Source: an optimization exercise on an open RTL-to-GDS flow (aim: small area, a short achievable clock period and few clock cycles). Production flows keep margins and buffers that such runs may drop. Function was checked by simulation only, so behaviour that the tests miss may differ from the original. Power and IR drop assume default switching activity.

<file path="flow/run.sh">
#!/bin/bash
# synth_recipe.tcl (not shown) runs the flow's synth.tcl, then flattens the netlist and writes it again
# the make line also repeats each setting of config.mk as NAME=value (left out here)
make -C /OpenROAD-flow-scripts/flow DESIGN_CONFIG=/design/flow/config.mk WORK_HOME=/design/flow/orfs CLKGATE_MAP_FILE= SYNTH_SCRIPT=/design/flow/synth_recipe.tcl finish
</file>
<file path="flow/config.mk">
export PLATFORM = sky130hd
export DESIGN_NAME = cpu_top
export DESIGN_NICKNAME = cpu_top
export VERILOG_FILES = /design/flow/design.v
export SDC_FILE = /design/flow/constraint.sdc
export NUM_CORES = 4
export LEC_CHECK = 0
export CAP_MARGIN = 30
export CORE_MARGIN = 2
export CORE_UTILIZATION = 25
export PLACE_DENSITY = 0.4
export SLEW_MARGIN = 35
</file>
<file path="flow/constraint.sdc">
create_clock -name core_clock -period 13.0 [get_ports {clk}]
set_input_delay 2.6000 -clock core_clock [delete_from_list [all_inputs] [get_ports {clk}]]
set_output_delay 2.6000 -clock core_clock [all_outputs]
set_load 0.01 [all_outputs]
</file>
<file path="flow/design.v">
`timescale 1ns / 1ps
module MUX5_2(
    input [4:0] A,
    input [4:0] B,
    input sel,
    output reg [4:0] out
    );
    always @(*)
    begin
        case(sel)
        1'b0:out = A;
        1'b1:out = B;
        endcase
    end
endmodule
module MUX32_2(
    input [31:0] A,
    input [31:0] B,
    input sel,
    output reg [31:0] out
    );
    always @(*)
    begin
        case(sel)
        1'b0:out = A;
        1'b1:out = B;
        endcase
    end
endmodule
module MUX32_3(
    input [31:0] A,
    input [31:0] B,
    input [31:0] C,
    input [1:0] sel,
    output reg [31:0] out
    );
    always @(*)
    begin
        case(sel)
        2'b00:out = A;
        2'b01:out = B;
        2'b10:out = C;
        default:out = A;
        endcase
    end
endmodule
module MUX32_5(
    input [31:0] A,
    input [31:0] B,
    input [31:0] C,
    input [31:0] D,
    input [31:0] E,
    input [2:0] sel,
    output reg [31:0] out
    );
    always @(*)
    begin
        case(sel)
        3'd0:out = A;
        3'd1:out = B;
        3'd2:out = C;
        3'd3:out = D;
        3'd4:out = E;
        default:out = A;
        endcase
    end
endmodule
module MUX5_3(
    input [4:0] A,
    input [4:0] B,
    input [4:0] C,
    input [1:0] sel,
    output reg [4:0] out
    );
    always @(*)
    begin
        case(sel)
        2'b00:out = A;
        2'b01:out = B;
        2'b10:out = C;
        default:out = A;
        endcase
    end
endmodule
`timescale 1ns / 1ps
module adder(
    input cin,
    input [31:0] a_in,b_in,
    output zero,carry,overflow,negative,
    output [31:0] o_out
    );
    wire [31:0] b_in_not;
    assign b_in_not = b_in ^ {32{cin}};
    assign {carry,o_out} = a_in + b_in_not  + cin;
    assign zero = (o_out == 0)?1:0;
    assign overflow = (!a_in[31] & !b_in_not[31] & o_out[31]) | (a_in[31] & b_in_not[31] & !o_out[31]);
    assign negative = o_out[31];
endmodule
`timescale 1ns / 1ps
module alu_controller(
    input[3:0] alu_op,
    output reg [2:0]alu_ctr
    );
    always @(*)
    begin
        case(alu_op[3:0])
        4'b0000:alu_ctr = 3'b111; 
        4'b0001:alu_ctr = 3'b111; 
        4'b0010:alu_ctr = 3'b000; 
        4'b0011:alu_ctr = 3'b000; 
        4'b0100:alu_ctr = 3'b100; 
        4'b0101:alu_ctr = 3'b101; 
        4'b0110:alu_ctr = 3'b010; 
        4'b0111:alu_ctr = 3'b101; 
        4'b1000:alu_ctr = 3'b011; 
        4'b1001:alu_ctr = 3'b001; 
        4'b1010:alu_ctr = 3'b110; 
        4'b1011:alu_ctr = 3'b110; 
        4'b1110:alu_ctr = 3'b111; 
        4'b1111:alu_ctr = 3'b111; 
        default:alu_ctr = 3'b111;
        endcase
    end
endmodule
`timescale 1ns / 1ps
module count_leading_zero(a_in,op0,result);
  input  [31:0] a_in;
  input op0;
  output [31:0] result;
  wire [31:0] value;
  wire [15:0] val16;
  wire [7:0] val8;
  wire [3:0] val4;
  assign value = a_in ^ {32{op0}};
  assign result[31:5] = 27'b0;
  assign result[4] = (value[31:16] == 16'b0);
  assign val16     = result[4] ? value[15:0] : value[31:16];
  assign result[3] = (val16[15:8] == 8'b0);
  assign val8      = result[3] ? val16[7:0] : val16[15:8];
  assign result[2] = (val8[7:4] == 4'b0);
  assign val4      = result[2] ? val8[3:0] : val8[7:4];
  assign result[1] = (val4[3:2] == 2'b0);
  assign result[0] = result[1] ? ~val4[1] : ~val4[3];                        
endmodule
`timescale 1ns / 1ps
module ALU(
    input [31:0] a_in,b_in,
    input [3:0] alu_op,
    output reg [31:0]alu_out,
    output zero,less,overflow_out
    );
    wire [2:0]alu_ctr; 
    wire [31:0] o_out; 
    wire negative,carry,overflow; 
    wire [31:0] zero_count;
    alu_controller controller(  
        .alu_op(alu_op),
        .alu_ctr(alu_ctr));
    adder adder_mips32( 
        .cin(alu_op[0]),
        .a_in(a_in), 
        .b_in(b_in),
        .zero(zero), 
        .carry(carry),
        .overflow(overflow), 
        .negative(negative),
        .o_out(o_out));
    count_leading_zero leading_zero(
        .a_in(a_in),
        .op0(alu_op[0]),
        .result(zero_count)
        );  
    assign overflow_out = (alu_op[3:1] == 3'b111)?overflow:0;
    assign less = (alu_op[3:0] == 4'b0111)?(!carry):(overflow ^ negative);
    always @(*) 
    begin
        case(alu_ctr[2:0])
        3'b000:
        begin 
            if(a_in == 32'h0000_0000 || a_in == 32'hffff_ffff) begin
                alu_out <= 32'h20;
            end
            else begin
                alu_out <= zero_count; 
            end
        end
        3'b001:alu_out <= a_in ^ b_in;  
        3'b010:alu_out <= a_in | b_in;  
        3'b011:alu_out <= ~(a_in | b_in); 
        3'b100:alu_out <= a_in & b_in; 
        3'b101:alu_out <= (less == 0)?32'b0:32'b1;
        3'b110: 
        begin
            if(alu_op[0] == 0)
                alu_out <= {{24{b_in[7]}},b_in[7:0]};
            else
                alu_out <= {{16{b_in[15]}},b_in[15:0]};
        end
        3'b111:alu_out <= o_out; 
        endcase
    end
endmodule
`timescale 1ns / 1ps
module SHIFT
#(parameter DATA_WIDTH = 32,parameter OP_WIDTH = 2, parameter SHIFT_NUM_WIDTH = 5)
(
    input [DATA_WIDTH-1:0]shift_in,
    input [SHIFT_NUM_WIDTH-1:0] shift_amount,
    input [OP_WIDTH-1:0] shift_op,
    output reg [DATA_WIDTH-1:0] shift_out
 );
    always @(*)
    begin
        case(shift_op)
        2'b00:shift_out = shift_in << shift_amount; 
        2'b01:shift_out = shift_in >> shift_amount; 
        2'b10:shift_out = (shift_in >> shift_amount) | ({(DATA_WIDTH){shift_in[DATA_WIDTH-1]}} << (DATA_WIDTH - shift_amount));
        2'b11:shift_out = (shift_in >> shift_amount) | (shift_in << (DATA_WIDTH - shift_amount)); 
        endcase
    end 
endmodule
`timescale 1ns / 1ps
module pc(
    input clk,
    input reset,
    input stall,
    input [31:0] pc_in,
    output reg [31:0] pc_out
);
always @(posedge clk) begin
    if (reset) begin
    	pc_out <= 32'hf0000000;  
    end
    else if (!stall) begin
    	pc_out <= pc_in;
    end 	
end
endmodule
`timescale 1ns / 1ps
module ifid_reg(
    input clk,
    input reset,
    input cu_stall,
    input cu_flush,
    input [31:0] pc,
    input [31:0] pc_4,
    input [31:0] instr,
    output reg [31:0] ifid_pc,
    output reg [31:0] ifid_pc_4,
    output reg [31:0] ifid_instr,
    output [29:0] ifid_jump_addr,
    output [4:0] ifid_rs_addr,
    output [4:0] ifid_rt_addr,
    output [4:0] ifid_rd_addr,
    output [15:0] ifid_imm
    );
    assign ifid_jump_addr = {ifid_pc[31:28], ifid_instr[25:0]};
    assign ifid_rs_addr   = ifid_instr[25:21];
    assign ifid_rt_addr   = ifid_instr[20:16];
    assign ifid_rd_addr   = ifid_instr[15:11];
    assign ifid_imm       = ifid_instr[15:0];
    always @(posedge clk) begin
        if (reset || (!cu_stall && cu_flush)) begin
            ifid_pc    <= 32'd0;
            ifid_pc_4  <= 32'd4;
            ifid_instr <= 32'd0; 
        end
        else if (cu_stall) begin
            ifid_pc    <= ifid_pc;
            ifid_pc_4  <= ifid_pc_4;
            ifid_instr <= ifid_instr;
        end
        else begin
            ifid_pc    <= pc;
            ifid_pc_4  <= pc_4;
            ifid_instr <= instr;
        end
    end
endmodule
`timescale 1ns / 1ps
module GPR
#(parameter DATA_WIDTH = 32,parameter ADDR_WIDTH = 5)
(
    input [(ADDR_WIDTH-1):0] rs_addr,rt_addr,rd_addr,
    input [(DATA_WIDTH-1):0] rd_in,
    input [3:0] rd_byte_w_en,
    input clk,
    input reset,
    input write,
    output [(DATA_WIDTH-1):0] rs_out,rt_out);
    wire [(DATA_WIDTH-1):0] register [2**ADDR_WIDTH-1:0];  
    genvar g;
    generate
        for(g = 0; g < 32; g = g + 1) begin : regs
            reg [(DATA_WIDTH-1):0] q;
            assign register[g] = q;
            always@(negedge clk) begin 
                if(reset)
                    q <= 0;
                else if(g != 0 && rd_addr == g && write)
                begin
                    if(rd_byte_w_en[3] == 1) q[31:24] <= rd_in[31:24];
                    if(rd_byte_w_en[2] == 1) q[23:16] <= rd_in[23:16];
                    if(rd_byte_w_en[1] == 1) q[15:8] <= rd_in[15:8];
                    if(rd_byte_w_en[0] == 1) q[7:0] <= rd_in[7:0];
                end
            end
        end
    endgenerate
    assign rs_out = register[rs_addr];
    assign rt_out = register[rt_addr];
endmodule
`timescale 1ns / 1ps
module Ext_unit(
    input [15:0] ifid_imm,
    input [1:0] id_imm_ext,
    output reg [31:0] imm_ext
    );
    parameter UNSIGN_EXT = 0;
    parameter SIGN_EXT   = 1;
    parameter LUI        = 2;
    parameter CONST_4    = 3;
    always @(*) begin
        case (id_imm_ext)
        SIGN_EXT: imm_ext = { {16{ifid_imm[15]}}, ifid_imm};
        UNSIGN_EXT: imm_ext = { {16{1'b0}}, ifid_imm };
        LUI: imm_ext = { ifid_imm, 16'd0 };
        CONST_4: imm_ext = 32'd1;   
        endcase
    end
endmodule
module except_detect1(
		input 				syscall_i,
		input				eret,
		input 				invalid_inst_i,
		output reg[31:0]	excepttype_o
	);
	always@(*) begin
	   excepttype_o = 32'h00000000;
		if(syscall_i == 1'b1) begin
			excepttype_o = excepttype_o | 32'h00000100;
		end
		if(eret == 1'b1) begin
			excepttype_o = excepttype_o | 32'h00001000;
		end
		if(invalid_inst_i == 1'b1) begin
			excepttype_o = excepttype_o | 32'h00000200;
		end
	end
endmodule
`timescale 1ns / 1ps
module decoder(
	input [31 : 0]						ifid_instr,
	output reg							idex_mem_w_en,
	output reg							idex_mem_r_en,
	output reg							idex_reg_w_en,
	output reg							idex_of_w_disen,
	output reg							idex_cp0_w_en,
	output reg							idex_jump,
	output reg							idex_branch,
	output reg [2 : 0]					idex_condition,
	output reg [4 : 0]					idex_shamt,
	output reg [1 : 0]					idex_imm_ext,
	output reg [3 : 0]					idex_ALU_op, 
	output reg [1 : 0]					idex_shift_op,
	output reg [3 : 0]					idex_md_op,
	output reg							idex_syscall,
	output reg							idex_eret,
	output reg							idex_jr,
	output reg							idex_movn,
	output reg							idex_movz,
	output reg							idex_nop,
	output reg							idex_trap,
	output reg							idex_invalid,
	output reg							idex_B_sel,
	output reg							idex_shamt_sel,
	output reg [2 : 0]					idex_load_sel,
	output reg [2 : 0]					idex_store_sel,  
	output reg [2 : 0]					idex_exres_sel,
	output reg							idex_rt_data_sel,
	output reg [1 : 0]					idex_rd_addr_sel,
	output reg							idex_rt_addr_sel,
	output reg [4 : 0]					idex_cp0_src_addr,
	output reg [4 : 0]					idex_cp0_dest_addr
	);
	wire [77:0] match;
	wire [77:0] first;
	assign match[0] = ((ifid_instr[31 : 26] == 6'b000000) && (ifid_instr[10 : 6] == 5'b00000) && (ifid_instr[5 : 0] == 6'b100000));
	assign match[1] = ((ifid_instr[31 : 26] == 6'b000000) && (ifid_instr[10 : 6] == 5'b00000) && (ifid_instr[5 : 0] == 6'b100001));
	assign match[2] = (ifid_instr[31 : 26] == 6'b001000);
	assign match[3] = (ifid_instr[31 : 26] == 6'b001001);
	assign match[4] = ((ifid_instr[31 : 26] == 6'b000000) && (ifid_instr[10 : 6] == 5'b00000) && (ifid_instr[5 : 0] == 6'b100010));
	assign match[5] = ((ifid_instr[31 : 26] == 6'b000000) && (ifid_instr[10 : 6] == 5'b00000) && (ifid_instr[5 : 0] == 6'b100011));
	assign match[6] = ((ifid_instr[31 : 26] == 6'b000000) && (ifid_instr[10 : 6] == 5'b00000) && (ifid_instr[5 : 0] == 6'b100100));
	assign match[7] = (ifid_instr[31 : 26] == 6'b001100);
	assign match[8] = ((ifid_instr[31 : 26] == 6'b000000) && (ifid_instr[10 : 6] == 5'b00000) && (ifid_instr[5 : 0] == 6'b100101));
	assign match[9] = (ifid_instr[31 : 26] == 6'b001101);
	assign match[10] = ((ifid_instr[31 : 26] == 6'b000000) && (ifid_instr[10 : 6] == 5'b00000) && (ifid_instr[5 : 0] == 6'b100110));
	assign match[11] = (ifid_instr[31 : 26] == 6'b001110);
	assign match[12] = ((ifid_instr[31 : 26] == 6'b000000) && (ifid_instr[10 : 6] == 5'b00000) && (ifid_instr[5 : 0] == 6'b100111));
	assign match[13] = ((ifid_instr[31 : 26] == 6'b000000) && (ifid_instr[10 : 6] == 5'b00000) && (ifid_instr[5 : 0] == 6'b101010));
	assign match[14] = ((ifid_instr[31 : 26] == 6'b000000) && (ifid_instr[10 : 6] == 5'b00000) && (ifid_instr[5 : 0] == 6'b101011));
	assign match[15] = (ifid_instr[31 : 26] == 6'b001010);
	assign match[16] = (ifid_instr[31 : 26] == 6'b001011);
	assign match[17] = ((ifid_instr[31 : 26] == 6'b000000) && (ifid_instr[25 : 21] == 5'b00000) && (ifid_instr[5 : 0] == 6'b000000));
	assign match[18] = ((ifid_instr[31 : 26] == 6'b000000) && (ifid_instr[10 : 6] == 5'b00000) && (ifid_instr[5 : 0] == 6'b000100));
	assign match[19] = ((ifid_instr[31 : 26] == 6'b000000) && (ifid_instr[25 : 21] == 5'b00000) && (ifid_instr[5 : 0] == 6'b000010));
	assign match[20] = ((ifid_instr[31 : 26] == 6'b000000) && (ifid_instr[10 : 6] == 5'b00000) && (ifid_instr[5 : 0] == 6'b000110));
	assign match[21] = ((ifid_instr[31 : 26] == 6'b000000) && (ifid_instr[25 : 21] == 5'b00000) && (ifid_instr[5 : 0] == 6'b000011));
	assign match[22] = ((ifid_instr[31 : 26] == 6'b000000) && (ifid_instr[10 : 6] == 5'b00000) && (ifid_instr[5 : 0] == 6'b000111));
	assign match[23] = ((ifid_instr[31 : 26] == 6'b011100) && (ifid_instr[10 : 6] == 5'b00000) && (ifid_instr[5 : 0] == 6'b100001));
	assign match[24] = ((ifid_instr[31 : 26] == 6'b011100) && (ifid_instr[10 : 6] == 5'b00000) && (ifid_instr[5 : 0] == 6'b100000));
	assign match[25] = ((ifid_instr[31 : 26] == 6'b011111) && (ifid_instr[25:21] == 5'b00000) && (ifid_instr[10 : 6] == 5'b10000) && (ifid_instr[5 : 0] == 6'b100000));
	assign match[26] = ((ifid_instr[31 : 26] == 6'b011111) && (ifid_instr[25:21] == 5'b00000) && (ifid_instr[10 : 6] == 5'b11000) && (ifid_instr[5 : 0] == 6'b100000));
	assign match[27] = (ifid_instr[31 : 26] == 6'b000100);
	assign match[28] = (ifid_instr[31 : 26] == 6'b010100);
	assign match[29] = ((ifid_instr[31 : 26] == 6'b000001) && (ifid_instr[20 : 16] == 5'b00001));
	assign match[30] = ((ifid_instr[31 : 26] == 6'b000111) && (ifid_instr[20 : 16] == 5'b00000));
	assign match[31] = ((ifid_instr[31 : 26] == 6'b000110) && (ifid_instr[20 : 16] == 5'b00000));
	assign match[32] = ((ifid_instr[31 : 26] == 6'b000001) && (ifid_instr[20 : 16] == 5'b00000));
	assign match[33] = (ifid_instr[31 : 26] == 6'b000101);
	assign match[34] = ((ifid_instr[31 : 26] == 6'b000000) && (ifid_instr[5 : 0] == 6'b110100));
	assign match[35] = ((ifid_instr[31 : 26] == 6'b000001) && (ifid_instr[20 : 16] == 5'b01100));
	assign match[36] = ((ifid_instr[31 : 26] == 6'b000000) && (ifid_instr[5 : 0] == 6'b110000));
	assign match[37] = ((ifid_instr[31 : 26] == 6'b000001) && (ifid_instr[20 : 16] == 5'b01000));
	assign match[38] = ((ifid_instr[31 : 26] == 6'b000000) && (ifid_instr[5 : 0] == 6'b110001));
	assign match[39] = ((ifid_instr[31 : 26] == 6'b000001) && (ifid_instr[20 : 16] == 5'b01001));
	assign match[40] = ((ifid_instr[31 : 26] == 6'b000000) && (ifid_instr[5 : 0] == 6'b110010));
	assign match[41] = ((ifid_instr[31 : 26] == 6'b000001) && (ifid_instr[20 : 16] == 5'b01010));
	assign match[42] = ((ifid_instr[31 : 26] == 6'b000000) && (ifid_instr[5 : 0] == 6'b110011));
	assign match[43] = ((ifid_instr[31 : 26] == 6'b000001) && (ifid_instr[20 : 16] == 5'b01011));
	assign match[44] = ((ifid_instr[31 : 26] == 6'b000000) && (ifid_instr[5 : 0] == 6'b110110));
	assign match[45] = ((ifid_instr[31 : 26] == 6'b000001) && (ifid_instr[20 : 16] == 5'b01110));
	assign match[46] = (ifid_instr[31 : 26] == 6'b000010);
	assign match[47] = (ifid_instr[31 : 26] == 6'b000011);
	assign match[48] = ((ifid_instr[31 : 26] == 6'b000000) && (ifid_instr[20 : 11] == 10'b0000000000) && (ifid_instr[5 : 0] == 6'b001000));
	assign match[49] = ((ifid_instr[31 : 26] == 6'b000000) && (ifid_instr[10 : 6] == 5'b00000) && (ifid_instr[5 : 0] == 6'b001011));
	assign match[50] = ((ifid_instr[31 : 26] == 6'b000000) && (ifid_instr[10 : 6] == 5'b00000) && (ifid_instr[5 : 0] == 6'b001010));
	assign match[51] = ((ifid_instr[31 : 26] == 6'b001111) && (ifid_instr[25 : 21] == 5'b00000));
	assign match[52] = ((ifid_instr[31 : 26] == 6'b011100) && (ifid_instr[10 : 6] == 5'b00000) && (ifid_instr[5 : 0] == 6'b000010));
	assign match[53] = ((ifid_instr[31 : 26] == 6'b000000) && (ifid_instr[15 : 6] == 10'b0000000000) && (ifid_instr[5 : 0] == 6'b011000));
	assign match[54] = ((ifid_instr[31 : 26] == 6'b000000) && (ifid_instr[15 : 6] == 10'b0000000000) && (ifid_instr[5 : 0] == 6'b011001));
	assign match[55] = ((ifid_instr[31 : 26] == 6'b000000) && (ifid_instr[15 : 6] == 10'b0000000000) && (ifid_instr[5 : 0] == 6'b011010));
	assign match[56] = ((ifid_instr[31 : 26] == 6'b000000) && (ifid_instr[15 : 6] == 10'b0000000000) && (ifid_instr[5 : 0] == 6'b011011));
	assign match[57] = ((ifid_instr[31 : 26] == 6'b000000) && (ifid_instr[25 : 16] == 10'b0000000000) && (ifid_instr[10 : 6] == 5'b00000) && (ifid_instr[5 : 0] == 6'b010000));
	assign match[58] = ((ifid_instr[31 : 26] == 6'b000000) && (ifid_instr[20 : 6] == 15'b000000000000000) && (ifid_instr[5 : 0] == 6'b010001));
	assign match[59] = ((ifid_instr[31 : 26] == 6'b000000) && (ifid_instr[25 : 16] == 10'b0000000000) && (ifid_instr[10 : 6] == 5'b00000) && (ifid_instr[5 : 0] == 6'b010010));
	assign match[60] = ((ifid_instr[31 : 26] == 6'b000000) && (ifid_instr[20 : 6] == 15'b000000000000000) && (ifid_instr[5 : 0] == 6'b010011));
	assign match[61] = (ifid_instr[31 : 26] == 6'b100000);
	assign match[62] = (ifid_instr[31 : 26] == 6'b100100);
	assign match[63] = (ifid_instr[31 : 26] == 6'b100001);
	assign match[64] = (ifid_instr[31 : 26] == 6'b100101);
	assign match[65] = (ifid_instr[31 : 26] == 6'b100011);
	assign match[66] = (ifid_instr[31 : 26] == 6'b101000);
	assign match[67] = (ifid_instr[31 : 26] == 6'b101001);
	assign match[68] = (ifid_instr[31 : 26] == 6'b101011);
	assign match[69] = (ifid_instr[31 : 26] == 6'b100010);
	assign match[70] = (ifid_instr[31 : 26] == 6'b100110);
	assign match[71] = (ifid_instr[31 : 26] == 6'b101010);
	assign match[72] = (ifid_instr[31 : 26] == 6'b101110);
	assign match[73] = ((ifid_instr[31 : 26] == 6'b010000) && (ifid_instr[25 : 21] == 5'b00000) && (ifid_instr[10 : 3] == 8'b00000000));
	assign match[74] = ((ifid_instr[31 : 26] == 6'b010000) && (ifid_instr[25 : 21] == 5'b00100) && (ifid_instr[10 : 3] == 8'b00000000));
	assign match[75] = ((ifid_instr[31 : 26] == 6'b000000) && (ifid_instr[5 : 0] == 6'b001100));
	assign match[76] = ((ifid_instr[31 : 26] == 6'b010000) && (ifid_instr[25 : 6] == 20'b10000000000000000000) && (ifid_instr[5 : 0] == 6'b011000));
	assign match[77] = ((ifid_instr[31 : 26] == 6'b000000) && (ifid_instr[25 : 6] == 20'b00000000000000000000) && (ifid_instr[5 : 0] == 6'b000000));
	assign first[0] = match[0];
	genvar gk;
	generate
		for (gk = 1; gk < 78; gk = gk + 1) begin : prio
			assign first[gk] = match[gk] & ~(|match[gk-1:0]);
		end
	endgenerate
	wire none = ~(|match);
	always @(*) begin
		idex_cp0_src_addr = ({5{first[73]}} & ifid_instr[15:11]);
		idex_jump = first[46]
			| first[47];
		idex_mem_w_en = first[66]
			| first[67]
			| first[68]
			| first[71]
			| first[72];
		idex_mem_r_en = first[61]
			| first[62]
			| first[63]
			| first[64]
			| first[65]
			| first[69]
			| first[70];
		idex_reg_w_en = first[0]
			| first[1]
			| first[2]
			| first[3]
			| first[4]
			| first[5]
			| first[6]
			| first[7]
			| first[8]
			| first[9]
			| first[10]
			| first[11]
			| first[12]
			| first[13]
			| first[14]
			| first[15]
			| first[16]
			| first[17]
			| first[18]
			| first[19]
			| first[20]
			| first[21]
			| first[22]
			| first[23]
			| first[24]
			| first[25]
			| first[26]
			| first[47]
			| first[49]
			| first[50]
			| first[51]
			| first[52]
			| first[57]
			| first[59]
			| first[61]
			| first[62]
			| first[63]
			| first[64]
			| first[65]
			| first[69]
			| first[70]
			| first[73];
		idex_branch = first[27]
			| first[28]
			| first[29]
			| first[30]
			| first[31]
			| first[32]
			| first[33]
			| first[48];
		idex_condition = ({3{first[27]}} & 3'd1)
			| ({3{first[28]}} & 3'd1)
			| ({3{first[29]}} & 3'd3)
			| ({3{first[30]}} & 3'd4)
			| ({3{first[31]}} & 3'd5)
			| ({3{first[32]}} & 3'd6)
			| ({3{first[33]}} & 3'd2)
			| ({3{first[34]}} & 3'd1)
			| ({3{first[35]}} & 3'd1)
			| ({3{first[36]}} & 3'd3)
			| ({3{first[37]}} & 3'd3)
			| ({3{first[38]}} & 3'd3)
			| ({3{first[39]}} & 3'd3)
			| ({3{first[40]}} & 3'd6)
			| ({3{first[41]}} & 3'd6)
			| ({3{first[42]}} & 3'd6)
			| ({3{first[43]}} & 3'd6)
			| ({3{first[44]}} & 3'd2)
			| ({3{first[45]}} & 3'd2)
			| ({3{first[48]}} & 3'd7);
		idex_B_sel = first[2]
			| first[3]
			| first[7]
			| first[9]
			| first[11]
			| first[15]
			| first[16]
			| first[35]
			| first[37]
			| first[39]
			| first[41]
			| first[43]
			| first[45]
			| first[51]
			| first[61]
			| first[62]
			| first[63]
			| first[64]
			| first[65]
			| first[66]
			| first[67]
			| first[68]
			| first[69]
			| first[70]
			| first[71]
			| first[72];
		idex_ALU_op = ({4{first[0]}} & 4'd14)
			| ({4{first[2]}} & 4'd14)
			| ({4{first[4]}} & 4'd15)
			| ({4{first[5]}} & 4'd1)
			| ({4{first[6]}} & 4'd4)
			| ({4{first[7]}} & 4'd4)
			| ({4{first[8]}} & 4'd6)
			| ({4{first[9]}} & 4'd6)
			| ({4{first[10]}} & 4'd9)
			| ({4{first[11]}} & 4'd9)
			| ({4{first[12]}} & 4'd8)
			| ({4{first[13]}} & 4'd5)
			| ({4{first[14]}} & 4'd7)
			| ({4{first[15]}} & 4'd5)
			| ({4{first[16]}} & 4'd7)
			| ({4{first[23]}} & 4'd3)
			| ({4{first[24]}} & 4'd2)
			| ({4{first[25]}} & 4'd10)
			| ({4{first[26]}} & 4'd11)
			| ({4{first[27]}} & 4'd1)
			| ({4{first[28]}} & 4'd1)
			| ({4{first[29]}} & 4'd1)
			| ({4{first[30]}} & 4'd1)
			| ({4{first[31]}} & 4'd1)
			| ({4{first[32]}} & 4'd1)
			| ({4{first[33]}} & 4'd1)
			| ({4{first[34]}} & 4'd1)
			| ({4{first[35]}} & 4'd1)
			| ({4{first[36]}} & 4'd1)
			| ({4{first[37]}} & 4'd1)
			| ({4{first[38]}} & 4'd7)
			| ({4{first[39]}} & 4'd7)
			| ({4{first[40]}} & 4'd1)
			| ({4{first[41]}} & 4'd1)
			| ({4{first[42]}} & 4'd7)
			| ({4{first[43]}} & 4'd7)
			| ({4{first[44]}} & 4'd1)
			| ({4{first[45]}} & 4'd1)
			| ({4{first[49]}} & 4'd1)
			| ({4{first[50]}} & 4'd1);
		idex_shamt = ({5{first[17]}} & ifid_instr[10:6])
			| ({5{first[19]}} & ifid_instr[10:6])
			| ({5{first[21]}} & ifid_instr[10:6]);
		idex_shamt_sel = first[18]
			| first[20]
			| first[22];
		idex_shift_op = ({2{first[19]}} & 2'd1)
			| ({2{first[20]}} & 2'd1)
			| ({2{first[21]}} & 2'd2)
			| ({2{first[22]}} & 2'd2);
		idex_load_sel = ({3{first[62]}} & 3'd1)
			| ({3{first[63]}} & 3'd2)
			| ({3{first[64]}} & 3'd3)
			| ({3{first[65]}} & 3'd4)
			| ({3{first[69]}} & 3'd5)
			| ({3{first[70]}} & 3'd6);
		idex_store_sel = ({3{first[67]}} & 3'd1)
			| ({3{first[68]}} & 3'd2)
			| ({3{first[71]}} & 3'd3)
			| ({3{first[72]}} & 3'd4);
		idex_of_w_disen = first[0]
			| first[2]
			| first[4];
		idex_cp0_dest_addr = ({5{first[74]}} & ifid_instr[15:11]);
		idex_cp0_w_en = first[74];
		idex_syscall = first[75];
		idex_eret = first[76];
		idex_jr = first[48];
		idex_exres_sel = ({3{first[17]}} & 3'd1)
			| ({3{first[18]}} & 3'd1)
			| ({3{first[19]}} & 3'd1)
			| ({3{first[20]}} & 3'd1)
			| ({3{first[21]}} & 3'd1)
			| ({3{first[22]}} & 3'd1)
			| ({3{first[47]}} & 3'd2)
			| ({3{first[49]}} & 3'd3)
			| ({3{first[50]}} & 3'd3)
			| ({3{first[52]}} & 3'd4)
			| ({3{first[53]}} & 3'd4)
			| ({3{first[54]}} & 3'd4)
			| ({3{first[55]}} & 3'd4)
			| ({3{first[56]}} & 3'd4)
			| ({3{first[57]}} & 3'd4)
			| ({3{first[58]}} & 3'd4)
			| ({3{first[59]}} & 3'd4)
			| ({3{first[60]}} & 3'd4);
		idex_movn = first[49]
			| first[74];
		idex_movz = first[50];
		idex_rt_data_sel = first[0]
			| first[1]
			| first[2]
			| first[3]
			| first[4]
			| first[5]
			| first[6]
			| first[7]
			| first[8]
			| first[9]
			| first[10]
			| first[11]
			| first[12]
			| first[13]
			| first[14]
			| first[15]
			| first[16]
			| first[17]
			| first[18]
			| first[19]
			| first[20]
			| first[21]
			| first[22]
			| first[23]
			| first[24]
			| first[25]
			| first[26]
			| first[27]
			| first[28]
			| first[29]
			| first[30]
			| first[31]
			| first[32]
			| first[33]
			| first[34]
			| first[35]
			| first[36]
			| first[37]
			| first[38]
			| first[39]
			| first[40]
			| first[41]
			| first[42]
			| first[43]
			| first[44]
			| first[45]
			| first[46]
			| first[47]
			| first[48]
			| first[49]
			| first[50]
			| first[51]
			| first[52]
			| first[53]
			| first[54]
			| first[55]
			| first[56]
			| first[57]
			| first[58]
			| first[59]
			| first[60]
			| first[61]
			| first[62]
			| first[63]
			| first[64]
			| first[65]
			| first[66]
			| first[67]
			| first[68]
			| first[69]
			| first[70]
			| first[71]
			| first[72]
			| first[74]
			| first[75]
			| first[76]
			| first[77]
			| none;
		idex_imm_ext = ({2{first[2]}} & 2'd1)
			| ({2{first[3]}} & 2'd1)
			| ({2{first[15]}} & 2'd1)
			| ({2{first[16]}} & 2'd1)
			| ({2{first[27]}} & 2'd1)
			| ({2{first[28]}} & 2'd1)
			| ({2{first[29]}} & 2'd1)
			| ({2{first[30]}} & 2'd1)
			| ({2{first[31]}} & 2'd1)
			| ({2{first[32]}} & 2'd1)
			| ({2{first[33]}} & 2'd1)
			| ({2{first[35]}} & 2'd1)
			| ({2{first[37]}} & 2'd1)
			| ({2{first[39]}} & 2'd1)
			| ({2{first[41]}} & 2'd1)
			| ({2{first[43]}} & 2'd1)
			| ({2{first[45]}} & 2'd1)
			| ({2{first[47]}} & 2'd3)
			| ({2{first[51]}} & 2'd2)
			| ({2{first[61]}} & 2'd1)
			| ({2{first[62]}} & 2'd1)
			| ({2{first[63]}} & 2'd1)
			| ({2{first[64]}} & 2'd1)
			| ({2{first[65]}} & 2'd1)
			| ({2{first[66]}} & 2'd1)
			| ({2{first[67]}} & 2'd1)
			| ({2{first[68]}} & 2'd1)
			| ({2{first[69]}} & 2'd1)
			| ({2{first[70]}} & 2'd1)
			| ({2{first[71]}} & 2'd1)
			| ({2{first[72]}} & 2'd1);
		idex_rd_addr_sel = ({2{first[0]}} & 2'd1)
			| ({2{first[1]}} & 2'd1)
			| ({2{first[4]}} & 2'd1)
			| ({2{first[5]}} & 2'd1)
			| ({2{first[6]}} & 2'd1)
			| ({2{first[8]}} & 2'd1)
			| ({2{first[10]}} & 2'd1)
			| ({2{first[12]}} & 2'd1)
			| ({2{first[13]}} & 2'd1)
			| ({2{first[14]}} & 2'd1)
			| ({2{first[17]}} & 2'd1)
			| ({2{first[18]}} & 2'd1)
			| ({2{first[19]}} & 2'd1)
			| ({2{first[20]}} & 2'd1)
			| ({2{first[21]}} & 2'd1)
			| ({2{first[22]}} & 2'd1)
			| ({2{first[23]}} & 2'd1)
			| ({2{first[24]}} & 2'd1)
			| ({2{first[25]}} & 2'd1)
			| ({2{first[26]}} & 2'd1)
			| ({2{first[47]}} & 2'd2)
			| ({2{first[49]}} & 2'd1)
			| ({2{first[50]}} & 2'd1)
			| ({2{first[52]}} & 2'd1)
			| ({2{first[57]}} & 2'd1)
			| ({2{first[59]}} & 2'd1);
		idex_rt_addr_sel = first[29]
			| first[30]
			| first[31]
			| first[32]
			| first[48];
		idex_invalid = none;
		idex_trap = first[34]
			| first[35]
			| first[36]
			| first[37]
			| first[38]
			| first[39]
			| first[40]
			| first[41]
			| first[42]
			| first[43]
			| first[44]
			| first[45];
		idex_md_op = ({4{first[52]}} & 4'd7)
			| ({4{first[53]}} & 4'd8)
			| ({4{first[54]}} & 4'd9)
			| ({4{first[55]}} & 4'd1)
			| ({4{first[56]}} & 4'd2)
			| ({4{first[57]}} & 4'd3)
			| ({4{first[58]}} & 4'd5)
			| ({4{first[59]}} & 4'd4)
			| ({4{first[60]}} & 4'd6);
		idex_nop = first[77];
	end
endmodule
module control_unit(
	input			reset,
	input			id_jmp,
	input 			mem_jr,       
	input			mem_branch_state,
	input			mem_stall,
	input[31:0]		mem_excepttype,
	input			idex_mem_r,
	input[4:0]		ifid_rs_addr,
	input[4:0]		ifid_real_rt_addr,
	input[4:0]		idex_real_rd_addr,
	output			reg cu_pc_stall,
	output 		    reg cu_ifid_stall,
	output			reg cu_idex_stall,
	output			reg cu_exmem_stall,
	output			reg cu_memwb_stall,
	output			reg cu_ifid_flush,
	output			reg cu_idex_flush,
	output			reg cu_exmem_flush,
	output reg [2:0]		cu_pc_src,
	output reg [31:0]	cu_vector
	);
	always@(*) begin
		cu_pc_stall		=		1'b0;
		cu_ifid_stall		=		1'b0;
		cu_idex_stall		=		1'b0;
		cu_exmem_stall	=		1'b0;
		cu_memwb_stall	=		1'b0;
		cu_ifid_flush		=		1'b0;
		cu_idex_flush		=		1'b0;
		cu_exmem_flush		=		1'b0;
		cu_pc_src 			= 		4; 
		cu_vector			=		32'h0;
		if(reset == 1'b1) begin
			cu_ifid_flush 	= 	1'b1; 
			cu_idex_flush	=	1'b1;
			cu_exmem_flush 	= 	1'b1;
		end
		else begin
			if(mem_excepttype != 32'h0) begin
				cu_ifid_flush		=		1'b1;
				cu_idex_flush		=		1'b1;
				cu_exmem_flush		=		1'b1;
				cu_pc_src			=		1;
				case(mem_excepttype)
					32'h1: cu_vector = 32'h80000000;
					32'h2: cu_vector = 32'h80000000;
					32'h3: cu_vector = 32'h80000000;
					32'h4: cu_vector = 32'h80000000;
					32'h5: cu_vector = 32'h80000000;
					32'h6: cu_vector = 32'h80000000;
					32'h7: cu_vector = 32'h80000000;
					32'h8: cu_vector = 32'h80000000;
					32'h9: cu_vector = 32'h80000000;
					32'ha: begin
						cu_vector 		= 32'h80000000;
						cu_pc_stall		=		1'b1;
						cu_ifid_stall	=		1'b1;
						cu_idex_stall	=		1'b1;
						cu_exmem_stall	=		1'b1;
						cu_memwb_stall	=		1'b1;
					end
					32'hb: cu_vector = 32'h80000000;
					32'hc: cu_vector = 32'h80000000;
					32'hd: begin
						cu_pc_src	=	2;
					end
				endcase
			end
			else if(mem_stall == 1'b1) begin
				cu_pc_stall		=		1'b1;
				cu_ifid_stall		=		1'b1;
				cu_idex_stall		=		1'b1;
				cu_exmem_stall	=		1'b1;
				cu_memwb_stall	=		1'b1;
			end
			else begin
				if(mem_branch_state == 1'b1) begin
					cu_pc_src 		= 	3;
					cu_ifid_flush 	=	1'b1;
					cu_idex_flush	=	1'b1;
				end
				else if(id_jmp == 1'b1) begin
					cu_pc_src = 0;
				end
				else if(mem_jr == 1'b1) begin
					cu_pc_src = 3;
					cu_ifid_flush 	=	1'b1;
					cu_idex_flush	=	1'b1;
				end
				else if( idex_mem_r == 1'b1 && (ifid_rs_addr == idex_real_rd_addr || ifid_real_rt_addr == idex_real_rd_addr) ) begin
					cu_pc_stall = 1'b1;
					cu_ifid_stall = 1'b1;
					cu_idex_flush = 1'b1;
				end
			end
		end
	end
endmodule
module cp0(
	input 			reset,
	input			clk,
	input			w_en_i,
	input[4:0]		w_addr_i,
	input[31:0]		data_i,
	input[4:0]		r_addr_i,
	input[7:0]		int_i,
	input[31:0]		excepttype_i,
	input[31:0]		current_inst_addr_i,
	input			is_in_delay_slot,
	output reg[31:0]	data_o,
	output reg[31:0]	status_o,
	output reg[31:0]	cause_o,
	output reg[31:0]	epc_o,
	output reg			time_int_o
	);
	reg[31:0] 		cp0_mem[4:0];
    always@(*) begin
        status_o = cp0_mem[2];
        cause_o = cp0_mem[3];
        epc_o = cp0_mem[4];
    end
	always@(negedge clk) begin
		if(reset == 1'b1) begin
			cp0_mem[0] 	<=	32'h0;
			cp0_mem[1]	<=	32'h0;
			cp0_mem[2] 	<=	32'h1000ff01;
			cp0_mem[3] 	<=	32'h0;
			cp0_mem[4]		<=	32'h0;
		end
		else begin
			if(cp0_mem[0] == 32'hffffffff) begin
				cp0_mem[0] <= 32'h0;
			end
			else begin
				cp0_mem[0] <= cp0_mem[0] + 32'b1;
			end
			if(cp0_mem[1] != 0 && cp0_mem[1] == cp0_mem[0]) begin
				time_int_o <= 1'b1;
			end
			if(w_en_i == 1'b1) begin
				case(w_addr_i)
					32'h9: cp0_mem[0] 	<= data_i;
					32'hb: begin cp0_mem[1] <= data_i; time_int_o <= 1'b0; end
					32'hc: cp0_mem[2] 	<= data_i;
					32'hd: cp0_mem[3] 	<= data_i;
					32'he: cp0_mem[4] 	<= data_i;
				endcase
			end
			case(r_addr_i)
				32'h9: data_o <= cp0_mem[0];
				32'hb: data_o <= cp0_mem[1];
				32'hc: data_o <= cp0_mem[2];
				32'hd: data_o <= cp0_mem[3];
				32'he: data_o <= cp0_mem[4];
				default: data_o <= 32'h0;
			endcase
			if(int_i != 8'h0) begin
				cp0_mem[3][15:8] 	<=	int_i;
			end
			if(excepttype_i != 32'h0) begin
				if( excepttype_i == 32'h1 && 
					excepttype_i == 32'h2 &&
					excepttype_i == 32'h3 &&
					excepttype_i == 32'h4 &&
					excepttype_i == 32'h5 &&
					excepttype_i == 32'h6 &&
					excepttype_i == 32'h7 &&
					excepttype_i == 32'h8) begin
						cp0_mem[2][1] <= 1'b1; 
						cp0_mem[3][6:2] <= 0;
						if(is_in_delay_slot == 1'b1) begin
							cp0_mem[3][31] <= 1;
							cp0_mem[4] <= current_inst_addr_i - 4;
						end
						else begin
							cp0_mem[3][31] <= 0;
							cp0_mem[4] <= current_inst_addr_i;
						end
					end
				else begin
					case(excepttype_i)
						32'h9: begin
							cp0_mem[2][1] <= 1'b1; 
							cp0_mem[3][6:2] <= 8;
							if(is_in_delay_slot == 1'b1) begin
								cp0_mem[3][31] <= 1;
								cp0_mem[4] <= current_inst_addr_i - 4;
							end
							else begin
								cp0_mem[3][31] <= 0;
								cp0_mem[4] <= current_inst_addr_i;
							end
						end
						32'ha: begin
							cp0_mem[2][1] <= 1'b1; 
							cp0_mem[3][6:2] <= 10;
							if(is_in_delay_slot == 1'b1) begin
								cp0_mem[3][31] <= 1;
								cp0_mem[4] <= current_inst_addr_i - 4;
							end
							else begin
								cp0_mem[3][31] <= 0;
								cp0_mem[4] <= current_inst_addr_i;
							end
						end
						32'hb: begin
							cp0_mem[2][1] <= 1'b1; 
							cp0_mem[3][6:2] <= 12;
							if(is_in_delay_slot == 1'b1) begin
								cp0_mem[3][31] <= 1;
								cp0_mem[4] <= current_inst_addr_i - 4;
							end
							else begin
								cp0_mem[3][31] <= 0;
								cp0_mem[4] <= current_inst_addr_i;
							end
						end
						32'hc: begin
							cp0_mem[2][1] <= 1'b1; 
							cp0_mem[3][6:2] <= 13;
							if(is_in_delay_slot == 1'b1) begin
								cp0_mem[3][31] <= 1;
								cp0_mem[4] <= current_inst_addr_i - 4;
							end
							else begin
								cp0_mem[3][31] <= 0;
								cp0_mem[4] <= current_inst_addr_i;
							end
						end
						32'hd:  cp0_mem[2][1] <= 0;
					endcase
				end
			end
		end
	end
endmodule
`timescale 1ns / 1ps
module idex_reg( 
    input clk,
    input reset,
    input cu_stall,
    input cu_flush,
    input id_nop,
    input id_jmp,
    input id_jr,
    input idex_mem_w_in,
    input idex_mem_r_in,
    input idex_reg_w_in,
    input idex_branch_in,
    input [2:0] idex_condition_in,
    input idex_of_w_disen_in,
    input [2:0] idex_exres_sel_in,
    input idex_B_sel_in,
    input [3:0] idex_ALU_op_in,
    input idex_shamt_sel_in,
    input [4:0] idex_shamt_in,
    input [1:0] idex_shift_op_in,
    input [31:0] idex_imm_ext_in,
    input [4:0] idex_rd_addr_in,
    input [31:0] idex_pc_in,
    input [31:0] idex_pc_4_in,
    input [2:0] idex_load_sel_in,
    input [2:0] idex_store_sel_in,
    input [31:0] idex_op_A_in,
    input [31:0] idex_op_B_in,
    input [4:0] idex_rs_addr_in,
    input [4:0] idex_rt_addr_in,
    input [4:0] idex_cp0_dst_addr_in,
    input idex_cp0_w_en_in,
    input idex_syscall_in,
    input idex_eret_in,
    input id_movz,
    input id_movn,
    input [3:0]id_md_op,
    input [31:0] id_instr,
    input idex_is_in_delayslot_in,
    input idex_trap_in,
    input [31:0] idex_excepttype_in,
    output reg ex_nop,
    output reg ex_jmp,
    output reg ex_jr,
    output reg idex_mem_w,
    output reg idex_mem_r,
    output reg idex_reg_w,
    output reg idex_branch,
    output reg [2:0] idex_condition,
    output reg idex_of_w_disen,
    output reg [2:0] idex_exres_sel,
    output reg idex_B_sel,
    output reg [3:0] idex_ALU_op,
    output reg idex_shamt_sel,
    output reg [4:0] idex_shamt,
    output reg [1:0] idex_shift_op,
    output reg [31:0] idex_imm_ext,
    output reg [4:0] idex_rd_addr,
    output reg [31:0] idex_pc,
    output reg [31:0] idex_pc_4,
    output reg [2:0] idex_load_sel,
    output reg [2:0] idex_store_sel,
    output reg [31:0] idex_op_A,
    output reg [31:0] idex_op_B,
    output reg [4:0] idex_rs_addr,
    output reg [4:0] idex_rt_addr,
    output reg [4:0] idex_cp0_dst_addr,
    output reg idex_movz,
    output reg idex_movn,
    output reg idex_cp0_w_en,
    output reg idex_syscall,
    output reg idex_eret,
    output reg [3:0] idex_md_op,
    output reg [31:0] idex_instr,
    output reg idex_is_in_delayslot_out,
    output reg idex_trap_out,
    output reg idex_overflow_detect_out,
    output reg [31:0] idex_excepttype_out
    );
    always @(posedge clk) begin
        if(reset || (cu_flush && !cu_stall)) begin
            idex_md_op <= 4'd0;
            idex_mem_w <= 1'd0;
            idex_mem_r <= 1'd0;
            idex_reg_w <= 1'd0;
            idex_branch <= 1'd0;
            idex_condition <= 3'd0;
            idex_of_w_disen <= 1'd0;
            idex_exres_sel <= 3'd0;
            idex_B_sel <= 1'd0;
            idex_ALU_op <= 4'd0;
            idex_shamt_sel <= 1'd0;
            idex_shamt <= 5'd0;
            idex_shift_op <= 2'd0;
            idex_imm_ext <= 32'd0;
            idex_rd_addr <= 5'd0;
            idex_pc <= 32'd0;
            idex_pc_4 <= 32'd0;
            idex_load_sel <= 3'd0;
            idex_store_sel <= 3'd0;
            idex_op_A <= 32'd0;
            idex_op_B <= 32'd0;
            idex_rs_addr <= 5'd0;
            idex_rt_addr <= 5'd0;
            idex_cp0_dst_addr <= 5'd0;
            idex_cp0_w_en <= 1'd0;
            idex_syscall <= 1'd0;
            idex_eret <= 1'd0;
            idex_movz <= 1'b0;
            idex_movn <= 1'b0;
            ex_nop <= 1'b1;
            ex_jmp <= 1'b0;
            ex_jr  <= 1'b0;
            idex_instr <= 32'd0;
            idex_is_in_delayslot_out <= 1'b0;
            idex_trap_out <= 1'b0;
            idex_overflow_detect_out <= 1'b0;
            idex_excepttype_out <= 32'd0;
        end
        else if(!cu_stall) begin
            idex_md_op <= id_md_op;
            idex_mem_w <= idex_mem_w_in;
            idex_mem_r <= idex_mem_r_in;
            idex_reg_w <= idex_reg_w_in;
            idex_branch <= idex_branch_in;
            idex_condition <= idex_condition_in;
            idex_of_w_disen <= idex_of_w_disen_in;
            idex_exres_sel <= idex_exres_sel_in;
            idex_B_sel <= idex_B_sel_in;
            idex_ALU_op <= idex_ALU_op_in;
            idex_shamt_sel <= idex_shamt_sel_in;
            idex_shamt <= idex_shamt_in;
            idex_shift_op <= idex_shift_op_in;
            idex_imm_ext <= idex_imm_ext_in;
            idex_rd_addr <= idex_rd_addr_in;
            idex_pc <= idex_pc_in;
            idex_pc_4 <= idex_pc_4_in;
            idex_load_sel <= idex_load_sel_in;
            idex_store_sel <= idex_store_sel_in;
            idex_op_A <= idex_op_A_in;
            idex_op_B <= idex_op_B_in;
            idex_rs_addr <= idex_rs_addr_in;
            idex_rt_addr <= idex_rt_addr_in;
            idex_cp0_dst_addr <= idex_cp0_dst_addr_in;
            idex_cp0_w_en <= idex_cp0_w_en_in;
            idex_syscall <= idex_syscall_in;
            idex_eret <= idex_eret_in;
            idex_movz <= id_movz;
            idex_movn <= id_movn;
            ex_nop <= id_nop;
            ex_jmp <= id_jmp;
            ex_jr  <= id_jr;
            idex_instr <= id_instr;
            idex_is_in_delayslot_out <=  idex_is_in_delayslot_in;
            idex_trap_out <= idex_trap_in;
            idex_overflow_detect_out <= idex_of_w_disen_in;
            idex_excepttype_out <= idex_excepttype_in;
        end
    end
endmodule
module is_delayslot(
		input		is_jmp,
		input		is_jr,
		input		is_branch,
		output reg	is_in_delay_slot
	);
	always@(*) begin
		if(is_jmp == 1'b1 || is_jr == 1'b1 || is_branch == 1'b1) begin
			is_in_delay_slot = 1'b1;
		end
		else begin
			is_in_delay_slot = 1'b0;
		end
	end
endmodule
`timescale 1ns / 1ps
module muldiv
(
	input [3:0] Md_op,
	input [31:0] Rs_in,
	input [31:0] Rt_in,
	input Clk,
	input Reset,
	input Ext_stall,
	output reg [31:0] Res_out,
	output Md_stall
);
reg [31:0] Hi;
reg [31:0] Lo;
reg [31:0] temp_out;
reg busy, done;
reg [5:0] cnt;
reg [63:0] acc;
reg [31:0] opd;
reg neg_q, neg_r;
wire is_mul  = (Md_op == 4'b0111) || (Md_op == 4'b1000) || (Md_op == 4'b1001);
wire is_div  = (Md_op == 4'b0001) || (Md_op == 4'b0010);
wire is_sgn  = (Md_op == 4'b0111) || (Md_op == 4'b1000) || (Md_op == 4'b0001);
wire needstall = is_mul || is_div;
assign Md_stall = needstall && !done;
wire [31:0] abs_s = (is_sgn && Rs_in[31]) ? (~Rs_in + 32'd1) : Rs_in;
wire [31:0] abs_t = (is_sgn && Rt_in[31]) ? (~Rt_in + 32'd1) : Rt_in;
wire [32:0] mul_sum = {1'b0, acc[63:32]} + (acc[0] ? {1'b0, opd} : 33'd0);
wire [63:0] mul_next = {mul_sum, acc[31:1]};
wire [32:0] div_rem = {acc[63:32], acc[31]};
wire        div_ge  = div_rem >= {1'b0, opd};
wire [32:0] div_sub = div_rem - {1'b0, opd};
wire [63:0] div_next = div_ge ? {div_sub[31:0], acc[30:0], 1'b1} : {div_rem[31:0], acc[30:0], 1'b0};
wire [63:0] step = is_mul ? mul_next : div_next;
wire [63:0] prod = neg_q ? (~step + 64'd1) : step;
wire [31:0] quo  = neg_q ? (~step[31:0] + 32'd1) : step[31:0];
wire [31:0] rem  = neg_r ? (~step[63:32] + 32'd1) : step[63:32];
always @ (*) begin
    case (Md_op)
        3 : Res_out = Hi;
        4 : Res_out = Lo;
        7 : Res_out = temp_out;
        default : Res_out = 0;
    endcase
end
always @ (posedge Clk) begin
    if (Reset) begin
        busy <= 1'b0;
        done <= 1'b0;
    end
    else if (!needstall) begin
        busy <= 1'b0;
        done <= 1'b0;
        if (Md_op == 4'b0101) Hi <= Rs_in;
        if (Md_op == 4'b0110) Lo <= Rs_in;
    end
    else if (done) begin
        if (!Ext_stall) done <= 1'b0;
    end
    else if (!busy) begin
        busy  <= 1'b1;
        cnt   <= 6'd32;
        acc   <= {32'd0, abs_s};
        opd   <= abs_t;
        neg_q <= is_sgn && (Rs_in[31] ^ Rt_in[31]);
        neg_r <= is_sgn && Rs_in[31];
    end
    else begin
        acc <= step;
        cnt <= cnt - 6'd1;
        if (cnt == 6'd1) begin
            busy <= 1'b0;
            done <= 1'b1;
            if (Md_op == 4'b0111) begin
                {Hi, temp_out} <= prod;
            end
            else if (is_mul) begin
                {Hi, Lo} <= prod;
            end
            else begin
                Lo <= quo;
                Hi <= rem;
            end
        end
    end
end
endmodule
module except_detect2(
		input 				alu_lf,
		input				alu_of,
		input 				alu_zf,
		input				trap,
		input				overflow_detect,
		input[31:0]			excepttype_in,
		input[2:0]			condition,
		output reg[31:0]	excepttype_out
	);
	always@(*) begin
	   excepttype_out = excepttype_in;
		if(overflow_detect == 1'b1 && alu_of == 1'b1) begin
			excepttype_out = excepttype_in | 32'h00000400;
		end
		if(trap == 1'b1) begin
			if( (condition == 3'b001 && alu_zf == 1'b1) ||
				(condition == 3'b010 && alu_zf == 1'b0) ||
				(condition == 3'b011 && alu_lf == 1'b0) ||
				(condition == 3'b110 && alu_lf == 1'b1) ) begin
					excepttype_out = excepttype_in | 32'h00000800;
				end
		end
	end
endmodule
module load_b_w_e_gen (
	input [1:0] addr,
	input [2:0] load_sel,
	output reg [3:0] b_w_en
);
	always @ (*) begin
		case (load_sel)
			5 : begin	 
				case (addr)
					3 : b_w_en = 4'b1000;
					2 : b_w_en = 4'b1100;
					1 : b_w_en = 4'b1110;
					0 : b_w_en = 4'b1111;
					default : b_w_en = 4'b1111;
				endcase
			end
			6 : begin	 
				case (addr)
					3 : b_w_en = 4'b1111;
					2 : b_w_en = 4'b0111;
					1 : b_w_en = 4'b0011;
					0 : b_w_en = 4'b0001;
					default : b_w_en = 4'b1111;
				endcase
			end
			default : b_w_en = 4'b1111;
		endcase
	end
endmodule
module store_b_w_e_gen (
	input [1:0] addr,
	input [2:0] store_sel,
	output reg [3:0] b_w_en
);
	always @ (*) begin
		case (store_sel)
			0 : begin  
				case (addr)
					3 : b_w_en = 4'b0001;
					2 : b_w_en = 4'b0010;
					1 : b_w_en = 4'b0100;
					0 : b_w_en = 4'b1000;
					default : b_w_en = 4'b1111;
				endcase
			end
			1 : begin  
				case (addr[1])
					1 : b_w_en = 4'b0011;
					0 : b_w_en = 4'b1100;
					default : b_w_en = 4'b1111;
				endcase
			end
			2 : b_w_en = 4'b1111;  
			3 : begin  
				case (addr)
					3 : b_w_en = 4'b0001;
					2 : b_w_en = 4'b0011;
					1 : b_w_en = 4'b0111;
					0 : b_w_en = 4'b1111;
					default : b_w_en = 4'b1111;
				endcase
			end
			4 : begin  
				case (addr)
					3 : b_w_en = 4'b1111;
					2 : b_w_en = 4'b1110;
					1 : b_w_en = 4'b1100;
					0 : b_w_en = 4'b1000;
					default : b_w_en = 4'b1111;
				endcase
			end
			default : b_w_en = 4'b1111;
		endcase
	end
endmodule
module store_shifter (
	input [1:0] addr,
	input [2:0] store_sel,
	input [31:0] rt_data,
	output reg [31:0] real_rt_data
);
	always @ (*) begin
		case (store_sel)
			0 : begin  
				case (addr)
					0 : real_rt_data = rt_data << 24;
					1 : real_rt_data = rt_data << 16;
					2 : real_rt_data = rt_data << 8;
					3 : real_rt_data = rt_data;
					default : real_rt_data = rt_data;
				endcase
			end
			1 : begin  
				case (addr[1])
					0 : real_rt_data = rt_data << 16;
					1 : real_rt_data = rt_data;
					default : real_rt_data = rt_data;
				endcase
			end
			2 : real_rt_data = rt_data;  
			3 : begin  
				case (addr)
					3 : real_rt_data = rt_data >> 24;  
					2 : real_rt_data = rt_data >> 16;  
					1 : real_rt_data = rt_data >> 8;  
					0 : real_rt_data = rt_data;  
					default : real_rt_data = rt_data;
				endcase
			end
			4 : begin  
				case (addr)
					3 : real_rt_data = rt_data;  
					2 : real_rt_data = rt_data << 8;  
					1 : real_rt_data = rt_data << 16;  
					0 : real_rt_data = rt_data << 24;  
					default : real_rt_data = rt_data;
				endcase		
			end
			default : real_rt_data = rt_data;
		endcase
	end
endmodule
`timescale 1ns / 1ps
module FU(
    input [4:0] rs_addr,
    input [31:0] rs_data,
    input [4:0] rt_addr,
    input [31:0] rt_data,
    input [4:0] exmem_rd_addr,
    input [3:0] exmem_byte_en,
    input [3:0] memwb_byte_en,
    input [31:0] memwb_data,
    input [4:0] memwb_rd_addr,
    output [31:0] input_A,
    output reg [1:0] A_sel,
    output [31:0] input_B,
    output reg [1:0] B_sel
    );
    assign input_A[7:0]     = (memwb_byte_en[0]==1'b0)?rs_data[7:0]     :   memwb_data[7:0];
    assign input_A[15:8]    = (memwb_byte_en[1]==1'b0)?rs_data[15:8]    :   memwb_data[15:8];
    assign input_A[23:16]   = (memwb_byte_en[2]==1'b0)?rs_data[23:16]   :   memwb_data[23:16];
    assign input_A[31:24]   = (memwb_byte_en[3]==1'b0)?rs_data[31:24]   :   memwb_data[31:24];
    assign input_B[7:0]     = (memwb_byte_en[0]==1'b0)?rt_data[7:0]     :   memwb_data[7:0];
    assign input_B[15:8]    = (memwb_byte_en[1]==1'b0)?rt_data[15:8]    :   memwb_data[15:8];
    assign input_B[23:16]   = (memwb_byte_en[2]==1'b0)?rt_data[23:16]   :   memwb_data[23:16];
    assign input_B[31:24]   = (memwb_byte_en[3]==1'b0)?rt_data[31:24]   :   memwb_data[31:24];
    always @ (*)
    begin
        if( (rs_addr == exmem_rd_addr) &&(exmem_byte_en!=4'b0000) )
            A_sel = 1;
        else if( (rs_addr == memwb_rd_addr) &&(memwb_byte_en!=4'b0000) )
            A_sel = 2;
        else
            A_sel = 0;
    end
    always @ (*)
    begin
        if( (rt_addr == exmem_rd_addr) &&(exmem_byte_en!=4'b0000) )
            B_sel = 1;
        else if( (rt_addr == memwb_rd_addr) &&(memwb_byte_en!=4'b0000) )
            B_sel = 2;
        else
            B_sel = 0;
    end
endmodule
module interrupt_except_handle(
		input[31:0] 		cp0_status_i,
		input[31:0] 		cp0_cause_i,
		input[31:0]			excepttype_i,
		output reg [31:0]			excepttype_o,
		output reg 			store_enable,
		output reg 			load_enable
	);
	wire[31:0] 	excepttype;
	assign excepttype[31:8] = excepttype_i[31:8];
	assign excepttype[7] = cp0_cause_i[15] & cp0_status_i[15] & !cp0_status_i[1] & cp0_status_i[0];
	assign excepttype[6] = cp0_cause_i[14] & cp0_status_i[14] & !cp0_status_i[1] & cp0_status_i[0];
	assign excepttype[5] = cp0_cause_i[13] & cp0_status_i[13] & !cp0_status_i[1] & cp0_status_i[0];
	assign excepttype[4] = cp0_cause_i[12] & cp0_status_i[12] & !cp0_status_i[1] & cp0_status_i[0];
	assign excepttype[3] = cp0_cause_i[11] & cp0_status_i[11] & !cp0_status_i[1] & cp0_status_i[0];
	assign excepttype[2] = cp0_cause_i[10] & cp0_status_i[10] & !cp0_status_i[1] & cp0_status_i[0];
	assign excepttype[1] = cp0_cause_i[9] & cp0_status_i[9] & !cp0_status_i[1] & cp0_status_i[0];
	assign excepttype[0] = cp0_cause_i[8] & cp0_status_i[8] & !cp0_status_i[1] & cp0_status_i[0];
	always@(*) begin
		store_enable = 1'b0;
		load_enable = 1'b0;
		if(excepttype[0] == 1'b1) begin
			excepttype_o = 32'h1;
		end
		else if (excepttype[1] == 1'b1) begin
			excepttype_o = 32'h2;
		end
		else if (excepttype[2] == 1'b1) begin
			excepttype_o = 32'h3;
		end
		else if (excepttype[3] == 1'b1) begin
			excepttype_o = 32'h4;
		end
		else if (excepttype[4] == 1'b1) begin
			excepttype_o = 32'h5;
		end
		else if (excepttype[5] == 1'b1) begin
			excepttype_o = 32'h6;
		end
		else if (excepttype[6] == 1'b1) begin
			excepttype_o = 32'h7;
		end
		else if (excepttype[7] == 1'b1) begin
			excepttype_o = 32'h8;
		end
		else if (excepttype[8] == 1'b1) begin
			excepttype_o = 32'h9;
		end
		else if (excepttype[9] == 1'b1) begin
			excepttype_o = 32'ha;
		end
		else if (excepttype[10] == 1'b1) begin
			excepttype_o = 32'hb;
		end
		else if (excepttype[11] == 1'b1) begin
			excepttype_o = 32'hc;
		end
		else if (excepttype[12] == 1'b1) begin
			excepttype_o = 32'hd;
		end
		else begin
			excepttype_o = 32'h0;
			store_enable = 1'b1;
			load_enable = 1'b1;
		end
	end
endmodule
module reg_w_gen (
	input of,
	input zf,
	input idex_movz,
	input idex_movnz,
	input idex_reg_w,
	input idex_of_w_disen,
	output new_reg_w
);
assign new_reg_w = ((idex_movz && !zf) || (idex_movnz && zf) || (idex_of_w_disen && of)) ? 0 : idex_reg_w;
endmodule
`timescale 1ns / 1ps
module exmem_reg(
    input clk,
    input reset,
    input cu_stall,
    input cu_flush,
    input ex_nop,
    input ex_jmp,
    input idex_mem_w,
    input idex_mem_r,
    input idex_reg_w,
    input idex_branch,
    input [2:0] idex_condition,
    input [31:0] addr_target,
    input alu_lf,
    input alu_zf,
    input [31:0] ex_res,
    input [4:0] real_rd_addr,
    input [2:0] idex_load_sel,
    input [3:0] reg_byte_w_en_in,
    input [3:0] mem_byte_w_en_in,
    input [31:0] idex_pc,
    input [31:0] idex_pc_4,
    input [31:0] aligned_rt_data,
    input [4:0] idex_cp0_dst_addr,
    input cp0_w_en_in,
    input syscall_in,
    input idex_eret,
    input [31:0] idex_instr,
    input idex_is_in_delayslot,  
    input [31:0] excepttype_in,  
    input idex_jr,
    output reg mem_nop,
    output reg mem_jmp,
    output reg [31:0] exmem_pc,
    output reg exmem_mem_w,
    output reg exmem_mem_r,
    output reg exmem_reg_w,
    output reg [3:0] reg_byte_w_en_out,
    output reg [4:0] exmem_rd_addr,
    output reg [3:0] mem_byte_w_en_out,
    output reg [31:0] exmem_alu_res,
    output reg [31:0] exmem_aligned_rt_data,
    output reg exmem_branch,
    output reg [2:0] exmem_condition,
    output reg [31:0] exmem_target,
    output reg [31:0] exmem_pc_4,
    output reg exmem_lf,
    output reg exmem_zf,
    output reg [2:0] exmem_load_sel,
    output reg [4:0] exmem_cp0_dst_addr,
    output reg cp0_w_en_out,
    output reg syscall_out,
    output reg exmem_eret,
    output reg [31:0] exmem_instr,
    output reg exmem_is_in_delayslot,
    output reg [31:0] exmem_excepttype,
    output reg exmem_jr
    );
    always @(posedge clk) begin
        if (reset || (!cu_stall && cu_flush)) begin
            exmem_pc        <= 0;
            exmem_mem_w     <= 0;
            exmem_mem_r     <= 0;
            exmem_reg_w     <= 0;
            reg_byte_w_en_out   <= 0;
            exmem_rd_addr   <= 0;
            mem_byte_w_en_out   <= 0;
            exmem_alu_res   <= 0;
            exmem_aligned_rt_data   <= 0;
            exmem_branch    <= 0;
            exmem_condition <= 0;
            exmem_target    <= 0;
            exmem_pc_4      <= 0;
            exmem_lf        <= 0;
            exmem_zf        <= 0;
            exmem_load_sel  <= 0;
            exmem_cp0_dst_addr <= 0;
            cp0_w_en_out    <= 0;
            syscall_out     <= 0;
            exmem_eret      <= 0;
            mem_nop         <= 1;
            mem_jmp         <= 0;
            exmem_instr     <= 32'd0;
            exmem_is_in_delayslot <= 1'b0;
            exmem_excepttype <= 32'd0;
            exmem_jr <= 1'b0;
        end
        else if (!cu_stall) begin
            exmem_pc        <= idex_pc;
            exmem_mem_w     <= idex_mem_w;
            exmem_mem_r     <= idex_mem_r;
            exmem_reg_w     <= idex_reg_w;
            if(idex_reg_w)
                reg_byte_w_en_out   <= reg_byte_w_en_in;
            else
                reg_byte_w_en_out <= 0;
            exmem_rd_addr   <= real_rd_addr;
            mem_byte_w_en_out   <= mem_byte_w_en_in;
            exmem_alu_res   <= ex_res;
            exmem_aligned_rt_data   <= aligned_rt_data;
            exmem_branch    <= idex_branch;
            exmem_condition <= idex_condition;
            exmem_target    <= addr_target;
            exmem_pc_4      <= idex_pc_4;
            exmem_lf        <= alu_lf;
            exmem_zf        <= alu_zf;
            exmem_load_sel  <= idex_load_sel;
            exmem_cp0_dst_addr <= idex_cp0_dst_addr;
            cp0_w_en_out        <= cp0_w_en_in;
            syscall_out         <= syscall_in;
            exmem_eret      <= idex_eret;
            mem_nop         <= ex_nop;
            mem_jmp         <= ex_jmp;
            exmem_instr     <= idex_instr;
            exmem_is_in_delayslot <= idex_is_in_delayslot;
            exmem_excepttype <= excepttype_in;
            exmem_jr <= idex_jr;
        end
    end
endmodule
`timescale 1ns / 1ps
module final_target(
	input exmem_branch,
	input [2:0] exmem_condition,
	input [31:0] exmem_target,
	input [31:0] exmem_pc_4,
	input exmem_lf,
	input exmem_zf,
	output reg [31:0] final_target,
	output reg branch_state
);
	always@(*)
	begin
		if(exmem_branch == 1'b0)
		begin
			final_target = exmem_pc_4;
			branch_state = 1'b0;
	    end
		else if(exmem_condition == 3'b000)
		begin
			final_target = exmem_target;
			branch_state = 1'b1;
	    end
		else if((exmem_condition == 3'b001) && (exmem_zf == 1'b1))
		begin
			final_target = exmem_target;
			branch_state = 1'b1;
		end
		else if((exmem_condition == 3'b010) && (exmem_zf == 1'b0))
		begin
			final_target = exmem_target;
			branch_state = 1'b1;
		end
		else if((exmem_condition == 3'b011) && (exmem_lf == 1'b0))
		begin
			final_target = exmem_target;
			branch_state = 1'b1;
		end
		else if((exmem_condition == 3'b100) && (exmem_zf == 1'b0) && (exmem_lf == 1'b0))
		begin
			final_target = exmem_target;
			branch_state = 1'b1;
		end
		else if((exmem_condition == 3'b101) && ((exmem_zf == 1'b1) || (exmem_lf == 1'b1)))
		begin
			final_target = exmem_target;
			branch_state = 1'b1;
		end
		else if((exmem_condition == 3'b110) && (exmem_lf == 1'b1))
		begin
			final_target = exmem_target;
			branch_state = 1'b1;
		end
		else if(exmem_condition == 3'b111)
		begin
			final_target = exmem_target;
			branch_state = 1'b1;
		end
		else
		begin
			final_target = exmem_pc_4 + 4;
			branch_state = 1'b0;
		end
	end
endmodule
module load_shifter (
	input [1:0] addr,
	input [2:0] load_sel,
	input [31:0] mem_data,
	output reg [31:0] data_to_reg
);
reg [31:0] temp_data;
reg [4:0] shamt;
	always@(*) begin
		shamt = 5'd0;
		case(load_sel)
			0 : begin
			    case (addr)
			        0 : data_to_reg = { { 24 {mem_data[31]} } , mem_data[31:24] }; 
			        1 : data_to_reg = { { 24 {mem_data[23]} } , mem_data[23:16] };
			        2 : data_to_reg = { { 24 {mem_data[15]} } , mem_data[15:8] };
			        3 : data_to_reg = { { 24 {mem_data[7]} } , mem_data[7:0] };
				endcase
			end
			1 : begin  
			    case (addr)
                    0 : data_to_reg = { 24 'b0 , mem_data[31:24] }; 
                    1 : data_to_reg = { 24 'b0 , mem_data[23:16] };
                    2 : data_to_reg = { 24 'b0 , mem_data[15:8] };
                    3 : data_to_reg = { 24 'b0 , mem_data[7:0] };
            endcase
			end
			2 : begin  
			    case (addr[1])
			        0 : data_to_reg = { { 16 {mem_data[31]} } , mem_data[31:16] };
			        1 : data_to_reg = { { 16 {mem_data[15]} } , mem_data[15:0] };
			    endcase
			end
			3 : begin  
			    case (addr[1])
                    0 : data_to_reg = { 16'b0 , mem_data[31:16] };
                    1 : data_to_reg = { 16'b0 , mem_data[15:0] };
                endcase
			end
			4 : data_to_reg = mem_data;  
			5 : begin  
				shamt = addr << 3;
				data_to_reg = mem_data << shamt;
			end
			6 : begin  
				shamt = (~addr) << 3;
				data_to_reg = mem_data >> shamt;
			end
			default : data_to_reg = mem_data;
		endcase
	end
endmodule
`timescale 1ns / 1ps
module memwb_reg(
    input clk,
    input reset,
    input mem_stall,
    input exmem_mem_r,
    input exmem_reg_w,
    input [3:0] reg_byte_w_en_in,
    input [4:0] exmem_rd_addr,
    input [31:0] mem_data,
    input [31:0] ex_data,
    input [4:0] exmem_cp0_dst_addr,
    input exmem_cp0_w_en,
    input [31:0] aligned_rt_data,
    output reg memwb_mem_r,
    output reg memwb_reg_w,
    output reg [3:0] reg_byte_w_en_out,
    output reg [4:0] memwb_rd_addr,
    output reg [31:0] memwb_memdata,
    output reg [31:0] memwb_exdata,
    output reg [4:0] memwb_cp0_dst_addr,
    output reg [31:0] aligned_rt_data_out,
    output reg memwb_cp0_w_en
    );
    always @(posedge clk) begin
        if (reset) begin
            memwb_mem_r         <= 0;
            memwb_reg_w         <= 0;
            reg_byte_w_en_out   <= 0;
            memwb_rd_addr       <= 0;
            memwb_memdata       <= 0;
            memwb_exdata        <= 0;
            memwb_cp0_dst_addr  <= 0;
            memwb_cp0_w_en      <= 0;
            aligned_rt_data_out <= 0;
        end
        else if ( !mem_stall ) begin
            memwb_mem_r         <= exmem_mem_r;
            memwb_reg_w         <= exmem_reg_w;
            reg_byte_w_en_out   <= reg_byte_w_en_in;
            memwb_rd_addr       <= exmem_rd_addr;
            memwb_memdata       <= mem_data;
            memwb_exdata        <= ex_data;
            memwb_cp0_dst_addr  <= exmem_cp0_dst_addr;
            memwb_cp0_w_en      <= exmem_cp0_w_en;
            aligned_rt_data_out <= aligned_rt_data;
        end
    end
endmodule
`timescale 1ns / 1ps
module cpu_top(
    input clk,
    input reset,
    input [7:0] interruptions,
    input [31:0] ic_data_out,
    input [31:0] dc_data_out,
    input mem_stall,
    output [31:0] ic_addr,
    output [31:0] dc_addr,
    output dc_read_in,
    output dc_write_in,
    output [3:0] dc_byte_w_en,
    output [31:0] data_reg,
    output time_int_o
);
	assign dc_read_in = dc_read_in_temp & load_enable;
	assign dc_write_in = dc_write_in_temp & store_enable;
    wire dc_write_in_temp;
    wire dc_read_in_temp;
    wire stall;
    wire [31:0] pc_in;
    wire cu_ifid_stall;
    wire cu_ifid_flush;
    wire [31:0] pc_4;
    wire [31:0] instr;
    wire [29:0] ifid_jump_addr;
    wire [31:0] ifid_instr;
    wire [4:0] ifid_rs_addr;
    wire [4:0] ifid_rt_addr;
    wire [4:0] ifid_rd_addr;
    wire [31:0] ifid_pc;
    wire [31:0] ifid_pc_4;
    wire [15:0] ifid_imm;
    wire [4:0] cp0_src_addr;
    wire id_jump;
    wire id_nop;
    wire idex_mem_w;
    wire idex_mem_r;
    wire idex_reg_w;
    wire idex_branch;
    wire [2:0] idex_condition;
    wire idex_B_sel;
    wire [3:0] idex_ALU_op;
    wire [4:0] idex_shamt;
    wire idex_shamt_sel;
    wire [1:0] idex_shift_op;
    wire [2:0] idex_load_sel;
    wire [2:0] idex_store_sel;
    wire idex_of_w_disen;
    wire [4:0] idex_cp0_dst_addr;
    wire idex_cp0_w_en;
    wire idex_syscall;
    wire idex_eret;
    wire id_jr;
    wire [2:0] idex_exres_sel;
    wire idex_movn;
    wire idex_movz;
    wire id_rt_data_sel;
    wire [1:0] id_imm_ext;
    wire [1:0] id_rd_addr_sel;
    wire id_rt_addr_sel;
    wire cu_idex_stall;
    wire cu_idex_flush;
    wire [4:0] rt_addr;
    wire [31:0] memwb_data;
    wire [31:0] Gpr_rt_out;
    wire [31:0] cp0_data;
    wire cu_cp0_w_en;
    wire [31:0] epc;
    wire [2:0] pc_in_sel;
    wire [31:0] cu_vector;
    wire [31:0] cp0_epc;  
    wire [31:0] idex_op_A;
    wire [31:0] idex_op_B;
    wire [31:0] idex_imm_ext;
    wire [4:0] idex_rd_addr;
    wire ex_nop;
    wire ex_jmp;
    wire ex_jr;
    wire idex_movz_out;
    wire idex_movn_out;
    wire idex_mem_w_out;
    wire idex_mem_r_out;
    wire idex_reg_w_out;
    wire idex_branch_out;
    wire [2:0] idex_condition_out;
    wire idex_of_w_disen_out;
    wire [2:0] idex_exres_sel_out;
    wire idex_B_sel_out;
    wire [3:0] idex_ALU_op_out;
    wire idex_shamt_sel_out;
    wire [4:0] idex_shamt_out;
    wire [1:0] idex_shift_op_out;
    wire [31:0] idex_imm_ext_out;
    wire [4:0] idex_rd_addr_out;
    wire [31:0] idex_pc_out;
    wire [31:0] idex_pc_4_out;
    wire [2:0] idex_load_sel_out;
    wire [2:0] idex_store_sel_out;
    wire [31:0] idex_op_A_out;
    wire [31:0] idex_op_B_out;
    wire [4:0] idex_rs_addr_out;
    wire [4:0] idex_rt_addr_out;
    wire [4:0] idex_cp0_dst_addr_out;
    wire idex_cp0_w_en_out;
    wire idex_syscall_out;
    wire idex_eret_out; 
    wire [31:0] A;
    wire [31:0] B;
    wire [31:0] ALU_out;
    wire lf_out;
    wire zf_out;
    wire of_out;
    wire [31:0] mux_6_out;
    wire [31:0] mux_8_out;
    wire [4:0] shift_amount;
    wire [1:0] shift_op;
    wire [31:0] shift_out;  
    wire [31:0] adder2_out;  
    wire [31:0] mux_10_out;  
    wire [31:0] input_A_out;
    wire [31:0] input_B_out;
    wire [1:0] A_sel_out;
    wire [1:0] B_sel_out;
    wire cu_exmem_stall;
    wire cu_exmem_flush;
    wire [31:0] ex_res;
    wire [3:0] reg_byte_w_en;
    wire [3:0] mem_byte_w_en;
    wire [31:0] aligned_rt_data;
    wire [31:0] aligned_rt_data_out;
    wire mem_nop;
    wire mem_jmp;
    wire [31:0] exmem_pc_out;
    wire exmem_mem_w_out;
    wire exmem_reg_w_out;
    wire [3:0] reg_byte_w_en_out;
    wire exmem_branch_out;
    wire [2:0] exmem_condition_out;
    wire [31:0] exmem_target_out;
    wire [31:0] exmem_pc_4_out;
    wire exmem_lf_out;
    wire exmem_zf_out;
    wire [2:0] exmem_load_sel_out;
    wire [2:0] exmem_store_sel_out;
    wire [4:0] exmem_cp0_dst_addr_out;
    wire exmem_cp0_w_en_out;
    wire exmem_syscall_out;
    wire exmem_eret_out; 
    wire new_reg_w_out;
    wire [31:0] target_exmem_pc_in;
    wire [31:0] mem_data;
    wire [31:0] ex_data;
    wire memwb_mem_r_out;
    wire memwb_reg_w_out;
    wire [4:0] memwb_rd_addr_out;
    wire [3:0] memwb_reg_byte_w_en_out;
    wire [31:0] memwb_memdata_out;
    wire [31:0] memwb_exdata_out;
    wire [4:0] memwb_cp0_dst_addr_out;
    wire memwb_cp0_w_en_out;
    wire [31:0] MD_out;
    wire Md_stall;
    wire [3:0] Md_op;
    wire [3:0] idex_md_op;
    wire memwb_stall;
    wire branch_state;
    wire [31:0] mem_excepttype;
    wire delayslot;
    wire [31:0] status_o;
    wire [31:0] exmem_excepttype;
    wire idex_trap;
    wire [31:0] idex_excepttype;
    wire invalid_inst;
    wire idex_is_in_delay_slot;
    wire idex_is_in_delay_slot_out;
    wire idex_trap_out;
    wire idex_overflow_detect_out;
    wire [31:0] idex_excepttype_out;
    wire [31:0] cause_o;
    wire [4:0] exmem_rd_addr_out;
    wire [31:0] pc_out;
    wire exmem_jr_out;
    wire [31:0] exmem_alu_res_out;
    wire [31:0] exmem_excepttype_out;
    wire store_enable;
    wire load_enable;
    assign ic_addr = pc_out; 
    assign dc_addr = exmem_alu_res_out;
    MUX32_5 mux_0(
    .A({ifid_jump_addr,2'b00}),
    .B(cu_vector),
    .C(cp0_epc),
    .D(target_exmem_pc_in),
    .E(pc_4),
    .sel(pc_in_sel),
    .out(pc_in));
    pc PC(
    .stall(stall),
    .clk(clk),
    .reset(reset),
    .pc_in(pc_in),
    .pc_out(pc_out));
    adder adder_for_pc(
    .cin(0),
    .a_in(pc_out),
    .b_in(32'd4),
    .o_out(pc_4),
    .zero(),
    .overflow(),
    .carry(),
    .negative());
    ifid_reg IF_ID(
    .clk(clk),
    .reset(reset),
    .cu_stall(cu_ifid_stall),
    .cu_flush(cu_ifid_flush),
    .pc(pc_out),
    .pc_4(pc_4),
    .instr(ic_data_out),
    .ifid_jump_addr(ifid_jump_addr),
    .ifid_instr(ifid_instr),
    .ifid_rs_addr(ifid_rs_addr),
    .ifid_rt_addr(ifid_rt_addr),
    .ifid_rd_addr(ifid_rd_addr),
    .ifid_pc(ifid_pc),
    .ifid_pc_4(ifid_pc_4),
    .ifid_imm(ifid_imm));
    MUX5_2 mux_1(
    .A(ifid_rt_addr),
    .B(4'b0),
    .sel(id_rt_addr_sel),
    .out(rt_addr));
    GPR gpr(
    .clk(clk),
    .reset(reset),
    .rs_addr(ifid_rs_addr),
    .rt_addr(rt_addr),
    .rd_in(memwb_data),
    .write(memwb_reg_w_out),
    .rd_addr(memwb_rd_addr_out),
    .rd_byte_w_en(memwb_reg_byte_w_en_out),
    .rs_out(idex_op_A),
    .rt_out(Gpr_rt_out));
    MUX32_2 mux_3(
    .A(cp0_data),
    .B(Gpr_rt_out),
    .sel(id_rt_data_sel),
    .out(idex_op_B));
    Ext_unit Eut(
    .id_imm_ext(id_imm_ext),
    .ifid_imm(ifid_imm),
    .imm_ext(idex_imm_ext));
    except_detect1 ED1(
    .syscall_i(idex_syscall),
    .eret(idex_eret),
    .invalid_inst_i(invalid_inst),
    .excepttype_o(idex_excepttype));
    decoder DC(
    .ifid_instr(ifid_instr),
    .idex_cp0_src_addr(cp0_src_addr),
    .idex_jump(id_jump),
    .idex_nop(id_nop),
    .idex_mem_w_en(idex_mem_w),
    .idex_mem_r_en(idex_mem_r),
    .idex_reg_w_en(idex_reg_w),
    .idex_branch(idex_branch),
    .idex_condition(idex_condition),
    .idex_B_sel(idex_B_sel),
    .idex_ALU_op(idex_ALU_op),
    .idex_shamt(idex_shamt),
    .idex_shamt_sel(idex_shamt_sel),
    .idex_shift_op(idex_shift_op),
    .idex_load_sel(idex_load_sel),
    .idex_store_sel(idex_store_sel),
    .idex_of_w_disen(idex_of_w_disen),
    .idex_cp0_dest_addr(idex_cp0_dst_addr),
    .idex_cp0_w_en(idex_cp0_w_en),
    .idex_syscall(idex_syscall),
    .idex_eret(idex_eret),
    .idex_jr(id_jr),
    .idex_exres_sel(idex_exres_sel),
    .idex_movn(idex_movn),
    .idex_movz(idex_movz),
    .idex_rt_data_sel(id_rt_data_sel),
    .idex_imm_ext(id_imm_ext),
    .idex_rd_addr_sel(id_rd_addr_sel),
    .idex_rt_addr_sel(id_rt_addr_sel),
    .idex_md_op(idex_md_op),
    .idex_trap(idex_trap),
    .idex_invalid(invalid_inst));
    control_unit cu(
    .reset(reset),
    .mem_stall(mem_stall | Md_stall),
    .id_jmp(id_jump),
    .mem_jr(exmem_jr_out),
    .idex_mem_r(idex_mem_r_out),
    .ifid_rs_addr(ifid_rs_addr),
    .ifid_real_rt_addr(rt_addr),
    .idex_real_rd_addr(idex_rd_addr_out),
    .mem_branch_state(branch_state),
    .mem_excepttype(mem_excepttype),
    .cu_pc_src(pc_in_sel),
    .cu_pc_stall(stall),
    .cu_ifid_stall(cu_ifid_stall),
    .cu_ifid_flush(cu_ifid_flush),
    .cu_idex_stall(cu_idex_stall),
    .cu_idex_flush(cu_idex_flush),
    .cu_exmem_stall(cu_exmem_stall),
    .cu_exmem_flush(cu_exmem_flush),
    .cu_memwb_stall(memwb_stall),
    .cu_vector(cu_vector));
    cp0 cp0(
    .clk(clk),
    .reset(reset),
    .w_en_i(memwb_cp0_w_en_out),
    .int_i(interruptions),
    .r_addr_i(cp0_src_addr),
    .excepttype_i(mem_excepttype),
    .current_inst_addr_i(exmem_pc_out),
    .is_in_delay_slot(delayslot), 
    .w_addr_i(memwb_cp0_dst_addr_out),
    .data_i(memwb_data),
    .data_o(cp0_data),
    .epc_o(cp0_epc),
    .status_o(status_o),
    .cause_o(cause_o),
    .time_int_o(time_int_o));
    MUX5_3 mux_4(
    .A(ifid_rt_addr),
    .B(ifid_rd_addr),
    .C(5'h1f),
    .sel(id_rd_addr_sel),
    .out(idex_rd_addr));
    idex_reg ID_EX(
    .clk(clk),
    .reset(reset),
    .cu_stall(cu_idex_stall),
    .cu_flush(cu_idex_flush),
    .id_nop(id_nop),
    .id_jmp(id_jump),
    .idex_mem_w_in(idex_mem_w),
    .idex_mem_r_in(idex_mem_r),
    .idex_reg_w_in(idex_reg_w),
    .idex_branch_in(idex_branch),
    .idex_condition_in(idex_condition),
    .idex_of_w_disen_in(idex_of_w_disen),
    .idex_exres_sel_in(idex_exres_sel),
    .idex_B_sel_in(idex_B_sel),
    .idex_ALU_op_in(idex_ALU_op),
    .idex_shamt_in(idex_shamt),
    .idex_shamt_sel_in(idex_shamt_sel),
    .idex_shift_op_in(idex_shift_op),
    .idex_imm_ext_in(idex_imm_ext),
    .idex_load_sel_in(idex_load_sel),
    .idex_store_sel_in(idex_store_sel),
    .idex_rs_addr_in(ifid_rs_addr),
    .idex_rt_addr_in(ifid_rt_addr),
    .id_instr(),
    .idex_instr(),
    .idex_cp0_dst_addr_in(idex_cp0_dst_addr),
    .idex_cp0_w_en_in(idex_cp0_w_en),
    .idex_syscall_in(idex_syscall),
    .idex_eret_in(idex_eret),
    .id_jr(id_jr),
    .id_movn(idex_movn),
    .id_movz(idex_movz),
    .id_md_op(idex_md_op),
    .idex_is_in_delayslot_in(idex_is_in_delay_slot),
    .idex_trap_in(idex_trap),
    .idex_excepttype_in(idex_excepttype),
    .idex_op_A_in(idex_op_A),
    .idex_op_B_in(idex_op_B),
    .idex_pc_in(ifid_pc),
    .idex_pc_4_in(ifid_pc_4),
    .idex_rd_addr_in(idex_rd_addr),
    .ex_nop(ex_nop),
    .ex_jmp(ex_jmp),
    .ex_jr(ex_jr),
    .idex_movz(idex_movz_out),
    .idex_movn(idex_movn_out),
    .idex_mem_w(idex_mem_w_out),
    .idex_mem_r(idex_mem_r_out),
    .idex_reg_w(idex_reg_w_out),
    .idex_branch(idex_branch_out),
    .idex_condition(idex_condition_out),
    .idex_of_w_disen(idex_of_w_disen_out),
    .idex_exres_sel(idex_exres_sel_out),
    .idex_B_sel(idex_B_sel_out),
    .idex_ALU_op(idex_ALU_op_out),
    .idex_shamt_sel(idex_shamt_sel_out),
    .idex_shamt(idex_shamt_out),
    .idex_shift_op(idex_shift_op_out),
    .idex_imm_ext(idex_imm_ext_out),
    .idex_rd_addr(idex_rd_addr_out),
    .idex_pc(idex_pc_out),
    .idex_pc_4(idex_pc_4_out),
    .idex_load_sel(idex_load_sel_out),
    .idex_store_sel(idex_store_sel_out),
    .idex_op_A(idex_op_A_out),
    .idex_op_B(idex_op_B_out),
    .idex_rs_addr(idex_rs_addr_out),
    .idex_rt_addr(idex_rt_addr_out),
    .idex_cp0_dst_addr(idex_cp0_dst_addr_out),
    .idex_cp0_w_en(idex_cp0_w_en_out),
    .idex_syscall(idex_syscall_out),
    .idex_eret(idex_eret_out),
    .idex_md_op(Md_op),
    .idex_is_in_delayslot_out(idex_is_in_delay_slot_out),
    .idex_trap_out(idex_trap_out),
    .idex_overflow_detect_out(idex_overflow_detect_out),
    .idex_excepttype_out(idex_excepttype_out));
    is_delayslot IDSLOT(
    .is_jmp(ex_jmp),
    .is_jr(ex_jr),
    .is_branch(idex_branch_out),
    .is_in_delay_slot(idex_is_in_delay_slot));
    MUX32_2 mux_5(
    .A(mux_6_out),
    .B(32'd0),
    .sel(idex_movz_out | idex_movn_out),
    .out(A));
    MUX32_2 mux_7(
    .A(mux_8_out),
    .B(idex_imm_ext_out),
    .sel(idex_B_sel_out),
    .out(B));
    MUX32_3 mux_6(
    .A(idex_op_A_out),
    .B(exmem_alu_res_out),
    .C(input_A_out),
    .sel(A_sel_out),
    .out(mux_6_out));
    MUX32_3 mux_8(
    .A(idex_op_B_out),
    .B(exmem_alu_res_out),
    .C(input_B_out),
    .sel(B_sel_out),
    .out(mux_8_out));
    MUX5_2 mux_9(
    .A(idex_shamt_out),
    .B(mux_6_out[4:0]),
    .sel(idex_shamt_sel_out),
    .out(shift_amount));
    SHIFT shifter(
    .shift_amount(shift_amount),
    .shift_op(idex_shift_op_out),
    .shift_in(mux_8_out),
    .shift_out(shift_out));
    ALU alu(
    .a_in(A),
    .b_in(B),
    .alu_op(idex_ALU_op_out),
    .alu_out(ALU_out),
    .less(lf_out),
    .zero(zf_out),
    .overflow_out(of_out));
    muldiv MD(
    .Md_op(Md_op),
    .Rs_in(A),
    .Rt_in(B),
    .Clk(clk),
    .Reset(reset),
    .Ext_stall(mem_stall),
    .Res_out(MD_out),
    .Md_stall(Md_stall));
    adder adder2(
    .cin(0),
    .a_in(idex_imm_ext_out << 2),
    .b_in(idex_pc_4_out),
    .o_out(adder2_out),
    .zero(),
    .overflow(),
    .carry(),
    .negative());
    MUX32_2 mux_10(
    .A(adder2_out),
    .B(ALU_out),
    .sel(ex_jr),
    .out(mux_10_out));
    MUX32_5 mux_11(
    .A(ALU_out),
    .B(shift_out),
    .C(mux_10_out),
    .D(mux_6_out),
    .E(MD_out),
    .sel(idex_exres_sel_out),
    .out(ex_res));
    except_detect2 ED2(
    .alu_lf(lf_out),
    .alu_of(of_out),
    .alu_zf(zf_out),
    .trap(idex_trap_out),
    .overflow_detect(idex_overflow_detect_out),
    .excepttype_in(idex_excepttype_out),
    .condition(idex_condition_out),
    .excepttype_out(exmem_excepttype));
    load_b_w_e_gen loader(
    .addr(ALU_out[1:0]),
    .load_sel(idex_load_sel_out),
    .b_w_en(reg_byte_w_en));
    store_b_w_e_gen storer(
    .addr(ALU_out[1:0]),
    .store_sel(idex_store_sel_out),
    .b_w_en(mem_byte_w_en));
    store_shifter ss(
    .addr(ALU_out[1:0]),
    .store_sel(idex_store_sel_out),
    .rt_data(mux_8_out),
    .real_rt_data(aligned_rt_data));
    FU forward_unit(
    .rs_data(idex_op_A_out),
    .rt_data(idex_op_B_out),
    .rs_addr(idex_rs_addr_out),
    .rt_addr(idex_rt_addr_out),
    .exmem_byte_en(reg_byte_w_en_out),
    .exmem_rd_addr(exmem_rd_addr_out),
    .memwb_byte_en(memwb_reg_byte_w_en_out),
    .memwb_rd_addr(memwb_rd_addr_out),
    .memwb_data(memwb_data),
    .input_A(input_A_out),
    .input_B(input_B_out),
    .A_sel(A_sel_out),
    .B_sel(B_sel_out));
    interrupt_except_handle IEH(
    .cp0_status_i(status_o),
    .cp0_cause_i(cause_o),
    .excepttype_i(exmem_excepttype_out),
    .excepttype_o(mem_excepttype),
    .store_enable(store_enable),
    .load_enable(load_enable)
    );
    reg_w_gen reg_w(
    .of(of_out),
    .zf(zf_out),
    .idex_movz(idex_movz_out),
    .idex_movnz(idex_movn_out),
    .idex_reg_w(idex_reg_w_out),
    .idex_of_w_disen(idex_of_w_disen_out),
    .new_reg_w(new_reg_w_out));
    exmem_reg EX_MEM(
    .ex_nop(ex_nop),
    .ex_jmp(ex_jmp),
    .clk(clk),
    .reset(reset),
    .cu_stall(cu_exmem_stall),
    .cu_flush(cu_exmem_flush),
    .idex_mem_w(idex_mem_w_out),
    .idex_mem_r(idex_mem_r_out),
    .idex_reg_w(new_reg_w_out),
    .idex_branch(idex_branch_out),
    .idex_condition(idex_condition_out),
    .addr_target(mux_10_out),
    .alu_lf(lf_out),
    .alu_zf(zf_out),
    .ex_res(ex_res),
    .real_rd_addr(idex_rd_addr_out),
    .idex_load_sel(idex_load_sel_out),
    .reg_byte_w_en_in(reg_byte_w_en),
    .mem_byte_w_en_in(mem_byte_w_en),
    .idex_pc(idex_pc_out),
    .idex_pc_4(idex_pc_4_out),
    .aligned_rt_data(aligned_rt_data),
    .idex_cp0_dst_addr(idex_cp0_dst_addr_out),
    .cp0_w_en_in(idex_cp0_w_en_out),
    .syscall_in(idex_syscall_out),
    .idex_eret(idex_eret_out),
    .idex_is_in_delayslot(idex_is_in_delay_slot_out),
    .excepttype_in(exmem_excepttype),
    .idex_jr(ex_jr),
    .idex_instr(),   
    .exmem_instr(),      
    .mem_nop(),      
    .mem_jmp(),      
    .exmem_pc(exmem_pc_out),
    .exmem_mem_w(dc_write_in_temp),
    .exmem_mem_r(dc_read_in_temp),
    .exmem_reg_w(exmem_reg_w_out),
    .reg_byte_w_en_out(reg_byte_w_en_out),
    .exmem_rd_addr(exmem_rd_addr_out),
    .mem_byte_w_en_out(dc_byte_w_en),
    .exmem_alu_res(exmem_alu_res_out),         
    .exmem_aligned_rt_data(data_reg),
    .exmem_branch(exmem_branch_out),
    .exmem_condition(exmem_condition_out),
    .exmem_target(exmem_target_out),
    .exmem_pc_4(exmem_pc_4_out),
    .exmem_lf(exmem_lf_out),
    .exmem_zf(exmem_zf_out),
    .exmem_load_sel(exmem_load_sel_out),
    .exmem_cp0_dst_addr(exmem_cp0_dst_addr_out),
    .cp0_w_en_out(exmem_cp0_w_en_out),
    .syscall_out(exmem_syscall_out),
    .exmem_eret(exmem_eret_out),
    .exmem_is_in_delayslot(delayslot),
    .exmem_excepttype(exmem_excepttype_out),
    .exmem_jr(exmem_jr_out));
    final_target em_tar(
    .exmem_branch(exmem_branch_out),
    .exmem_condition(exmem_condition_out),
    .exmem_target(exmem_target_out),
    .exmem_pc_4(exmem_pc_4_out),
    .exmem_lf(exmem_lf_out),
    .exmem_zf(exmem_zf_out),
    .final_target(target_exmem_pc_in),
    .branch_state(branch_state));
    load_shifter ls(
    .addr(exmem_alu_res_out[1:0]),
    .load_sel(exmem_load_sel_out),
    .mem_data(dc_data_out),
    .data_to_reg(mem_data));
    memwb_reg MEM_WB(
    .clk(clk),
    .reset(reset),
    .mem_stall(memwb_stall),
    .exmem_mem_r(dc_read_in),
    .exmem_reg_w(exmem_reg_w_out),
    .reg_byte_w_en_in(reg_byte_w_en_out),
    .exmem_rd_addr(exmem_rd_addr_out),
    .mem_data(mem_data),
    .ex_data(exmem_alu_res_out),
    .exmem_cp0_dst_addr(exmem_cp0_dst_addr_out),
    .exmem_cp0_w_en(exmem_cp0_w_en_out),
    .aligned_rt_data(data_reg),
    .memwb_mem_r(memwb_mem_r_out),
    .memwb_reg_w(memwb_reg_w_out),
    .memwb_rd_addr(memwb_rd_addr_out),
    .reg_byte_w_en_out(memwb_reg_byte_w_en_out),
    .memwb_memdata(memwb_memdata_out),
    .memwb_exdata(memwb_exdata_out),
    .memwb_cp0_dst_addr(memwb_cp0_dst_addr_out),
    .memwb_cp0_w_en(memwb_cp0_w_en_out),
    .aligned_rt_data_out(aligned_rt_data_out));
    MUX32_2 mux_2(
    .B(memwb_memdata_out),
    .A(memwb_exdata_out),
    .sel(memwb_mem_r_out),
    .out(memwb_data));
endmodule
</file>
==> summary.md <==
| Metric | Value |
|---|---|
| Outcome | no timing/DRC/antenna violations |
| Top cell category | multi-input combinational cells |
| Routability-driven placement congestion ratio | 0.9978 |
| Highest-count cells in the layout ignoring fill and taps | sky130_fd_sc_hd__dfxtp_1, sky130_fd_sc_hd__nor2_1, sky130_fd_sc_hd__inv_1 |
| Clock tree from TritonCTS | done |
| Worst-case setup slack after placement | 1.098 ns |
| Kind of end point of the critical path | primary output |
| Total Negative Setup Slacks | 0 ns |
| Worst EP arrival | 10.12 ns |
| Post-synthesis average cell area | 8.148 sq um |
| Synthesized instance count | 13810 |
| Via count | 122600 |
| Sink Count | 2015 |
| Number of failing setup endpoints in the final timing report | 0 |
| Clock insertion delay at the later pin of the skew report | 0.98 ns |
| Initial core utilization | 0.2510 |
| Maximum number of buffers from clock root to sink | 4 |
| Largest registers ranked by flip-flop count | gpr.regs.q: 992 flops, cp0.cp0_mem: 160 flops, MD.acc: 64 flops |
| Buffers on Ports | 177 |
| First-pass GRT wire length | 957.2 mm |
| Final total power | 0.01731 W |
| Syn Nets | 14090 |
| Share of async-settable or async-resettable flops after synthesis | 0 |
| Number of well-tap cells placed | 5952 |
| Cell-by-cell trace of the critical path | nand2_1 > a32o_1 > nand2_1 > nand3_1 > nand3_1 > o21ai_0 > nor2_1 > and3_2 > and2_1 > clkdlybuf4s50_1 |
| Number of top-level pins | 178 |
| Share of cell area taken by multi-input logic gates | 0.4823 |
| Critical path data required time | 10.40 ns |
| Setup repair after global routing missed its margin | no |
| Per-cell via count in the routed design | 5.837 |
| Placed inst area | 124000 sq um |
| Area taken by multi-input logic gates | 66520 sq um |
| Synth top area share | 0.3170 |
| Count of synthesis-stage warnings from yosys | 32 |
| Post-synth EDFFs | 233 |
| Final hold violation count | 0 |
| Die Span X | 675.0 um |
| Post-Route Utilization | 0.3075 |
| Number of global-route vias before repair | 115800 |
| Rows | 246 |
| Post-CTS repair timing setup buffer count | 0 |
| Most common cell after layout, fill and taps aside | sky130_fd_sc_hd__dfxtp_1 |
| Clock buffer instance count of the final layout | 320 |
| Prevailing post-synth register cell | sky130_fd_sc_hd__dfxtp_1 |
| Final-layout non-clock buffer area share | 0.04803 |
| Layout area overhead | 22.55% |
| Setup crit start kind | register |
| Total die area | 455600 sq um |
| Grt ovf | 0 |
| Power per cell area | 125.5 nW/um^2 |
| Number of H-tree branching levels | 5 |
| Non-clock inverter count | 230 |
| PostCTS Resize Cnt | 0 |
| Max-slew headroom at the worst pin | 0.2491 |
| Placed cells | 19320 |
| Pre-antenna DRT Iters | 8 |
| Slew at the pin closest to its max-slew limit | 1.117 ns |
| Clock root buffer | sky130_fd_sc_hd__clkbuf_16 |
| Non-clock buffer count in the final layout | 781 |
| Clock-pin transition on the worst setup and hold timing paths | 0.06 ns |
| Worst IR drop on VDD | 114.4 uV |
| Number of antenna violations at the first check in global routing | 54 |
Testbench counts, summed over its fixed seeds: cycles 51,467.
[worst paths after layout]
kind | start | to | slack [ns] | depth (start not counted)
worst max-delay path | cp0.cp0_mem[3][13]$_SDFFE_NP0P_ | dc_read_in | 0.28 | 10
worst min register to register | IF_ID.ifid_pc[14]$_SDFFE_PP0N_ | IF_ID.ifid_pc[14]$_SDFFE_PP0N_ | 0.44 | 2
worst max register to register | cp0.cp0_mem[3][13]$_SDFFE_NP0P_ | PC.pc_out[26]$_SDFFE_PP0N_ | 1.86 | 15
worst min-delay path | IF_ID.ifid_pc[14]$_SDFFE_PP0N_ | IF_ID.ifid_pc[14]$_SDFFE_PP0N_ | 0.44 | 2
[cells in the mapped netlist (218+ instances only)]
cell,instances
sky130_fd_sc_hd__inv_1,218
sky130_fd_sc_hd__a22o_1,348
sky130_fd_sc_hd__mux2i_1,354
sky130_fd_sc_hd__nand3_1,430
sky130_fd_sc_hd__nor3_1,385
sky130_fd_sc_hd__a22oi_1,497
sky130_fd_sc_hd__nand2_1,1269
sky130_fd_sc_hd__edfxtp_1,233
sky130_fd_sc_hd__a211oi_1,1200
sky130_fd_sc_hd__a221oi_1,301
sky130_fd_sc_hd__a21oi_1,628
sky130_fd_sc_hd__o21ai_0,687
sky130_fd_sc_hd__clkbuf_1,1081
sky130_fd_sc_hd__xnor2_1,251
sky130_fd_sc_hd__dfxtp_1,1782
sky130_fd_sc_hd__nor2_1,1837
[where the power goes]
| part | switching [W] | internal [W] | leakage, nW | total, W |
|---|---|---|---|---|
| logic | 0.000959 | 0.000330 | 24.4 | 0.00129 |
| clock network | 0.00426 | 0.00529 | 11.0 | 0.00955 |
| registers | 0.000105 | 0.00637 | 16.6 | 0.00647 |
| total | 0.00533 | 0.0120 | 51.9 | 0.0173 |
[cell families (layout without fill, tap and decap cells)]
kind of cell    Yosys count  count (layout)  share of synthesized area
mux                     424             424                    0.03942
fa+ha+maj               207             207                    0.02328
buf+inv                1456            2681                    0.04978
simple gates           4588            4588                     0.1788
xor+xnor                416             416                    0.03251
flops                  2015            2015                     0.3792
compound gates         4706            4706                     0.2971
other cells               0              15                          0
[routing by layer]
metal | up-vias | track usage | share of wire
met4 | 22 | 0.1794 | 0.065
met3 | 1711 | 0.07835 | 0.093
met5 | - | 0.002020 | 0.00028
met1 | 60110 | 0.3712 | 0.40
met2 | 7008 | 0.4573 | 0.44
li1 | 53750 | - | -
Figure 1. Signal wires on met1.
Drawn at 1 px/um. Supply wires on this layer in grey.
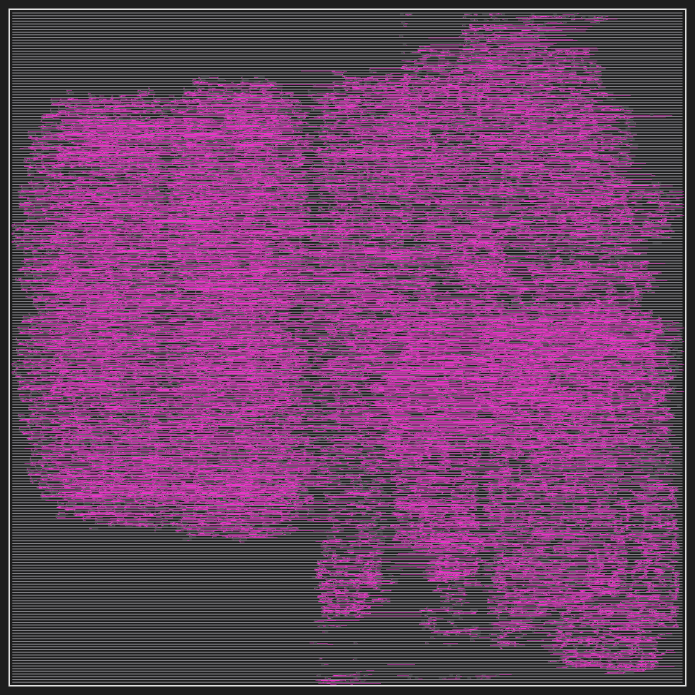
nets with wire on the layer: 14556
longest straight run: 216 um
share of all routed wire: 40%
main direction: horizontal

Figure 2. Wiring heat map.
Drawn at 0.5 px/um. The die is cut into 34 by 34 equal tiles; dark blue is low, red is high, scaled to the fullest tile. Values are wire area over tile area, all layers added.
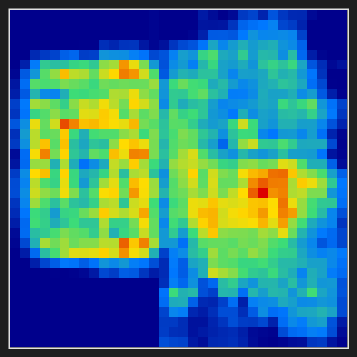
nearly empty tiles: 19%
emptiest ninth of the die: lower left
fullest tile: 0.77
tiles over half the peak: 30%
average detailed-routed wire length per instance: 33.73 um
total routing resource utilization after global routing: 0.2974
routed wire length: 708.4 mm

